This is an optimization exercise on Yosys and OpenROAD, whose aim is small area, not a production implementation.
Only simulation tests tie the RTL to the original design; equivalence was not proved.
Some runs may be left out. An edit can pass the tests and still lose a function that they never use.
Power is estimated from default activity; no workload was simulated.

$ cat design/flow/design.v
module  clk_div_4Khz(clk_50Mhz,rst_n,clk_4Khz,tick);
	input clk_50Mhz,rst_n;
	output reg clk_4Khz;
	output tick;               
	parameter NUM = 10;
	reg[13:0] cnt;
	assign tick = (cnt == NUM - 1) && !clk_4Khz;
	always@(posedge clk_50Mhz or negedge rst_n) begin
		if(!rst_n)
			begin
				cnt <= 0;
				clk_4Khz <= 0;
			end
		else if(cnt == NUM - 1)
			begin
				cnt <= 0;
				clk_4Khz <= ~clk_4Khz;
			end
		else
			cnt <= cnt + 1'b1;
	end
endmodule
module key_scan  (
							clk,
							rst_n,
							key_in_y,          
							key_out_x,         
							led_out,           
							show_hou,          
							show_min,          
							show_sec,          
							stop_clk,
							h,m,s,             
							hou,               
							min,               
							sec,               
							led4
						);
input        clk;
input        rst_n;
input  [3:0] key_in_y;
input [5:0] show_hou,show_min,show_sec;
output reg [3:0] key_out_x;
output [15:0] led_out;
output reg[3:0] stop_clk,h,m,s,led4;
output reg[5:0] hou ,min ,sec;
reg [19:0] count;
always @(posedge clk or negedge rst_n)
begin
   if(!rst_n) begin
      count <= 20'd0;
      key_out_x <= 4'b1111;
   end
   else begin
	       if(count == 20'd0)
            begin
               key_out_x <= 4'b1110;
					count <= count + 20'b1;
            end
         else if(count == 20'd249)
            begin
               key_out_x <= 4'b1101;
					count <= count + 20'b1;
            end
			else if(count ==20'd499)
            begin
               key_out_x <= 4'b1011;
					count <= count + 20'b1;
            end
			else if(count ==20'd749)
            begin
               key_out_x <= 4'b0111;
					count <= count + 20'b1;
            end
         else if(count ==20'd999)
			   begin
               count <= 0;
            end
	      else
				count <= count + 20'b1;
     end
end
reg [3:0] key_h1_scan;
reg [3:0] key_h1_scan_r;
reg [3:0] key_h2_scan;
reg [3:0] key_h2_scan_r;
reg [3:0] key_h3_scan;
reg [3:0] key_h3_scan_r;
reg [3:0] key_h4_scan;
reg [3:0] key_h4_scan_r;
always @(posedge clk)
	begin
		if(!rst_n) begin
			key_h1_scan <= 4'b1111;
			key_h2_scan <= 4'b1111;
			key_h3_scan <= 4'b1111;
			key_h4_scan <= 4'b1111;
		end
		else begin
		  if(count == 20'd124)
			   key_h1_scan<=key_in_y;
		  else if(count == 20'd374)
			   key_h2_scan<=key_in_y;
		  else if(count == 20'd624)
			   key_h3_scan<=key_in_y;
		  else if(count == 20'd874)
			   key_h4_scan<=key_in_y;
		end
end
always @(posedge clk)
   begin
		 key_h1_scan_r <= key_h1_scan;
		 key_h2_scan_r <= key_h2_scan;
		 key_h3_scan_r <= key_h3_scan;
		 key_h4_scan_r <= key_h4_scan;
	end
wire [3:0] flag_h1_key = key_h1_scan_r[3:0] & (~key_h1_scan[3:0]);
wire [3:0] flag_h2_key = key_h2_scan_r[3:0] & (~key_h2_scan[3:0]);
wire [3:0] flag_h3_key = key_h3_scan_r[3:0] & (~key_h3_scan[3:0]);
wire [3:0] flag_h4_key = key_h4_scan_r[3:0] & (~key_h4_scan[3:0]);
reg [15:0] temp_led;
reg [5:0] hou_n, min_n, sec_n;
reg [3:0] led4_n;
always @ (posedge clk or negedge rst_n)
begin
    if (!rst_n)begin
         temp_led <= 16'd0;
			hou <= 12;
			min <= 46;
			sec <= 57;
			led4 <= 4'b0000;
			stop_clk <= 0;
			h <= 0;
			m <= 0;
			s <= 0;
		end
    else
         begin
             hou_n = hou;
             min_n = min;
             sec_n = sec;
             led4_n = led4;
             if ( flag_h1_key[0] ) begin
					temp_led[0] <= ~temp_led[0];
					led4_n = 4'b0001;
					stop_clk <= 1;
					h<=1;
					m<=0;
					s<=0;
					hou_n = show_hou;
					min_n = show_min;
					sec_n = show_sec;
				 end
             if ( flag_h1_key[1] ) begin
					temp_led[1] <= ~temp_led[1];
					led4_n = 4'b0010;
					stop_clk <= 1;
					h<=0;
					m<=1;
					s<=0;
					hou_n = show_hou;
					min_n = show_min;
					sec_n = show_sec;
				 end
             if ( flag_h1_key[2] ) begin
					temp_led[2] <= ~temp_led[2];
					led4_n = 4'b0100;
					stop_clk <= 1;
					h<=0;
					m<=0;
					s<=1;
					hou_n = show_hou;
					min_n = show_min;
					sec_n = show_sec;
				 end
             if ( flag_h1_key[3] ) begin
					temp_led[3] <= ~temp_led[3];
					led4_n = 4'b1100;
					stop_clk <= 1;
					if(h==1&&m==0&&s==0) begin hou_n = hou_n + 1;if (hou_n >= 24) hou_n = 0;end
					if(h==0&&m==1&&s==0) begin min_n = min_n + 1;if (min_n >= 60) min_n = 0;end
					if(h==0&&m==0&&s==1) begin sec_n = sec_n + 1;if (sec_n >= 60) sec_n = 0;end
				 end
				 if ( flag_h2_key[0] ) begin
					temp_led[4] <= ~temp_led[4];
					led4_n = 4'b0011;
					stop_clk <= 1;
					if(h==1&&m==0&&s==0) begin hou_n = hou_n - 1; if (hou_n <= 0) hou_n = 23;end
					if(h==0&&m==1&&s==0) begin min_n = min_n - 1; if (min_n <= 0) min_n = 59;end
					if(h==0&&m==0&&s==1) begin sec_n = sec_n - 1; if (sec_n <= 0) sec_n = 59;end
				 end
             if ( flag_h2_key[1] ) begin
					temp_led[5] <= ~temp_led[5];
					led4_n = 4'b1000;
					stop_clk <= 0;
					h<=0;
					m<=0;
					s<=0;
				 end
             if ( flag_h2_key[2] ) begin
					temp_led[6] <= ~temp_led[6];
					hou_n = 12;
					min_n = 46;
					sec_n = 57;
					h<=1;
					m<=1;
					s<=1;
					stop_clk <= 0;
					led4_n = 4'b0101;
				 end
             if ( flag_h2_key[3] ) temp_led[7] <= ~temp_led[7];
				 if ( flag_h3_key[0] ) temp_led[8] <= ~temp_led[8];
             if ( flag_h3_key[1] ) temp_led[9] <= ~temp_led[9];
             if ( flag_h3_key[2] ) temp_led[10] <= ~temp_led[10];
             if ( flag_h3_key[3] ) temp_led[11] <= ~temp_led[11];
				 if ( flag_h4_key[0] ) temp_led[12] <= ~temp_led[12];
             if ( flag_h4_key[1] ) temp_led[13] <= ~temp_led[13];
             if ( flag_h4_key[2] ) temp_led[14] <= ~temp_led[14];
				 if ( flag_h4_key[3] ) temp_led[15] <= ~temp_led[15];
             hou <= hou_n;
             min <= min_n;
             sec <= sec_n;
             led4 <= led4_n;
         end
end
 assign led_out = temp_led;
endmodule
module runing(clk_50Mhz,rst_n,h,m,s,stop_clk,hou_temp,min_temp,sec_temp,hou_show,min_show,sec_show,ring);
	input clk_50Mhz,h,m,s,stop_clk,rst_n;
	input [5:0]hou_temp,min_temp,sec_temp;
	output reg[5:0] hou_show,min_show,sec_show;
	output reg ring;
	reg[5:0] hou,min,sec;
	reg[5:0] hou_n,min_n,sec_n;
	reg [24:0] counter;
	reg clk_1hz;
	reg c;
	wire tick_1hz = (counter == 25000) && !clk_1hz;
	always @(posedge clk_50Mhz or negedge rst_n)begin
	if(!rst_n)begin
		counter <= 25'd0;
		clk_1hz <= 0;
	end
	else if(counter == 25000) begin
		counter <= 25'd0;
		clk_1hz <= ~clk_1hz;
	end
	else
		counter <= counter + 1;
	end
	always @(posedge clk_50Mhz or negedge rst_n)begin
		if(!rst_n)begin
			hou <= 0;
			min <= 0;
			sec <= 0;
			c <= 1;
			ring <= 0;
		end
		else if(tick_1hz)begin
			hou_n = hou;
			min_n = min;
			sec_n = sec;
			if(c)begin
				hou_n = hou_temp;
				min_n = min_temp;
				sec_n = sec_temp;
				c <= ~c;
			end
			if((h==1&&m==1&&s==1)||(h==1&&m==0&&s==0)||(h==0&&m==1&&s==0)||(h==0&&m==0&&s==1))begin
				hou_n = hou_temp;
				min_n = min_temp;
				sec_n = sec_temp;
			end
			if(!stop_clk)
				sec_n = sec_n + 1;
			if(sec_n >= 60)begin
				sec_n = 0;
				min_n = min_n + 1;
			end
			if(min_n >= 60)begin
				min_n = 0;
				hou_n = hou_n + 1;
			end
			if(hou_n >= 24)begin
				hou_n = 0;
			end
			if(min_n == 0 && sec_n <= 3)
				ring <= 1;
			else
				ring <= 0;
			hou <= hou_n;
			min <= min_n;
			sec <= sec_n;
		end
	end
	always @(posedge clk_50Mhz) begin
		hou_show <= hou;
		min_show <= min;
		sec_show <= sec;
	end
endmodule
module  seg7_scan(tick_4Khz,clk_50Mhz,rst_n,DIG_OUT,SEL,sec,min,hou,sec_back,min_back,hou_back);
	input tick_4Khz,rst_n,clk_50Mhz;
	input [5:0] sec,min,hou;
	output reg[5:0] sec_back,min_back,hou_back;
	output [7:0] DIG_OUT;
	output [5:0] SEL;
	reg[6:0] val;
	reg [5:0] current_state,next_state;
	reg [7:0] dig;
	reg [7:0] dig_hold;
	reg [5:0] sel_hold;
	parameter SEL0 = 6'b11_1111;
	parameter SEL_sec0 = 6'b01_1111;
	parameter SEL_sec1 = 6'b10_1111;
	parameter SEL_min0 = 6'b11_0111;
	parameter SEL_min1 = 6'b11_1011;
	parameter SEL_hou0 = 6'b11_1101;
	parameter SEL_hou1 = 6'b11_1110;
	always @(posedge clk_50Mhz )begin
		sec_back <= sec;
		min_back <= min;
		hou_back <= hou;
	end
	always @(posedge clk_50Mhz or negedge rst_n)begin
		if(!rst_n)
			current_state <= SEL0;
		else if(tick_4Khz)
			current_state <= next_state;
	end
	always @(*)begin
		case(current_state)
			SEL0:next_state = SEL_sec0;
			SEL_sec0:next_state = SEL_sec1;
			SEL_sec1:next_state = SEL_min0;
			SEL_min0:next_state = SEL_min1;
			SEL_min1:next_state = SEL_hou0;
			SEL_hou0:next_state = SEL_hou1;
			SEL_hou1:next_state = SEL0;
			default:next_state = SEL0;
		endcase
	end
	always @(*)begin
		val = 7'd0;
		dig = dig_hold;
		case(current_state)
			SEL_sec0:
				begin
					val = sec % 10;
					case(val)
						4'd0: dig = 8'b1100_0000;
						4'd1: dig = 8'b1111_1001;
						4'd2: dig = 8'b1010_0100;
						4'd3: dig = 8'b1011_0000;
						4'd4: dig = 8'b1001_1001;
						4'd5: dig = 8'b1001_0010;
						4'd6: dig = 8'b1000_0010;
						4'd7: dig = 8'b1111_1000;
						4'd8: dig = 8'b1000_0000;
						4'd9: dig = 8'b1001_0000;
						default: dig = dig_hold;
					endcase
				end
			SEL_sec1:
				begin
					val = sec / 10;
					case(val)
						4'd0: dig = 8'b1100_0000;
						4'd1: dig = 8'b1111_1001;
						4'd2: dig = 8'b1010_0100;
						4'd3: dig = 8'b1011_0000;
						4'd4: dig = 8'b1001_1001;
						4'd5: dig = 8'b1001_0010;
						4'd6: dig = 8'b1000_0010;
						4'd7: dig = 8'b1111_1000;
						4'd8: dig = 8'b1000_0000;
						4'd9: dig = 8'b1001_0000;
						default: dig = dig_hold;
					endcase
				end
			SEL_min0:
				begin
					val = min % 10;
					case(val)
						4'd0: dig = 8'b0100_0000;
						4'd1: dig = 8'b0111_1001;
						4'd2: dig = 8'b0010_0100;
						4'd3: dig = 8'b0011_0000;
						4'd4: dig = 8'b0001_1001;
						4'd5: dig = 8'b0001_0010;
						4'd6: dig = 8'b0000_0010;
						4'd7: dig = 8'b0111_1000;
						4'd8: dig = 8'b0000_0000;
						4'd9: dig = 8'b0001_0000;
						default: dig = dig_hold;
					endcase
				end
			SEL_min1:
				begin
					val = min / 10;
					case(val)
						4'd0: dig = 8'b1100_0000;
						4'd1: dig = 8'b1111_1001;
						4'd2: dig = 8'b1010_0100;
						4'd3: dig = 8'b1011_0000;
						4'd4: dig = 8'b1001_1001;
						4'd5: dig = 8'b1001_0010;
						4'd6: dig = 8'b1000_0010;
						4'd7: dig = 8'b1111_1000;
						4'd8: dig = 8'b1000_0000;
						4'd9: dig = 8'b1001_0000;
						default: dig = dig_hold;
					endcase
				end
			SEL_hou0:
				begin
					val = hou % 10;
					case(val)
						4'd0: dig = 8'b0100_0000;
						4'd1: dig = 8'b0111_1001;
						4'd2: dig = 8'b0010_0100;
						4'd3: dig = 8'b0011_0000;
						4'd4: dig = 8'b0001_1001;
						4'd5: dig = 8'b0001_0010;
						4'd6: dig = 8'b0000_0010;
						4'd7: dig = 8'b0111_1000;
						4'd8: dig = 8'b0000_0000;
						4'd9: dig = 8'b0001_0000;
						default: dig = dig_hold;
					endcase
				end
			SEL_hou1:
				begin
					val = hou / 10;
					case(val)
						4'd0: dig = 8'b1100_0000;
						4'd1: dig = 8'b1111_1001;
						4'd2: dig = 8'b1010_0100;
						4'd3: dig = 8'b1011_0000;
						4'd4: dig = 8'b1001_1001;
						4'd5: dig = 8'b1001_0010;
						4'd6: dig = 8'b1000_0010;
						4'd7: dig = 8'b1111_1000;
						4'd8: dig = 8'b1000_0000;
						4'd9: dig = 8'b1001_0000;
						default: dig = dig_hold;
					endcase
				end
			default: dig = dig_hold;
		endcase
	end
	wire shown = (current_state != SEL0);
	assign DIG_OUT = shown ? dig : dig_hold;
	assign SEL = shown ? current_state : sel_hold;
	always @(posedge clk_50Mhz or negedge rst_n)begin
		if(!rst_n)begin
			dig_hold <= 8'hff;
			sel_hold <= SEL0;
		end
		else begin
			dig_hold <= DIG_OUT;
			sel_hold <= SEL;
		end
	end
endmodule
module music_hz
(
 input  [7:0]  hz_sel,
 output reg [19:0] cycle
) ;
parameter CLK_HZ = 50000 ;
always @(*)
begin
  case(hz_sel)
     8'h01   : cycle = CLK_HZ/261 ;
     8'h02   : cycle = CLK_HZ/293 ;
     8'h03   : cycle = CLK_HZ/329 ;
     8'h04   : cycle = CLK_HZ/349 ;
     8'h05   : cycle = CLK_HZ/392 ;
     8'h06   : cycle = CLK_HZ/440 ;
     8'h07   : cycle = CLK_HZ/499 ;
     8'h11   : cycle = CLK_HZ/523 ;
     8'h12   : cycle = CLK_HZ/587 ;
     8'h13   : cycle = CLK_HZ/659 ;
     8'h14   : cycle = CLK_HZ/698 ;
     8'h15   : cycle = CLK_HZ/784 ;
     8'h16   : cycle = CLK_HZ/880 ;
     8'h17   : cycle = CLK_HZ/998 ;
     8'h21   : cycle = CLK_HZ/1046 ;
     8'h22   : cycle = CLK_HZ/1174 ;
     8'h23   : cycle = CLK_HZ/1318 ;
     8'h24   : cycle = CLK_HZ/1396 ;
     8'h25   : cycle = CLK_HZ/1568 ;
     8'h26   : cycle = CLK_HZ/1760 ;
     8'h27   : cycle = CLK_HZ/1976 ;
     8'h31   : cycle = CLK_HZ/2093 ;
     8'h32   : cycle = CLK_HZ/2349 ;
     8'h33   : cycle = CLK_HZ/2637 ;
     8'h34   : cycle = CLK_HZ/2794 ;
     8'h35   : cycle = CLK_HZ/3136 ;
     8'h36   : cycle = CLK_HZ/3520 ;
     8'h37   : cycle = CLK_HZ/3951 ;
     default : cycle = 20'd0 ;
  endcase
end
endmodule
module music_rom (
	address,
	clock,
	q);
	input	[8:0]  address;
	input	  clock;
	output reg [7:0]  q;
	reg [8:0] addr_r;
	reg [7:0] rom_q;
	always @(*) begin
		case (addr_r)
		9'd0: rom_q = 8'h13;
		9'd1: rom_q = 8'h15;
		9'd2: rom_q = 8'h16;
		9'd3: rom_q = 8'h21;
		9'd4: rom_q = 8'h22;
		9'd5: rom_q = 8'h16;
		9'd6: rom_q = 8'h21;
		9'd7: rom_q = 8'h15;
		9'd8: rom_q = 8'h25;
		9'd9: rom_q = 8'h31;
		9'd10: rom_q = 8'h26;
		9'd11: rom_q = 8'h25;
		9'd12: rom_q = 8'h23;
		9'd13: rom_q = 8'h25;
		9'd14: rom_q = 8'h22;
		9'd15: rom_q = 8'h22;
		9'd16: rom_q = 8'h22;
		9'd17: rom_q = 8'h23;
		9'd18: rom_q = 8'h17;
		9'd19: rom_q = 8'h16;
		9'd20: rom_q = 8'h15;
		9'd21: rom_q = 8'h16;
		9'd22: rom_q = 8'h21;
		9'd23: rom_q = 8'h22;
		9'd24: rom_q = 8'h13;
		9'd25: rom_q = 8'h21;
		9'd26: rom_q = 8'h16;
		9'd27: rom_q = 8'h15;
		9'd28: rom_q = 8'h16;
		9'd29: rom_q = 8'h21;
		9'd30: rom_q = 8'h15;
		9'd31: rom_q = 8'h23;
		9'd32: rom_q = 8'h25;
		9'd33: rom_q = 8'h17;
		9'd34: rom_q = 8'h22;
		9'd35: rom_q = 8'h16;
		9'd36: rom_q = 8'h21;
		9'd37: rom_q = 8'h15;
		9'd38: rom_q = 8'h15;
		9'd39: rom_q = 8'h13;
		9'd40: rom_q = 8'h15;
		9'd41: rom_q = 8'h13;
		9'd42: rom_q = 8'h15;
		9'd43: rom_q = 8'h16;
		9'd44: rom_q = 8'h17;
		9'd45: rom_q = 8'h22;
		9'd46: rom_q = 8'h16;
		9'd47: rom_q = 8'h15;
		9'd48: rom_q = 8'h16;
		9'd49: rom_q = 8'h21;
		9'd50: rom_q = 8'h22;
		9'd51: rom_q = 8'h25;
		9'd52: rom_q = 8'h23;
		9'd53: rom_q = 8'h22;
		9'd54: rom_q = 8'h23;
		9'd55: rom_q = 8'h22;
		9'd56: rom_q = 8'h21;
		9'd57: rom_q = 8'h16;
		9'd58: rom_q = 8'h15;
		9'd59: rom_q = 8'h13;
		9'd60: rom_q = 8'h21;
		9'd61: rom_q = 8'h16;
		9'd62: rom_q = 8'h21;
		9'd63: rom_q = 8'h16;
		9'd64: rom_q = 8'h15;
		9'd65: rom_q = 8'h13;
		9'd66: rom_q = 8'h15;
		9'd67: rom_q = 8'h16;
		9'd68: rom_q = 8'h21;
		9'd69: rom_q = 8'h15;
		9'd70: rom_q = 8'h13;
		9'd71: rom_q = 8'h15;
		9'd72: rom_q = 8'h12;
		9'd73: rom_q = 8'h13;
		9'd74: rom_q = 8'h12;
		9'd75: rom_q = 8'h11;
		9'd76: rom_q = 8'h07;
		9'd77: rom_q = 8'h06;
		default: rom_q = 8'h00;
		endcase
	end
	always @(posedge clock) begin
		addr_r <= address;
		q <= rom_q;
	end
endmodule
module music_time_rom (
	address,
	clock,
	q);
	input	[8:0]  address;
	input	  clock;
	output reg [7:0]  q;
	reg [8:0] addr_r;
	reg [7:0] rom_q;
	always @(*) begin
		case (addr_r)
		9'd0: rom_q = 8'h08;
		9'd1: rom_q = 8'h06;
		9'd2: rom_q = 8'h02;
		9'd3: rom_q = 8'h04;
		9'd4: rom_q = 8'h02;
		9'd5: rom_q = 8'h02;
		9'd6: rom_q = 8'h02;
		9'd7: rom_q = 8'h04;
		9'd8: rom_q = 8'h04;
		9'd9: rom_q = 8'h02;
		9'd10: rom_q = 8'h02;
		9'd11: rom_q = 8'h02;
		9'd12: rom_q = 8'h02;
		9'd13: rom_q = 8'h02;
		9'd14: rom_q = 8'h10;
		9'd15: rom_q = 8'h04;
		9'd16: rom_q = 8'h02;
		9'd17: rom_q = 8'h02;
		9'd18: rom_q = 8'h04;
		9'd19: rom_q = 8'h04;
		9'd20: rom_q = 8'h06;
		9'd21: rom_q = 8'h02;
		9'd22: rom_q = 8'h04;
		9'd23: rom_q = 8'h04;
		9'd24: rom_q = 8'h04;
		9'd25: rom_q = 8'h04;
		9'd26: rom_q = 8'h02;
		9'd27: rom_q = 8'h02;
		9'd28: rom_q = 8'h02;
		9'd29: rom_q = 8'h02;
		9'd30: rom_q = 8'h10;
		9'd31: rom_q = 8'h04;
		9'd32: rom_q = 8'h02;
		9'd33: rom_q = 8'h04;
		9'd34: rom_q = 8'h04;
		9'd35: rom_q = 8'h02;
		9'd36: rom_q = 8'h02;
		9'd37: rom_q = 8'h04;
		9'd38: rom_q = 8'h08;
		9'd39: rom_q = 8'h03;
		9'd40: rom_q = 8'h01;
		9'd41: rom_q = 8'h04;
		9'd42: rom_q = 8'h03;
		9'd43: rom_q = 8'h01;
		9'd44: rom_q = 8'h02;
		9'd45: rom_q = 8'h02;
		9'd46: rom_q = 8'h0c;
		9'd47: rom_q = 8'h02;
		9'd48: rom_q = 8'h02;
		9'd49: rom_q = 8'h04;
		9'd50: rom_q = 8'h04;
		9'd51: rom_q = 8'h04;
		9'd52: rom_q = 8'h04;
		9'd53: rom_q = 8'h04;
		9'd54: rom_q = 8'h02;
		9'd55: rom_q = 8'h02;
		9'd56: rom_q = 8'h04;
		9'd57: rom_q = 8'h02;
		9'd58: rom_q = 8'h02;
		9'd59: rom_q = 8'h08;
		9'd60: rom_q = 8'h08;
		9'd61: rom_q = 8'h03;
		9'd62: rom_q = 8'h01;
		9'd63: rom_q = 8'h02;
		9'd64: rom_q = 8'h02;
		9'd65: rom_q = 8'h02;
		9'd66: rom_q = 8'h02;
		9'd67: rom_q = 8'h02;
		9'd68: rom_q = 8'h02;
		9'd69: rom_q = 8'h0c;
		9'd70: rom_q = 8'h02;
		9'd71: rom_q = 8'h02;
		9'd72: rom_q = 8'h02;
		9'd73: rom_q = 8'h02;
		9'd74: rom_q = 8'h02;
		9'd75: rom_q = 8'h02;
		9'd76: rom_q = 8'h04;
		9'd77: rom_q = 8'h04;
		default: rom_q = 8'h00;
		endcase
	end
	always @(posedge clock) begin
		addr_r <= address;
		q <= rom_q;
	end
endmodule
module music_top
(
 input clk,
 input rst_n,
 input ring,
 output reg buzzer
) ;
parameter CLK_HZ    = 50000 ;
parameter music_len = 32'd78 ;
wire [19:0]    cycle ;
reg  [31:0]    play_cnt ;
reg  [31:0]    music_cnt ;
reg  [19:0]    hz_cnt ;
wire [7:0]     rom_hz_data ;
wire [7:0]     rom_time_data ;
reg  [31:0]    music_time ;
parameter IDLE      = 2'd0 ;
parameter PLAY      = 2'd1 ;
parameter PLAY_WAIT = 2'd2 ;
parameter PLAY_END  = 2'd3 ;
reg [1:0]  state ;
reg [1:0]  next_state ;
always @(posedge clk or negedge rst_n)
begin
  if (~rst_n)
    state <= IDLE ;
  else if (ring == 0)
    state <= IDLE ;
  else
    state <= next_state ;
end
always @(*)
begin
  case(state)
  IDLE      : begin
                if (ring == 1)
                 next_state = PLAY ;
                else
                 next_state = IDLE ;
              end
  PLAY      : begin
              if (play_cnt == music_time)
                next_state = PLAY_WAIT  ;
              else
                next_state = PLAY  ;
              end
  PLAY_WAIT : begin
               if (music_cnt == music_len - 1)
                 next_state = PLAY_END  ;
               else
                 next_state = PLAY  ;
              end
  PLAY_END  : next_state = IDLE ;
  default   : next_state = IDLE ;
  endcase
end
always @(posedge clk or negedge rst_n)
begin
  if (~rst_n)
    music_time <= 32'hffff_ffff ;
  else
    music_time <= rom_time_data*(CLK_HZ/8) ;
end
always @(posedge clk or negedge rst_n)
begin
  if (~rst_n)
    hz_cnt <= 20'd0 ;
  else if (state == PLAY || state == PLAY_WAIT)
  begin
    if (hz_cnt == cycle - 1)
      hz_cnt <= 20'd0 ;
    else
      hz_cnt <= hz_cnt + 1'b1 ;
  end
  else
    hz_cnt <= 20'd0 ;
end
always @(posedge clk or negedge rst_n)
begin
  if (~rst_n)
    buzzer <= 1'b1 ;
  else if (state == PLAY || state == PLAY_WAIT)
  begin
    if (hz_cnt < cycle/32)                      
      buzzer <= 1'b0 ;
    else
      buzzer <= 1'b1 ;
  end
  else if (state == IDLE || state == PLAY_END)
    buzzer <= 1'b1 ;
end
always @(posedge clk or negedge rst_n)
begin
  if (~rst_n)
    play_cnt <= 32'd0 ;
  else if (state == PLAY)
    play_cnt <= play_cnt + 1'b1 ;
  else
    play_cnt <= 32'd0 ;
end
always @(posedge clk or negedge rst_n)
begin
  if (~rst_n)
    music_cnt <= 32'd0 ;
  else if (state == PLAY_WAIT)
    music_cnt <= music_cnt + 1'b1 ;
  else if (state == IDLE || state == PLAY_END)
    music_cnt <= 32'd0 ;
end
music_hz hz0
(
 .hz_sel(rom_hz_data),
 .cycle(cycle)
) ;
music_rom hz_rom
(
	.address(music_cnt[8:0]),
	.clock(clk),
	.q(rom_hz_data)
	);
music_time_rom time_rom
(
	.address(music_cnt[8:0]),
	.clock(clk),
	.q(rom_time_data)
	);
endmodule
module  key_clock(clk_50Mhz,rst_n,key1,key2,DIG,SEL,key_row,key_col,led,led4,buzzer);
	input clk_50Mhz,rst_n,key1,key2;
	input [3:0] key_col;
	output buzzer;
	output [7:0] DIG;
	output [5:0] SEL;
	output [3:0] key_row;
	output [15:0] led;
	output [3:0] led4;
	wire [5:0] sec,min,hou,sec_show,min_show,hou_show,sec_back,min_back,hou_back;
	wire [3:0] stop_clk,h,m,s;
	wire ring;
	wire clk_4Khz;
	wire tick_4Khz;
	clk_div_4Khz U1(clk_50Mhz,rst_n,clk_4Khz,tick_4Khz);
	key_scan U3(clk_50Mhz,rst_n,key_col,key_row,led,hou_back,min_back,sec_back,stop_clk,h,m,s,hou,min,sec,led4);
	runing U6(clk_50Mhz,rst_n,h[0],m[0],s[0],stop_clk[0],hou,min,sec,hou_show,min_show,sec_show,ring);
	seg7_scan U2(tick_4Khz,clk_50Mhz,rst_n,DIG,SEL,sec_show,min_show,hou_show,sec_back,min_back,hou_back);
	music_top music(clk_50Mhz,rst_n,ring,buzzer);
endmodule
$ cat design/flow/run.sh
#!/bin/bash
# synth_recipe.tcl (not shown) runs the flow's synth.tcl, then flattens the netlist and writes it again
# the make line also repeats each setting of config.mk as NAME=value (left out here)
make -C /OpenROAD-flow-scripts/flow DESIGN_CONFIG=/design/flow/config.mk WORK_HOME=/design/flow/orfs CLKGATE_MAP_FILE= SYNTH_SCRIPT=/design/flow/synth_recipe.tcl finish
$ cat design/flow/constraint.sdc
create_clock -name core_clock -period 10.0 [get_ports {clk_50Mhz}]
set_input_delay 2.0000 -clock core_clock [delete_from_list [all_inputs] [get_ports {clk_50Mhz}]]
set_output_delay 2.0000 -clock core_clock [all_outputs]
set_load 0.01 [all_outputs]
$ cat design/flow/config.mk
export PLATFORM = sky130hd
export DESIGN_NAME = key_clock
export DESIGN_NICKNAME = key_clock
export VERILOG_FILES = /design/flow/design.v
export SDC_FILE = /design/flow/constraint.sdc
export NUM_CORES = 4
export LEC_CHECK = 0
export CAP_MARGIN = 20
export CORE_MARGIN = 2
export CORE_UTILIZATION = 40
export SLEW_MARGIN = 20
==> impl_metrics.tcl, run 1 <==
set metrics [dict create \
    status "complete, no violations" \
    gr-total-overflow 0 \
    globalplace.congestion 0.836 \
    wl_per_cell_um 15.6 \
    cp_max_fo 15 \
    area_growth_pct 11.0 \
    dr.pass1.iters 5 \
    hp-class "reg2reg" \
    utilization_pct 45.0 \
    leakage_nw 9.71 \
    synth_top_family_by_area "simple AND/OR/NAND/NOR gates" \
    die-height_um 235 \
    wl_um 48300 \
    synth_compound_area_share_pct 16.6 \
    seq_power_share_pct 43.9 \
    synth_top_area_share_pct 23.2 \
    num_antenna_cells 0 \
    power.density_nw_per_um2 136 \
    cp.required_ps 8000 \
    cp-start-kind "register" \
    setup_viol 0 \
    cts_buffers 40 \
    die_w_um 235 \
    cts_resized 0 \
    synth_cell_type_count 111 \
    worstPathArrival_ps 6400 \
    grt_max_degree 80 \
    tns_ps 0 \
    vias 17200 \
    synth_nets 2480 \
    syn_inst 2374 \
    clock_latency_ps 570 \
    hold_viol_final 0 \
    worst_setup_path_end_kind "output pin" \
    drive_above_1_share_pct 8.62 \
    dpl.hpwl_um 34400 \
    cts_tree "yes" \
    h-tree-depth 2 \
    synth_top_area_cell "dfrtp_1" \
    via_per_inst 5.57 \
]
[run 1: path summary, 6_finish.rpt]
kind | end | cells past startpoint | start | slack, ps
min reg2reg | U3.key_h3_scan_r[1]$_DFF_P_ | 0 | U3.key_h3_scan[1]$_SDFFE_PN1P_ | 360
max in group asynchronous | U1.cnt[8]$_DFF_PN0_ | 3 | rst_n | 6600
min in group asynchronous | U6.counter[8]$_DFF_PN0_ | 1 | rst_n | 1400
max | DIG[5] | 20 | U6.hou_show[4]$_DFF_P_ | 1600
min | U3.key_h3_scan_r[1]$_DFF_P_ | 0 | U3.key_h3_scan[1]$_SDFFE_PN1P_ | 360
max reg2reg | U2.dig_hold[5]$_DFF_PN1_ | 19 | U6.hou_show[4]$_DFF_P_ | 4650
[run 1: through the flow]
stage	power, mW	hold slack [ps]	instance area [µm²]	setup WS (ps)	std cells
after floorplan	1.64	329	21400	3630	2374
after global placement	1.72	350	22300	2340	3015
final	3.23	363	23700	1600	3089
after detailed placement	1.73	359	22300	2270	3015
after CTS	3.27	367	23700	1610	3089
after global routing	3.36	373	23700	1130	3089
[run 1: layout by cell type, fill, tap and decap left out, types with 13 or more instances in the layout]
cell type	synthesis	layout
nor2_1	221	221
nand2_1	210	210
dfrtp_1	198	198
xnor2_1	135	135
a21oi_1	100	100
o21ai_0	98	98
nand3_1	97	97
xor2_1	96	96
ha_1	95	95
dfxtp_1	87	87
inv_1	81	81
nor3_1	62	62
mux2i_1	58	58
dfstp_2	55	55
and3_1	45	45
nand4_1	43	43
clkdlybuf4s50_1	0	43
nand2b_1	42	42
clkbuf_16	0	40
a31oi_1	34	34
nor2b_1	30	30
nor4_1	28	28
or3_1	25	25
o21a_1	22	22
and2_1	22	22
a211oi_1	22	22
a21o_1	20	20
o211ai_1	19	19
o31ai_1	19	19
buf_4	7	16
o22ai_1	15	15
mux2_2	14	14
o21ai_1	13	13
[run 1: layer usage]
| metal | track usage (%) | vias to the layer above | wire length (µm) |
|---|---|---|---|
| met4 | 5.10 | 0 | 1090 |
| met3 | 2.36 | 92 | 1870 |
| met5 | 0 | - | 0 |
| met2 | 27.5 | 331 | 22000 |
| met1 | 24.4 | 8273 | 23400 |
| li1 | - | 8516 | - |
[run 1: layout make-up]
type                    instances  area share (%)
clock buffers                  53            4.76
clock inverters                21            1.10
inverters                      82            1.30
multi-input cells            1845            52.5
flip-flops and latches        340            34.3
well taps                     688            3.63
repair buffers                 60            2.38
[run 1: state kept, by name (all words and copies together) (netlist names), 8 cells and up]
register,count
music.music_cnt,32
music.play_cnt,32
U6.counter,25
U3.count,20
music.hz_cnt,20
music.music_time,19
U3.temp_led,16
U1.cnt,14
music.time_rom.addr_r,9
U2.dig_hold,8
[run 1: worst max-delay path, cell delays in order (launching register included)]
cell and delay (ps):
dfxtp_1 590, inv_1 160, ha_1 240, or2_1 240, ha_1 320, nand2b_1 220
o21a_1 240, nor2_1 240, xnor2_1 200, inv_1 180, ha_1 190, nand3_1 70
a211o_1 350, a311oi_2 340, nor3_1 80, or3_1 490, or4_1 560, nand4b_1 160
a221oi_1 100, a21oi_1 260, clkdlybuf4s50_1 600
[run 1: synth_stat cells (all sizes together) (11+ instances only)]
cell / number
mux2i: 60
dfrtp: 198
ha: 95
or3: 25
a31oi: 34
buf: 36
and2: 26
o21ai: 111
dfstp: 55
o22ai: 16
a21oi: 101
nor3b: 12
nand4: 43
nand2b: 42
nand2: 210
nor3: 63
or2: 19
o21bai: 11
o31ai: 19
xnor2: 135
a211oi: 23
inv: 81
and3: 45
dfxtp: 87
xor2: 96
mux2: 15
nand3: 99
nand3b: 11
o211ai: 19
a21o: 20
o21a: 22
nor2: 224
nor4: 29
nor2b: 30
clkbuf: 71
[run 1: power by group through the flow]
stage	clock (mW)	combinational, mW	sequential [mW]
6_report	1.52	0.288	1.42
3_5_place_dp	0	0.286	1.44
4_1_cts	1.57	0.289	1.42
3_3_place_gp	0	0.281	1.44
2_1_floorplan	0	0.195	1.44
5_1_grt	1.62	0.320	1.42
[run 1: logic make-up after synthesis]
group	Yosys count
simple gates	925
fa+ha+maj	99
other cells	1
compound gates	508
flops	340
buf+inv	189
mux	79
xor+xnor	233
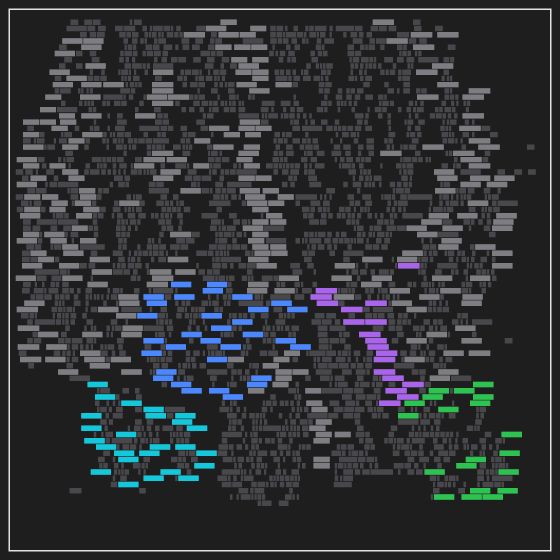
Run 1: register map, names as in the netlist
Other sequential cells in the stronger gray, the rest of the logic in the fainter gray.
color	name in the netlist	flops
purple	`music.music_time`	19
green	`music.hz_cnt`	20
blue	`music.music_cnt`	32
cyan	`U6.counter`	25
not colored	244

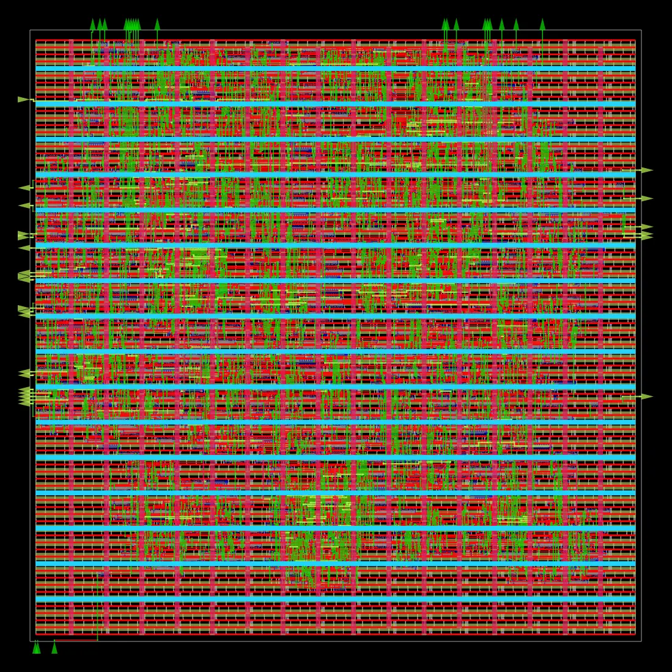
Run 1: top view of the die
Die Area: 55300 µm²
# rows: 84
final non-filler cell total: 3089

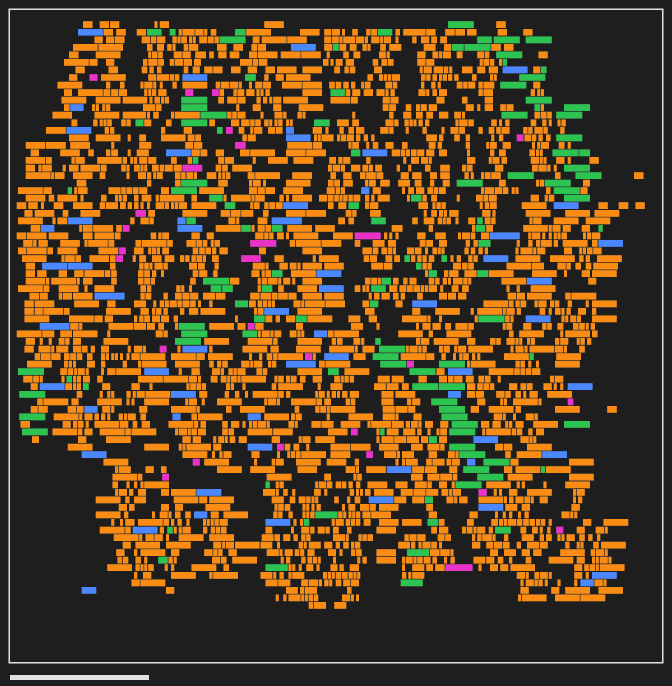
Run 1: cell sizes after repair
The bar under the picture is 50 µm long.
color	size	cells
green	x2	121
blue	x6 and larger	59
orange	x1 and smaller	2194
magenta	x3 and x4	27

--- run 2 (changed files replaced; the others as in run 1) ---
==> design/flow/design.v <==
module key_clock(clk_50Mhz,rst_n,key1,key2,DIG,SEL,key_row,key_col,led,led4,buzzer);
	input clk_50Mhz,rst_n,key1,key2;
	input [3:0] key_col;
	output reg buzzer;
	output reg [7:0] DIG;
	output [5:0] SEL;
	output reg [3:0] key_row;
	output reg [15:0] led;
	output reg [3:0] led4;
	wire clk = clk_50Mhz;
	reg [4:0] lo;
	reg [5:0] hi;
	wire lo_end = (lo == 5'd19);
	wire hi_end = (hi == 6'd49);
	always @(posedge clk or negedge rst_n)
		if (!rst_n) begin
			lo <= 5'd0;
			hi <= 6'd0;
		end else begin
			lo <= lo_end ? 5'd0 : lo + 5'd1;
			if (lo_end)
				hi <= hi_end ? 6'd0 : hi + 6'd1;
		end
	wire at0   = (hi == 6'd0)  & (lo == 5'd0);
	wire at249 = (hi == 6'd12) & (lo == 5'd9);
	wire at499 = (hi == 6'd24) & lo_end;
	wire at749 = (hi == 6'd37) & (lo == 5'd9);
	wire samp  = (((hi == 6'd6) | (hi == 6'd31)) & (lo == 5'd4)) |
	             (((hi == 6'd18) | (hi == 6'd43)) & (lo == 5'd14));
	wire tick4k = (lo == 5'd9);
	always @(posedge clk or negedge rst_n)
		if (!rst_n)
			key_row <= 4'b1111;
		else if (at0 | at249 | at499 | at749)
			key_row <= {key_row[2:0], ~at0};
	reg [15:0] scanq;
	reg first;
	reg [3:0] fl;
	wire [3:0] old = scanq[15:12] | {4{first}};
	always @(posedge clk or negedge rst_n)
		if (!rst_n)
			first <= 1'b1;
		else if (lo_end & hi_end)
			first <= 1'b0;
	always @(posedge clk) begin
		if (samp)
			scanq <= {scanq[11:0], key_col};
		fl <= samp ? (old & ~key_col) : 4'b0000;
	end
	wire [3:0] rsel = ~key_row;
	always @(posedge clk or negedge rst_n)
		if (!rst_n)
			led <= 16'd0;
		else
			led <= led ^ {fl & {4{rsel[3]}}, fl & {4{rsel[2]}}, fl & {4{rsel[1]}}, fl & {4{rsel[0]}}};
	wire k0 = fl[0] & rsel[0];
	wire k1 = fl[1] & rsel[0];
	wire k2 = fl[2] & rsel[0];
	wire k3 = fl[3] & rsel[0];
	wire k4 = fl[0] & rsel[1];
	wire k5 = fl[1] & rsel[1];
	wire k6 = fl[2] & rsel[1];
	reg [5:0] kh, km, ks;        
	reg mh, mm, ms, stop;        
	reg [5:0] rh, rm, rs;        
	reg [5:0] bh, bm, bs;        
	wire ld = k0 | k1 | k2;
	wire [5:0] xh = ld ? bh : kh;
	wire [5:0] xm = ld ? bm : km;
	wire [5:0] xs = ld ? bs : ks;
	wire selH = mh & ~mm & ~ms;
	wire selM = ~mh & mm & ~ms;
	wire selS = ~mh & ~mm & ms;
	wire [5:0] xh1 = xh + 6'd1;
	wire [5:0] xm1 = xm + 6'd1;
	wire [5:0] xs1 = xs + 6'd1;
	wire [5:0] xhd = xh - 6'd1;
	wire [5:0] xmd = xm - 6'd1;
	wire [5:0] xsd = xs - 6'd1;
	always @(posedge clk or negedge rst_n)
		if (!rst_n) begin
			kh <= 6'd12; km <= 6'd46; ks <= 6'd57;
			mh <= 1'b0; mm <= 1'b0; ms <= 1'b0;
			stop <= 1'b0;
			led4 <= 4'b0000;
		end else begin
			if (k6) begin
				kh <= 6'd12; km <= 6'd46; ks <= 6'd57;
			end else begin
				kh <= (k3 & selH) ? ((xh1 >= 6'd24) ? 6'd0 : xh1) :
				      (k4 & selH) ? ((xhd == 6'd0) ? 6'd23 : xhd) : xh;
				km <= (k3 & selM) ? ((xm1 >= 6'd60) ? 6'd0 : xm1) :
				      (k4 & selM) ? ((xmd == 6'd0) ? 6'd59 : xmd) : xm;
				ks <= (k3 & selS) ? ((xs1 >= 6'd60) ? 6'd0 : xs1) :
				      (k4 & selS) ? ((xsd == 6'd0) ? 6'd59 : xsd) : xs;
			end
			if (k6)      begin mh <= 1'b1; mm <= 1'b1; ms <= 1'b1; end
			else if (k5) begin mh <= 1'b0; mm <= 1'b0; ms <= 1'b0; end
			else if (k2) begin mh <= 1'b0; mm <= 1'b0; ms <= 1'b1; end
			else if (k1) begin mh <= 1'b0; mm <= 1'b1; ms <= 1'b0; end
			else if (k0) begin mh <= 1'b1; mm <= 1'b0; ms <= 1'b0; end
			if (k5 | k6)
				stop <= 1'b0;
			else if (ld | k3 | k4)
				stop <= 1'b1;
			if (k6)      led4 <= 4'b0101;
			else if (k5) led4 <= 4'b1000;
			else if (k4) led4 <= 4'b0011;
			else if (k3) led4 <= 4'b1100;
			else if (k2) led4 <= 4'b0100;
			else if (k1) led4 <= 4'b0010;
			else if (k0) led4 <= 4'b0001;
		end
	reg [15:0] sc;
	reg c, ring;
	wire tick = (sc == 16'd25000);
	always @(posedge clk or negedge rst_n)
		if (!rst_n)
			sc <= 16'd0;
		else
			sc <= (sc == 16'd50001) ? 16'd0 : sc + 16'd1;
	wire tld = c | mh | mm | ms;
	wire [5:0] h0 = tld ? kh : rh;
	wire [5:0] m0 = tld ? km : rm;
	wire [5:0] s0 = tld ? ks : rs;
	wire [5:0] s1 = stop ? s0 : s0 + 6'd1;
	wire sw = (s1 >= 6'd60);
	wire [5:0] s2 = sw ? 6'd0 : s1;
	wire [5:0] m1 = sw ? m0 + 6'd1 : m0;
	wire mw = (m1 >= 6'd60);
	wire [5:0] m2 = mw ? 6'd0 : m1;
	wire [5:0] h1 = mw ? h0 + 6'd1 : h0;
	wire [5:0] h2 = (h1 >= 6'd24) ? 6'd0 : h1;
	always @(posedge clk or negedge rst_n)
		if (!rst_n) begin
			rh <= 6'd0; rm <= 6'd0; rs <= 6'd0;
			c <= 1'b1;
			ring <= 1'b0;
		end else if (tick) begin
			rh <= h2; rm <= m2; rs <= s2;
			c <= 1'b0;
			ring <= (m2 == 6'd0) & (s2 <= 6'd3);
		end
	always @(posedge clk)
		if (!rst_n | (sc == 16'd25002)) begin
			bh <= rh; bm <= rm; bs <= rs;
		end
	reg [2:0] st;
	wire [2:0] stn = !tick4k ? st :
	                 ((st == 3'd7) | (st == 3'd0)) ? 3'd1 :
	                 (st == 3'd6) ? 3'd0 : st + 3'd1;
	always @(posedge clk or negedge rst_n)
		if (!rst_n)
			st <= 3'd7;
		else
			st <= stn;
	assign SEL = (st == 3'd7) ? 6'b111111 :
	             (st == 3'd1) ? 6'b011111 :
	             (st == 3'd2) ? 6'b101111 :
	             (st == 3'd3) ? 6'b110111 :
	             (st == 3'd4) ? 6'b111011 :
	             (st == 3'd5) ? 6'b111101 : 6'b111110;
	function [6:0] seg(input [3:0] d);
		case (d)
			4'd0: seg = 7'b100_0000;
			4'd1: seg = 7'b111_1001;
			4'd2: seg = 7'b010_0100;
			4'd3: seg = 7'b011_0000;
			4'd4: seg = 7'b001_1001;
			4'd5: seg = 7'b001_0010;
			4'd6: seg = 7'b000_0010;
			4'd7: seg = 7'b111_1000;
			4'd8: seg = 7'b000_0000;
			4'd9: seg = 7'b001_0000;
			default: seg = 7'bxxx_xxxx;
		endcase
	endfunction
	wire [5:0] fv = (stn == 3'd1 || stn == 3'd2) ? rs :
	                (stn == 3'd3 || stn == 3'd4) ? rm : rh;
	wire [3:0] dv = stn[0] ? (fv % 6'd10) : (fv / 6'd10);
	always @(posedge clk or negedge rst_n)
		if (!rst_n)
			DIG <= 8'hff;
		else if (stn != 3'd0 && stn != 3'd7)
			DIG <= {~(stn == 3'd3 || stn == 3'd5), seg(dv)};
	localparam IDLE = 2'd0, PLAY = 2'd1, PLAY_WAIT = 2'd2, PLAY_END = 2'd3;
	reg [1:0] mst;
	reg [4:0] pe;                
	reg [12:0] psub;
	reg [19:0] hz;               
	reg [6:0] mc2;               
	reg [1:0] dinc, dclr;        
	wire [15:0] mr = mrom(mc2);
	wire play_end = (psub == 13'd0) & (pe == mr[4:0]);
	wire sound = (mst == PLAY) | (mst == PLAY_WAIT);
	always @(posedge clk or negedge rst_n)
		if (!rst_n)
			mst <= IDLE;
		else if (!ring)
			mst <= IDLE;
		else case (mst)
			IDLE:      mst <= PLAY;
			PLAY:      if (play_end) mst <= PLAY_WAIT;
			PLAY_WAIT: mst <= (mc2 == 7'd77) ? PLAY_END : PLAY;
			default:   mst <= IDLE;
		endcase
	wire psub_end = (psub == 13'd6249);
	always @(posedge clk) begin
		if (mst == PLAY) begin
			psub <= psub_end ? 13'd0 : psub + 13'd1;
			pe <= pe + {4'd0, psub_end};
		end else begin
			psub <= 13'd0;
			pe <= 5'd0;
		end
		dinc <= {dinc[0], mst == PLAY_WAIT};
		dclr <= {dclr[0], (mst == IDLE) | (mst == PLAY_END)};
		if (dinc[1])
			mc2 <= mc2 + 7'd1;
		else if (dclr[1])
			mc2 <= 7'd0;
		if (sound)
			hz <= (mr[15] & (hz[19:8] == 12'd0) & (hz[7:0] == mr[14:7])) ? 20'd0 : hz + 20'd1;
		else
			hz <= 20'd0;
	end
	always @(posedge clk or negedge rst_n)
		if (!rst_n)
			buzzer <= 1'b1;
		else
			buzzer <= ~(sound & (hz < {18'd0, mr[6:5]}));
	function [15:0] mrom(input [6:0] a);
		case (a)
		7'd0: mrom = 16'ha548;
		7'd1: mrom = 16'h9f26;
		7'd2: mrom = 16'h9ba2;
		7'd3: mrom = 16'h9724;
		7'd4: mrom = 16'h94a2;
		7'd5: mrom = 16'h9ba2;
		7'd6: mrom = 16'h9722;
		7'd7: mrom = 16'h9f24;
		7'd8: mrom = 16'h8f04;
		7'd9: mrom = 16'h8b02;
		7'd10: mrom = 16'h8d82;
		7'd11: mrom = 16'h8f02;
		7'd12: mrom = 16'h9222;
		7'd13: mrom = 16'h8f02;
		7'd14: mrom = 16'h94b0;
		7'd15: mrom = 16'h94a4;
		7'd16: mrom = 16'h94a2;
		7'd17: mrom = 16'h9222;
		7'd18: mrom = 16'h98a4;
		7'd19: mrom = 16'h9ba4;
		7'd20: mrom = 16'h9f26;
		7'd21: mrom = 16'h9ba2;
		7'd22: mrom = 16'h9724;
		7'd23: mrom = 16'h94a4;
		7'd24: mrom = 16'ha544;
		7'd25: mrom = 16'h9724;
		7'd26: mrom = 16'h9ba2;
		7'd27: mrom = 16'h9f22;
		7'd28: mrom = 16'h9ba2;
		7'd29: mrom = 16'h9722;
		7'd30: mrom = 16'h9f30;
		7'd31: mrom = 16'h9224;
		7'd32: mrom = 16'h8f02;
		7'd33: mrom = 16'h98a4;
		7'd34: mrom = 16'h94a4;
		7'd35: mrom = 16'h9ba2;
		7'd36: mrom = 16'h9722;
		7'd37: mrom = 16'h9f24;
		7'd38: mrom = 16'h9f28;
		7'd39: mrom = 16'ha543;
		7'd40: mrom = 16'h9f21;
		7'd41: mrom = 16'ha544;
		7'd42: mrom = 16'h9f23;
		7'd43: mrom = 16'h9ba1;
		7'd44: mrom = 16'h98a2;
		7'd45: mrom = 16'h94a2;
		7'd46: mrom = 16'h9bac;
		7'd47: mrom = 16'h9f22;
		7'd48: mrom = 16'h9ba2;
		7'd49: mrom = 16'h9724;
		7'd50: mrom = 16'h94a4;
		7'd51: mrom = 16'h8f04;
		7'd52: mrom = 16'h9224;
		7'd53: mrom = 16'h94a4;
		7'd54: mrom = 16'h9222;
		7'd55: mrom = 16'h94a2;
		7'd56: mrom = 16'h9724;
		7'd57: mrom = 16'h9ba2;
		7'd58: mrom = 16'h9f22;
		7'd59: mrom = 16'ha548;
		7'd60: mrom = 16'h9728;
		7'd61: mrom = 16'h9ba3;
		7'd62: mrom = 16'h9721;
		7'd63: mrom = 16'h9ba2;
		7'd64: mrom = 16'h9f22;
		7'd65: mrom = 16'ha542;
		7'd66: mrom = 16'h9f22;
		7'd67: mrom = 16'h9ba2;
		7'd68: mrom = 16'h9722;
		7'd69: mrom = 16'h9f2c;
		7'd70: mrom = 16'ha542;
		7'd71: mrom = 16'h9f22;
		7'd72: mrom = 16'haa42;
		7'd73: mrom = 16'ha542;
		7'd74: mrom = 16'haa42;
		7'd75: mrom = 16'haf42;
		7'd76: mrom = 16'hb1e4;
		7'd77: mrom = 16'hb864;
		7'd78: mrom = 16'h7f90;
		default: mrom = 16'hxxxx;
		endcase
	endfunction
endmodule
==> run 2 against run 1 <==
Still clean on timing, DRC and antenna. Clock power is 41% lower. Cell count is 36% lower. Sequential share of layout area is 0.78 points higher. Critical path type is now reg2reg.
==> impl_metrics.tcl, run 2 <==
set metrics [dict create \
    status "complete, no violations" \
    synth_top_area_cell "dfrtp_1" \
    yosysMostFrequentCell "nor2_1" \
    final_cell_mix "nor2_1 (162), nand2_1 (151), dfrtp_1 (80)" \
    leakage_nw 5.90 \
    synth_top_family_by_area "simple AND/OR/NAND/NOR gates" \
    num_antenna_cells 0 \
    die_w_um 185 \
    globalplace.congestion 0.907 \
    cts_buffers 26 \
    cp-start-kind "register" \
    cts_tree "yes" \
    synthTopCellsByCount "nor2_1 (163), nand2_1 (151), dfrtp_1 (80), xnor2_1 (75), o21ai_0 (73)" \
    setup_viol 0 \
    cp.required_ps 10450 \
    largest_reg_flops 20 \
    final_common_cell "nor2_1" \
    worst_setup_path_end_kind "register" \
    dpl.hpwl_um 22400 \
    h-tree-depth 1 \
    wl_per_cell_um 16.2 \
    die_area_um2 34400 \
    worstPathArrival_ps 5430 \
    gr-total-overflow 0 \
    synth_compound_area_share_pct 17.9 \
    synth_nets 1553 \
    synth_top_area_share_pct 15.2 \
    drive_above_1_share_pct 7.65 \
    area_growth_pct 12.7 \
    cp_max_fo 24 \
    via_per_inst 5.65 \
    vias 11100 \
    syn_inst 1489 \
    grt_max_degree 58 \
    dr.pass1.iters 5 \
    hp-class "reg2reg" \
    synth_cell_type_count 83 \
]
-- run 2: cell count changes in the layout (fill, tap and decap cells not counted), moves of 39 or more --
cell,before,now
xor2_1,96,44
dfrtp_1,198,80
nor2_1,221,162
edfxtp_1,0,41
nand2_1,210,151
xnor2_1,135,75
ha_1,95,56
-- run 2: path summary, 6_finish.rpt --
check | start | endpoint | slack, ps | cells after the start
worst min-delay path | dinc[0]$_DFF_P_ | dinc[1]$_DFF_P_ | 320 | 0
worst min register to register | dinc[0]$_DFF_P_ | dinc[1]$_DFF_P_ | 320 | 0
worst max-delay path | st[2]$_DFF_PN1_ | DIG[0]$_DFFE_PN1P_ | 5030 | 11
min in group asynchronous | rst_n | led[0]$_DFF_PN0_ | 1690 | 2
worst max register to register | st[2]$_DFF_PN1_ | DIG[0]$_DFFE_PN1P_ | 5030 | 11
max in group asynchronous | rst_n | led[14]$_DFF_PN0_ | 7040 | 3
-- run 2: per-stage QoR --
step                std cells  util [%]  power [mW]  setup WS, ps  cell area, µm²
global placement         1923      43.2       0.973          5190           14000
CTS                      1971      45.7        1.88          5150           14800
detailed placement       1923      43.2       0.974          5180           14000
global route             1971      45.7        1.92          4680           14800
finish                   1971      45.7        1.85          5030           14800
floorplan                1489         -       0.942          5500           13200
-- run 2: cells by family (layout without fill, tap and decap cells) --
logic type,count (synthesis),after routing
mux,50,50
fa+ha+maj,57,57
buf+inv,124,164
xor+xnor,119,119
flops,211,211
compound gates,340,340
simple gates,588,588
-- run 2: power groups by stage --
stage	Sequential (mW)	Clock, mW	Combinational [mW]
finish	0.894	0.891	0.0619
global route	0.895	0.957	0.0697
CTS	0.894	0.919	0.0633
detailed placement	0.911	0	0.0630
global placement	0.911	0	0.0621
floorplan	0.909	0	0.0331
-- run 2: layout make-up --
class / count / area [µm²] / area share, %
multi-input combinational: 1154 / 7500 / 50.5
inverter: 56 / 210 / 1.42
sequential: 211 / 5210 / 35.1
tap: 442 / 553 / 3.73
clock inverter: 15 / 100 / 0.674
clock buffer: 33 / 708 / 4.77
timing repair buffer: 60 / 558 / 3.76
-- run 2: per-layer routing --
| layer | track usage (%) | vias up | share of wire [%] |
|---|---|---|---|
| met2 | 28.7 | 311 | 43 |
| met3 | 2.44 | 71 | 5.2 |
| met5 | 0 | - | 0 |
| li1 | - | 5440 | - |
| met4 | 6.25 | 0 | 3.0 |
| met1 | 27.5 | 5312 | 48 |
-- run 2: worst max-delay path: stages (launching register included) --
cell	delay (ps)
dfstp_2	790
inv_1	220
ha_1	610
nand2_1	200
o221a_2	330
o2111ai_1	780
nor3_1	270
and3_1	260
a221o_1	300
a211oi_2	530
mux2_2	400
a22o_1	200
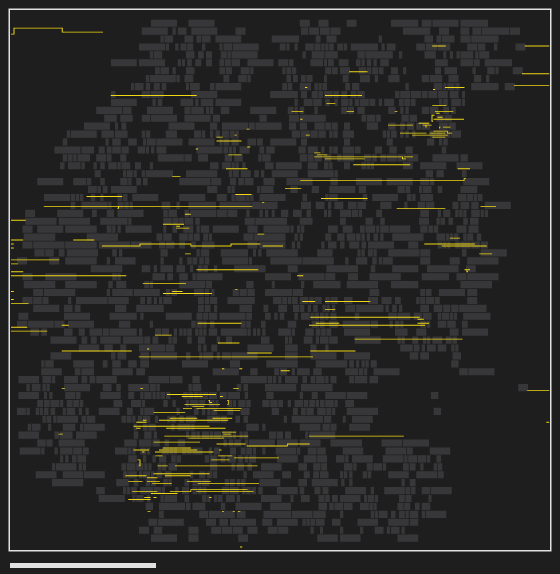
Run 2: the metal 3 layer
The bar under the picture is 50 µm long. Cells faint in the background.
nets with wire on the layer	112
longest straight run	71.3 µm

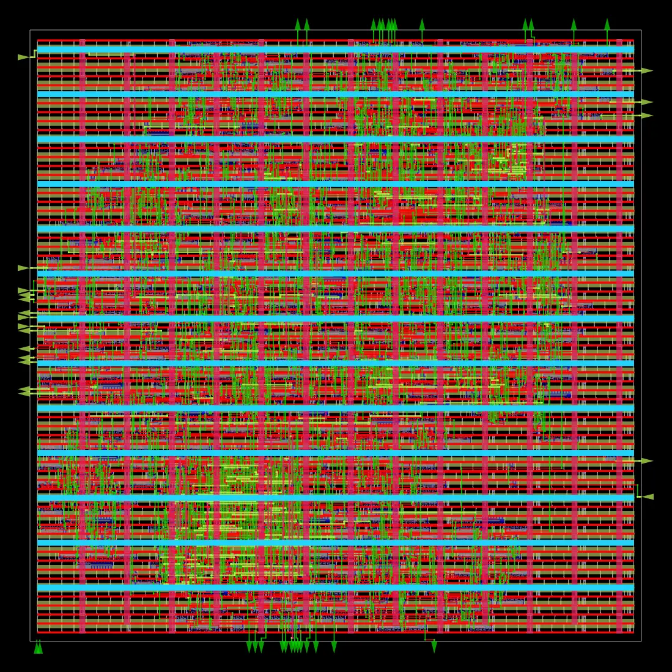
Run 2: top view of the die
# rows: 66
Die Ht: 185 µm

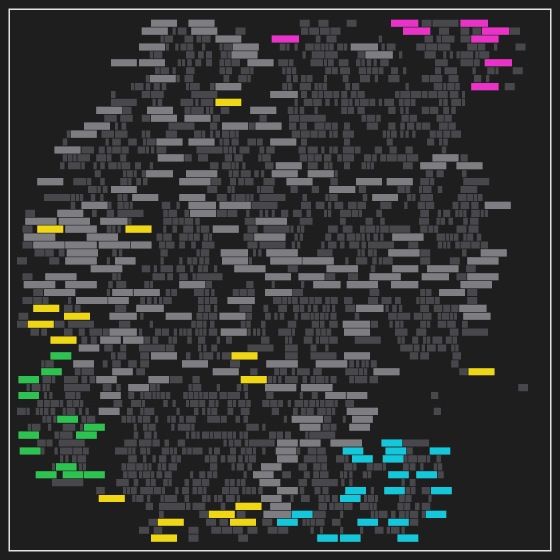
Run 2: register map, names as in the netlist
Other sequential cells in the stronger gray, the rest of the logic in the fainter gray.
color	name in the netlist	flops
magenta	`DIG`	8
yellow	`led`	16
green	`psub`	13
cyan	`hz`	20

--- run 3 (changed files replaced; the others as in run 2) ---
==> design/flow/design.v <==
module key_clock(clk_50Mhz,rst_n,key1,key2,DIG,SEL,key_row,key_col,led,led4,buzzer);
	input clk_50Mhz,rst_n,key1,key2;
	input [3:0] key_col;
	output reg buzzer;
	output reg [7:0] DIG;        
	output [5:0] SEL;
	output reg [3:0] key_row;
	output reg [15:0] led;
	output reg [3:0] led4;
	wire clk = clk_50Mhz;
	reg [4:0] lo;
	reg [5:0] hi;
	wire lo_end = (lo == 5'h1d);
	wire hi_end = (hi == 6'd49);
	always @(posedge clk or negedge rst_n)
		if (!rst_n) begin
			lo <= 5'd0;
			hi <= 6'd0;
		end else begin
			lo <= lo_end ? 5'd0 : {lo[3:0], ~^(lo & 5'h14)};
			if (lo_end)
				hi <= hi_end ? 6'd0 : hi + 6'd1;
		end
	wire lo4 = (lo == 5'he);
	wire lo9 = (lo == 5'h8);
	wire lo14 = (lo == 5'h15);
	wire at0   = (hi == 6'd0) & (lo == 5'd0);
	wire at249 = (hi == 6'd12) & lo9;
	wire at499 = (hi == 6'd24) & lo_end;
	wire at749 = (hi == 6'd37) & lo9;
	wire samp  = (((hi == 6'd6) | (hi == 6'd31)) & lo4) |
	             (((hi == 6'd18) | (hi == 6'd43)) & lo14);
	wire tick4k = lo9;
	always @(posedge clk or negedge rst_n)
		if (!rst_n)
			key_row <= 4'b1111;
		else if (at0 | at249 | at499 | at749)
			key_row <= {key_row[2:0], ~at0};
	reg [15:0] scanq;
	reg first;
	reg [3:0] fl;
	wire [3:0] old = scanq[15:12] | {4{first}};
	always @(posedge clk or negedge rst_n)
		if (!rst_n)
			first <= 1'b1;
		else if (lo_end & hi_end)
			first <= 1'b0;
	always @(posedge clk) begin
		if (samp)
			scanq <= {scanq[11:0], key_col};
		fl <= samp ? (old & ~key_col) : 4'b0000;
	end
	wire [3:0] rsel = ~key_row;
	always @(posedge clk or negedge rst_n)
		if (!rst_n)
			led <= 16'd0;
		else
			led <= led ^ {fl & {4{rsel[3]}}, fl & {4{rsel[2]}}, fl & {4{rsel[1]}}, fl & {4{rsel[0]}}};
	wire k0 = fl[0] & rsel[0];
	wire k1 = fl[1] & rsel[0];
	wire k2 = fl[2] & rsel[0];
	wire k3 = fl[3] & rsel[0];
	wire k4 = fl[0] & rsel[1];
	wire k5 = fl[1] & rsel[1];
	wire k6 = fl[2] & rsel[1];
	reg [5:0] kh, km, ks;        
	reg mh, mm, ms, stop;        
	reg [5:0] rh, rm, rs;        
	wire ld = k0 | k1 | k2;
	wire [5:0] xh = ld ? rh : kh;
	wire [5:0] xm = ld ? rm : km;
	wire [5:0] xs = ld ? rs : ks;
	wire selH = mh & ~mm & ~ms;
	wire selM = ~mh & mm & ~ms;
	wire selS = ~mh & ~mm & ms;
	wire [5:0] v = selH ? xh : selM ? xm : xs;
	wire [5:0] vi = v + 6'd1;
	wire [5:0] vd = v - 6'd1;
	wire vbig = selH ? (vi >= 6'd24) : (vi >= 6'd60);
	wire [5:0] vn = k3 ? (vbig ? 6'd0 : vi) : ((vd == 6'd0) ? (selH ? 6'd23 : 6'd59) : vd);
	wire act = k3 | k4;
	always @(posedge clk or negedge rst_n)
		if (!rst_n) begin
			kh <= 6'd12; km <= 6'd46; ks <= 6'd57;
			mh <= 1'b0; mm <= 1'b0; ms <= 1'b0;
			stop <= 1'b0;
			led4 <= 4'b0000;
		end else begin
			kh <= k6 ? 6'd12 : (act & selH) ? vn : xh;
			km <= k6 ? 6'd46 : (act & selM) ? vn : xm;
			ks <= k6 ? 6'd57 : (act & selS) ? vn : xs;
			if (k6)      begin mh <= 1'b1; mm <= 1'b1; ms <= 1'b1; end
			else if (k5) begin mh <= 1'b0; mm <= 1'b0; ms <= 1'b0; end
			else if (k2) begin mh <= 1'b0; mm <= 1'b0; ms <= 1'b1; end
			else if (k1) begin mh <= 1'b0; mm <= 1'b1; ms <= 1'b0; end
			else if (k0) begin mh <= 1'b1; mm <= 1'b0; ms <= 1'b0; end
			if (k5 | k6)
				stop <= 1'b0;
			else if (ld | k3 | k4)
				stop <= 1'b1;
			if (k6)      led4 <= 4'b0101;
			else if (k5) led4 <= 4'b1000;
			else if (k4) led4 <= 4'b0011;
			else if (k3) led4 <= 4'b1100;
			else if (k2) led4 <= 4'b0100;
			else if (k1) led4 <= 4'b0010;
			else if (k0) led4 <= 4'b0001;
		end
	reg [15:0] sc;
	reg c, ring;
	wire tick = (sc == 16'hb003);
	wire tick_next = (sc == 16'h6007);
	always @(posedge clk or negedge rst_n)
		if (!rst_n)
			sc <= 16'd0;
		else
			sc <= (sc == 16'h521e) ? 16'd0 : {sc[14:0], ~^(sc & 16'hd008)};
	wire tld = c | mh | mm | ms;
	wire [5:0] h0 = tld ? kh : rh;
	wire [5:0] m0 = tld ? km : rm;
	wire [5:0] s0 = tld ? ks : rs;
	wire [5:0] s1 = stop ? s0 : s0 + 6'd1;
	wire sw = (s1 >= 6'd60);
	wire [5:0] s2 = sw ? 6'd0 : s1;
	wire [5:0] m1 = sw ? m0 + 6'd1 : m0;
	wire mw = (m1 >= 6'd60);
	wire [5:0] m2 = mw ? 6'd0 : m1;
	wire [5:0] h1 = mw ? h0 + 6'd1 : h0;
	wire [5:0] h2 = (h1 >= 6'd24) ? 6'd0 : h1;
	always @(posedge clk or negedge rst_n)
		if (!rst_n) begin
			rh <= 6'd0; rm <= 6'd0; rs <= 6'd0;
			c <= 1'b1;
			ring <= 1'b0;
		end else begin
			if (tick)
				ring <= (m2 == 6'd0) & (s2 <= 6'd3);
			if (tick_next) begin
				rh <= h2; rm <= m2; rs <= s2;
				c <= 1'b0;
			end
		end
	reg [2:0] st;
	reg [1:0] ht;
	always @(posedge clk or negedge rst_n)
		if (!rst_n)
			st <= 3'd7;
		else if (tick4k)
			st <= ((st == 3'd7) | (st == 3'd0)) ? 3'd1 :
			      (st == 3'd6) ? 3'd0 : st + 3'd1;
	assign SEL = (st == 3'd7) ? 6'b111111 :
	             (st == 3'd1) ? 6'b011111 :
	             (st == 3'd2) ? 6'b101111 :
	             (st == 3'd3) ? 6'b110111 :
	             (st == 3'd4) ? 6'b111011 :
	             (st == 3'd5) ? 6'b111101 : 6'b111110;
	function [6:0] seg(input [3:0] d);
		case (d)
			4'd0: seg = 7'b100_0000;
			4'd1: seg = 7'b111_1001;
			4'd2: seg = 7'b010_0100;
			4'd3: seg = 7'b011_0000;
			4'd4: seg = 7'b001_1001;
			4'd5: seg = 7'b001_0010;
			4'd6: seg = 7'b000_0010;
			4'd7: seg = 7'b111_1000;
			4'd8: seg = 7'b000_0000;
			4'd9: seg = 7'b001_0000;
			default: seg = 7'bxxx_xxxx;
		endcase
	endfunction
	wire [5:0] fv = (st == 3'd1 || st == 3'd2) ? rs :
	                (st == 3'd3 || st == 3'd4) ? rm : rh;
	wire [3:0] dv = (st == 3'd0) ? {2'b00, ht} : st[0] ? (fv % 6'd10) : (fv / 6'd10);
	always @(posedge clk)
		if (st == 3'd6)
			ht <= rh / 6'd10;
	always @(*)
		DIG = (st == 3'd7) ? 8'hff : {~(st == 3'd3 || st == 3'd5), seg(dv)};
	localparam IDLE = 2'd0, PLAY = 2'd1, PLAY_WAIT = 2'd2, PLAY_END = 2'd3;
	reg [1:0] mst;
	reg [4:0] pe;                
	reg [12:0] psub;
	reg [11:0] hzh;              
	reg [7:0] hzl;               
	reg [6:0] mc2;               
	reg [1:0] dinc, dclr;        
	wire [16:0] mr = mrom(mc2);
	wire play_end = (psub == 13'd0) & (pe == mr[4:0]);
	wire sound = (mst == PLAY) | (mst == PLAY_WAIT);
	always @(posedge clk or negedge rst_n)
		if (!rst_n)
			mst <= IDLE;
		else if (!ring)
			mst <= IDLE;
		else case (mst)
			IDLE:      mst <= PLAY;
			PLAY:      if (play_end) mst <= PLAY_WAIT;
			PLAY_WAIT: mst <= (mc2 == 7'd77) ? PLAY_END : PLAY;
			default:   mst <= IDLE;
		endcase
	wire psub_end = (psub == 13'h1b5a);
	wire hzl_end = (hzl == 8'h80);
	wire hz_wrap = mr[16] & (hzh == 12'd0) & (hzl == mr[15:8]);
	always @(posedge clk) begin
		if (mst == PLAY) begin
			psub <= psub_end ? 13'd0 : {psub[11:0], ~^(psub & 13'h100d)};
			pe <= pe + {4'd0, psub_end};
		end else begin
			psub <= 13'd0;
			pe <= 5'd0;
		end
		dinc <= {dinc[0], mst == PLAY_WAIT};
		dclr <= {dclr[0], (mst == IDLE) | (mst == PLAY_END)};
		if (dinc[1])
			mc2 <= mc2 + 7'd1;
		else if (dclr[1])
			mc2 <= 7'd0;
		if (sound & ~hz_wrap) begin
			hzl <= {hzl[6:0], ~^(hzl & 8'hb8) ^ (&hzl[6:0])};
			hzh <= hzh + {11'd0, hzl_end};
		end else begin
			hzl <= 8'd0;
			hzh <= 12'd0;
		end
	end
	wire hz_lt = (hzh == 12'd0) & (((hzl == 8'h0) & mr[5]) | ((hzl == 8'h1) & mr[6]) | ((hzl == 8'h3) & mr[7]));
	always @(posedge clk or negedge rst_n)
		if (!rst_n)
			buzzer <= 1'b1;
		else
			buzzer <= ~(sound & hz_lt);
	function [16:0] mrom(input [6:0] a);
		case (a)
		7'd0: mrom = 17'h1be68;
		7'd1: mrom = 17'h1d926;
		7'd2: mrom = 17'h1cd22;
		7'd3: mrom = 17'h14724;
		7'd4: mrom = 17'h1da22;
		7'd5: mrom = 17'h1cd22;
		7'd6: mrom = 17'h14722;
		7'd7: mrom = 17'h1d924;
		7'd8: mrom = 17'h1ee04;
		7'd9: mrom = 17'h15f02;
		7'd10: mrom = 17'h1fd02;
		7'd11: mrom = 17'h1ee02;
		7'd12: mrom = 17'h18e22;
		7'd13: mrom = 17'h1ee02;
		7'd14: mrom = 17'h1da30;
		7'd15: mrom = 17'h1da24;
		7'd16: mrom = 17'h1da22;
		7'd17: mrom = 17'h18e22;
		7'd18: mrom = 17'h13f24;
		7'd19: mrom = 17'h1cd24;
		7'd20: mrom = 17'h1d926;
		7'd21: mrom = 17'h1cd22;
		7'd22: mrom = 17'h14724;
		7'd23: mrom = 17'h1da24;
		7'd24: mrom = 17'h1be64;
		7'd25: mrom = 17'h14724;
		7'd26: mrom = 17'h1cd22;
		7'd27: mrom = 17'h1d922;
		7'd28: mrom = 17'h1cd22;
		7'd29: mrom = 17'h14722;
		7'd30: mrom = 17'h1d930;
		7'd31: mrom = 17'h18e24;
		7'd32: mrom = 17'h1ee02;
		7'd33: mrom = 17'h13f24;
		7'd34: mrom = 17'h1da24;
		7'd35: mrom = 17'h1cd22;
		7'd36: mrom = 17'h14722;
		7'd37: mrom = 17'h1d924;
		7'd38: mrom = 17'h1d928;
		7'd39: mrom = 17'h1be63;
		7'd40: mrom = 17'h1d921;
		7'd41: mrom = 17'h1be64;
		7'd42: mrom = 17'h1d923;
		7'd43: mrom = 17'h1cd21;
		7'd44: mrom = 17'h13f22;
		7'd45: mrom = 17'h1da22;
		7'd46: mrom = 17'h1cd2c;
		7'd47: mrom = 17'h1d922;
		7'd48: mrom = 17'h1cd22;
		7'd49: mrom = 17'h14724;
		7'd50: mrom = 17'h1da24;
		7'd51: mrom = 17'h1ee04;
		7'd52: mrom = 17'h18e24;
		7'd53: mrom = 17'h1da24;
		7'd54: mrom = 17'h18e22;
		7'd55: mrom = 17'h1da22;
		7'd56: mrom = 17'h14724;
		7'd57: mrom = 17'h1cd22;
		7'd58: mrom = 17'h1d922;
		7'd59: mrom = 17'h1be68;
		7'd60: mrom = 17'h14728;
		7'd61: mrom = 17'h1cd23;
		7'd62: mrom = 17'h14721;
		7'd63: mrom = 17'h1cd22;
		7'd64: mrom = 17'h1d922;
		7'd65: mrom = 17'h1be62;
		7'd66: mrom = 17'h1d922;
		7'd67: mrom = 17'h1cd22;
		7'd68: mrom = 17'h14722;
		7'd69: mrom = 17'h1d92c;
		7'd70: mrom = 17'h1be62;
		7'd71: mrom = 17'h1d922;
		7'd72: mrom = 17'h19262;
		7'd73: mrom = 17'h1be62;
		7'd74: mrom = 17'h19262;
		7'd75: mrom = 17'h16962;
		7'd76: mrom = 17'h13ce4;
		7'd77: mrom = 17'h142e4;
		7'd78: mrom = 17'h00010;
		default: mrom = 17'bx;
		endcase
	endfunction
endmodule
==> design/flow/config.mk <==
export PLATFORM = sky130hd
export DESIGN_NAME = key_clock
export DESIGN_NICKNAME = key_clock
export VERILOG_FILES = /design/flow/design.v
export SDC_FILE = /design/flow/constraint.sdc
export NUM_CORES = 4
export LEC_CHECK = 0
export ABC_AREA = 1
export CAP_MARGIN = 20
export CORE_MARGIN = 2
export CORE_UTILIZATION = 40
export SLEW_MARGIN = 20
==> run 3 against run 2 <==
Largest power group unchanged. Register-to-register slack improved by 1600 ps. Synthesized cell count increased by 1.9%. Synthesized area decreased by 15%. Critical path depth increased by 12. Worst setup slack worse by 1200 ps. Combinational power up about 50%. Sequential power decreased by 12%. Clock-buffer cell count shrank 16. Non-clock buffer count decreased by 9. Via count down 11%. Cell count fell by 2.0%.
==> impl_metrics.tcl, run 3 <==
set metrics [dict create \
    grt_max_degree 54 \
    gr-total-overflow 0 \
    area_growth_pct 12.4 \
    crit_top_cell "nand2_1" \
    drive_above_1_share_pct 7.41 \
    post-route-cell-area_um2 12600 \
    leakage_nw 5.69 \
    yosysMostFrequentCell "nand2_1" \
    die_area_um2 29300 \
    synthTopCellsByCount "nand2_1 (333), inv_1 (214), nor2_1 (158), nand3_1 (118), o21ai_0 (101)" \
    regArea_um2 4540 \
    dpl_cell_area_um2 11900 \
    num_antenna_cells 0 \
    power.total_mw 1.61 \
    dpl.hpwl_um 20400 \
    worstPathCellList "inv_1, nand3_1, nand2_2, inv_2, nand3_1, nand2_2, nor2_1, nand2_1, nand2_1, inv_1, nand2_1, nand2_1, nand3_1, nand2_2, nand3_1, nand3_1, nand2_1, nand2_1, inv_1, ha_1, or2_1, nand2_1, clkdlybuf4s50_1" \
    status "complete, no violations" \
    h-tree-depth 4 \
    cts_buffers 17 \
    final_cell_mix "nand2_1 (333), inv_1 (214), nor2_1 (158)" \
    slowest_delay_ps 650 \
    syn_inst 1517 \
    hp-class "reg2reg" \
    rows 61 \
    crit_slowest_cell "dfstp_2" \
    via_per_inst 5.13 \
    critPathTopFamily "simple AND/OR/NAND/NOR gates" \
    final_common_cell "nand2_1" \
]
run 3: cell count changes after synthesis, sizes merged, moves of 42 or more:
cell | before | now
nand2 | 151 | 348
inv | 54 | 218
nand3 | 62 | 120
xnor2 | 75 | 19
o21ai | 73 | 127
mux2i | 42 | 0
run 3: kinds of logic (layout without fill, tap and decap cells):
family	after synthesis	in the layout
xor gates and xnor gates	46	46
and+or+nand+nor	723	723
AOI/OAI and AO/OA	250	250
buffers and inverters	267	303
adders and majority gates	43	43
DFF	188	188
run 3: worst paths after layout:
check                                             from              end  depth (start not counted)  slack (ps)
worst max-delay path                 st[0]$_DFFE_PN1P_           DIG[1]                         23        3850
worst min-delay path                   dinc[0]$_DFF_P_  dinc[1]$_DFF_P_                          0         330
worst max register to register  key_row[0]$_DFFE_PN1P_  kh[0]$_DFF_PN0_                         17        6610
worst min register to register         dinc[0]$_DFF_P_  dinc[1]$_DFF_P_                          0         330
max in group asynchronous                        rst_n   ms$_DFFE_PN0P_                          2        7340
min in group asynchronous                        rst_n  lo[4]$_DFF_PN0_                          1        1580
run 3: layer usage:
metal	vias up	share of wire, %	GRT usage (%)
li1	4991	-	-
met1	4622	46	26.4
met2	247	47	31.7
met3	41	4.2	2.99
met4	0	2.4	7.04
met5	-	0	0
run 3: worst reg2reg max path, cell delays in order, from the launching register on:
cell and delay (ps):
dfstp_2 670, nor2_4 100, nor2_4 160, nand2_4 220, a21oi_1 290, nand2_1 100
nand3_1 100, o21ai_2 140, inv_1 150, ha_1 180, nand3_1 120, xor2_1 190
nor2_2 120, nand3_1 190, nand3_1 150, nand2_1 150, o21bai_1 170, inv_1 60
run 3: stage by stage:
| step | instances | setup slack [ps] | util [%] |
|---|---|---|---|
| 2_1_floorplan | 1517 | 5210 | - |
| 3_3_place_gp | 1899 | 4460 | 43.1 |
| 3_5_place_dp | 1899 | 4390 | 43.1 |
| 4_1_cts | 1931 | 3880 | 45.5 |
| 5_1_grt | 1931 | 3480 | 45.5 |
| 6_report | 1931 | 3850 | 45.5 |
run 3: cell type report:
class	count	share of cell area, %
timing repair buffer	51	3.90
clock buffer	17	3.38
multi-input combinational	1062	44.4
sequential	188	36.1
inverter	220	6.57
tap	378	3.76
clock inverter	15	1.84
run 3: where the power goes:
group | total (mW) | switching (mW) | internal (mW)
combinational | 0.0929 | 0.0600 | 0.0329
sequential | 0.786 | 0.00676 | 0.779
clock | 0.733 | 0.377 | 0.356
total | 1.61 | 0.443 | 1.17
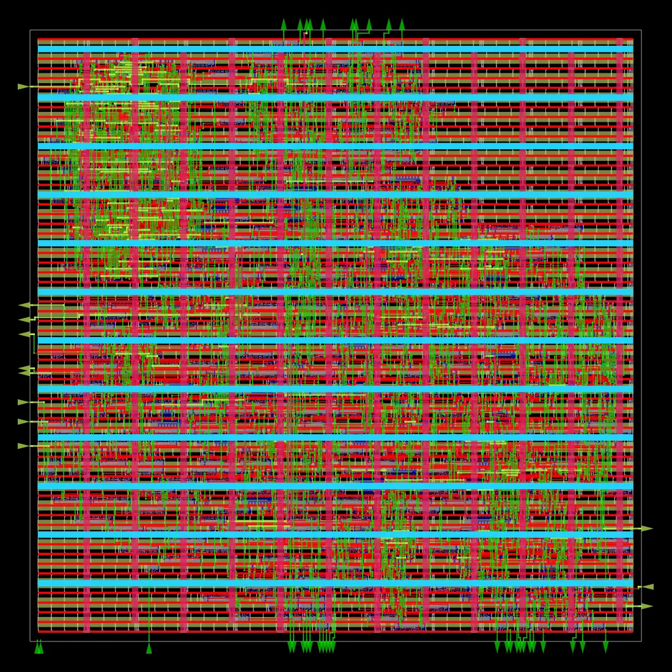
Run 3: top view of the die
final wirelength: 27300 µm
Top-Level Pins: 47
die width: 171 µm

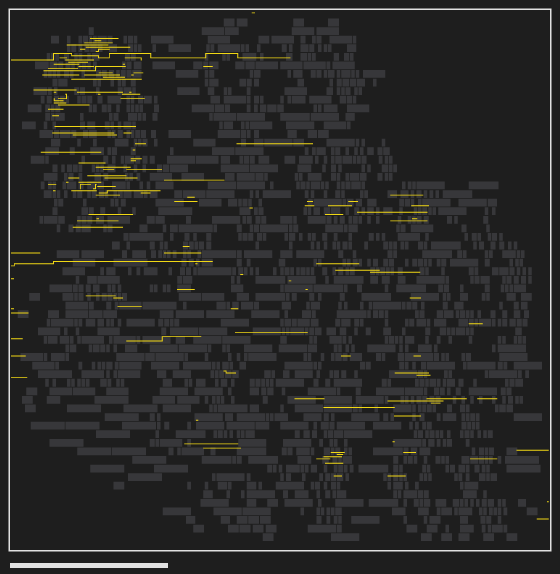
Run 3: the metal 3 layer
The bar under the picture is 50 µm long. Cells faint in the background.
share of all routed wire	4.2%
wire length on this layer	1140 µm
longest straight run	50.4 µm

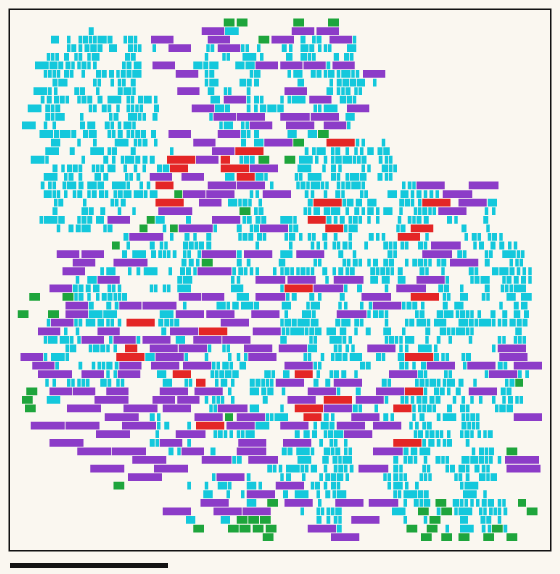
Run 3: placement by cell class
The bar under the picture is 50 µm long.
color	class	cells	share of their area
green	remaining buffers and delay cells	51	4.1%
red	clock drivers and dummy loads	32	5.4%
purple	registers	188	38%
cyan	remaining logic cells	1282	53%

-- static timing again, ports no longer ideal --
How much do the figures lean on ideal ports? The routed layouts below were timed once more, with nothing changed but the port constraints. Step 1: set_driving_cell puts a clkbuf_16 on clk_50Mhz and a buf_2 on each other input, an assumption about the parent block. Step 2 times the ports against the registers' clock, not the clock port: input delays grow and output delays shrink by t, the midpoint of the rising clock arrivals with the driver on. Three values: ideal, step 1, step 2; two values: the first two.
run	t (ns)	setup WS [ns]	cell pins on the clock port's net
run 1	0.614	1.605 / 1.548 / 2.162	1
run 2	0.573	5.027 / 5.027 / 5.027	1
run 3	0.499	3.852 / 3.800 / 4.299	1
After both steps every run listed still meets setup and hold.
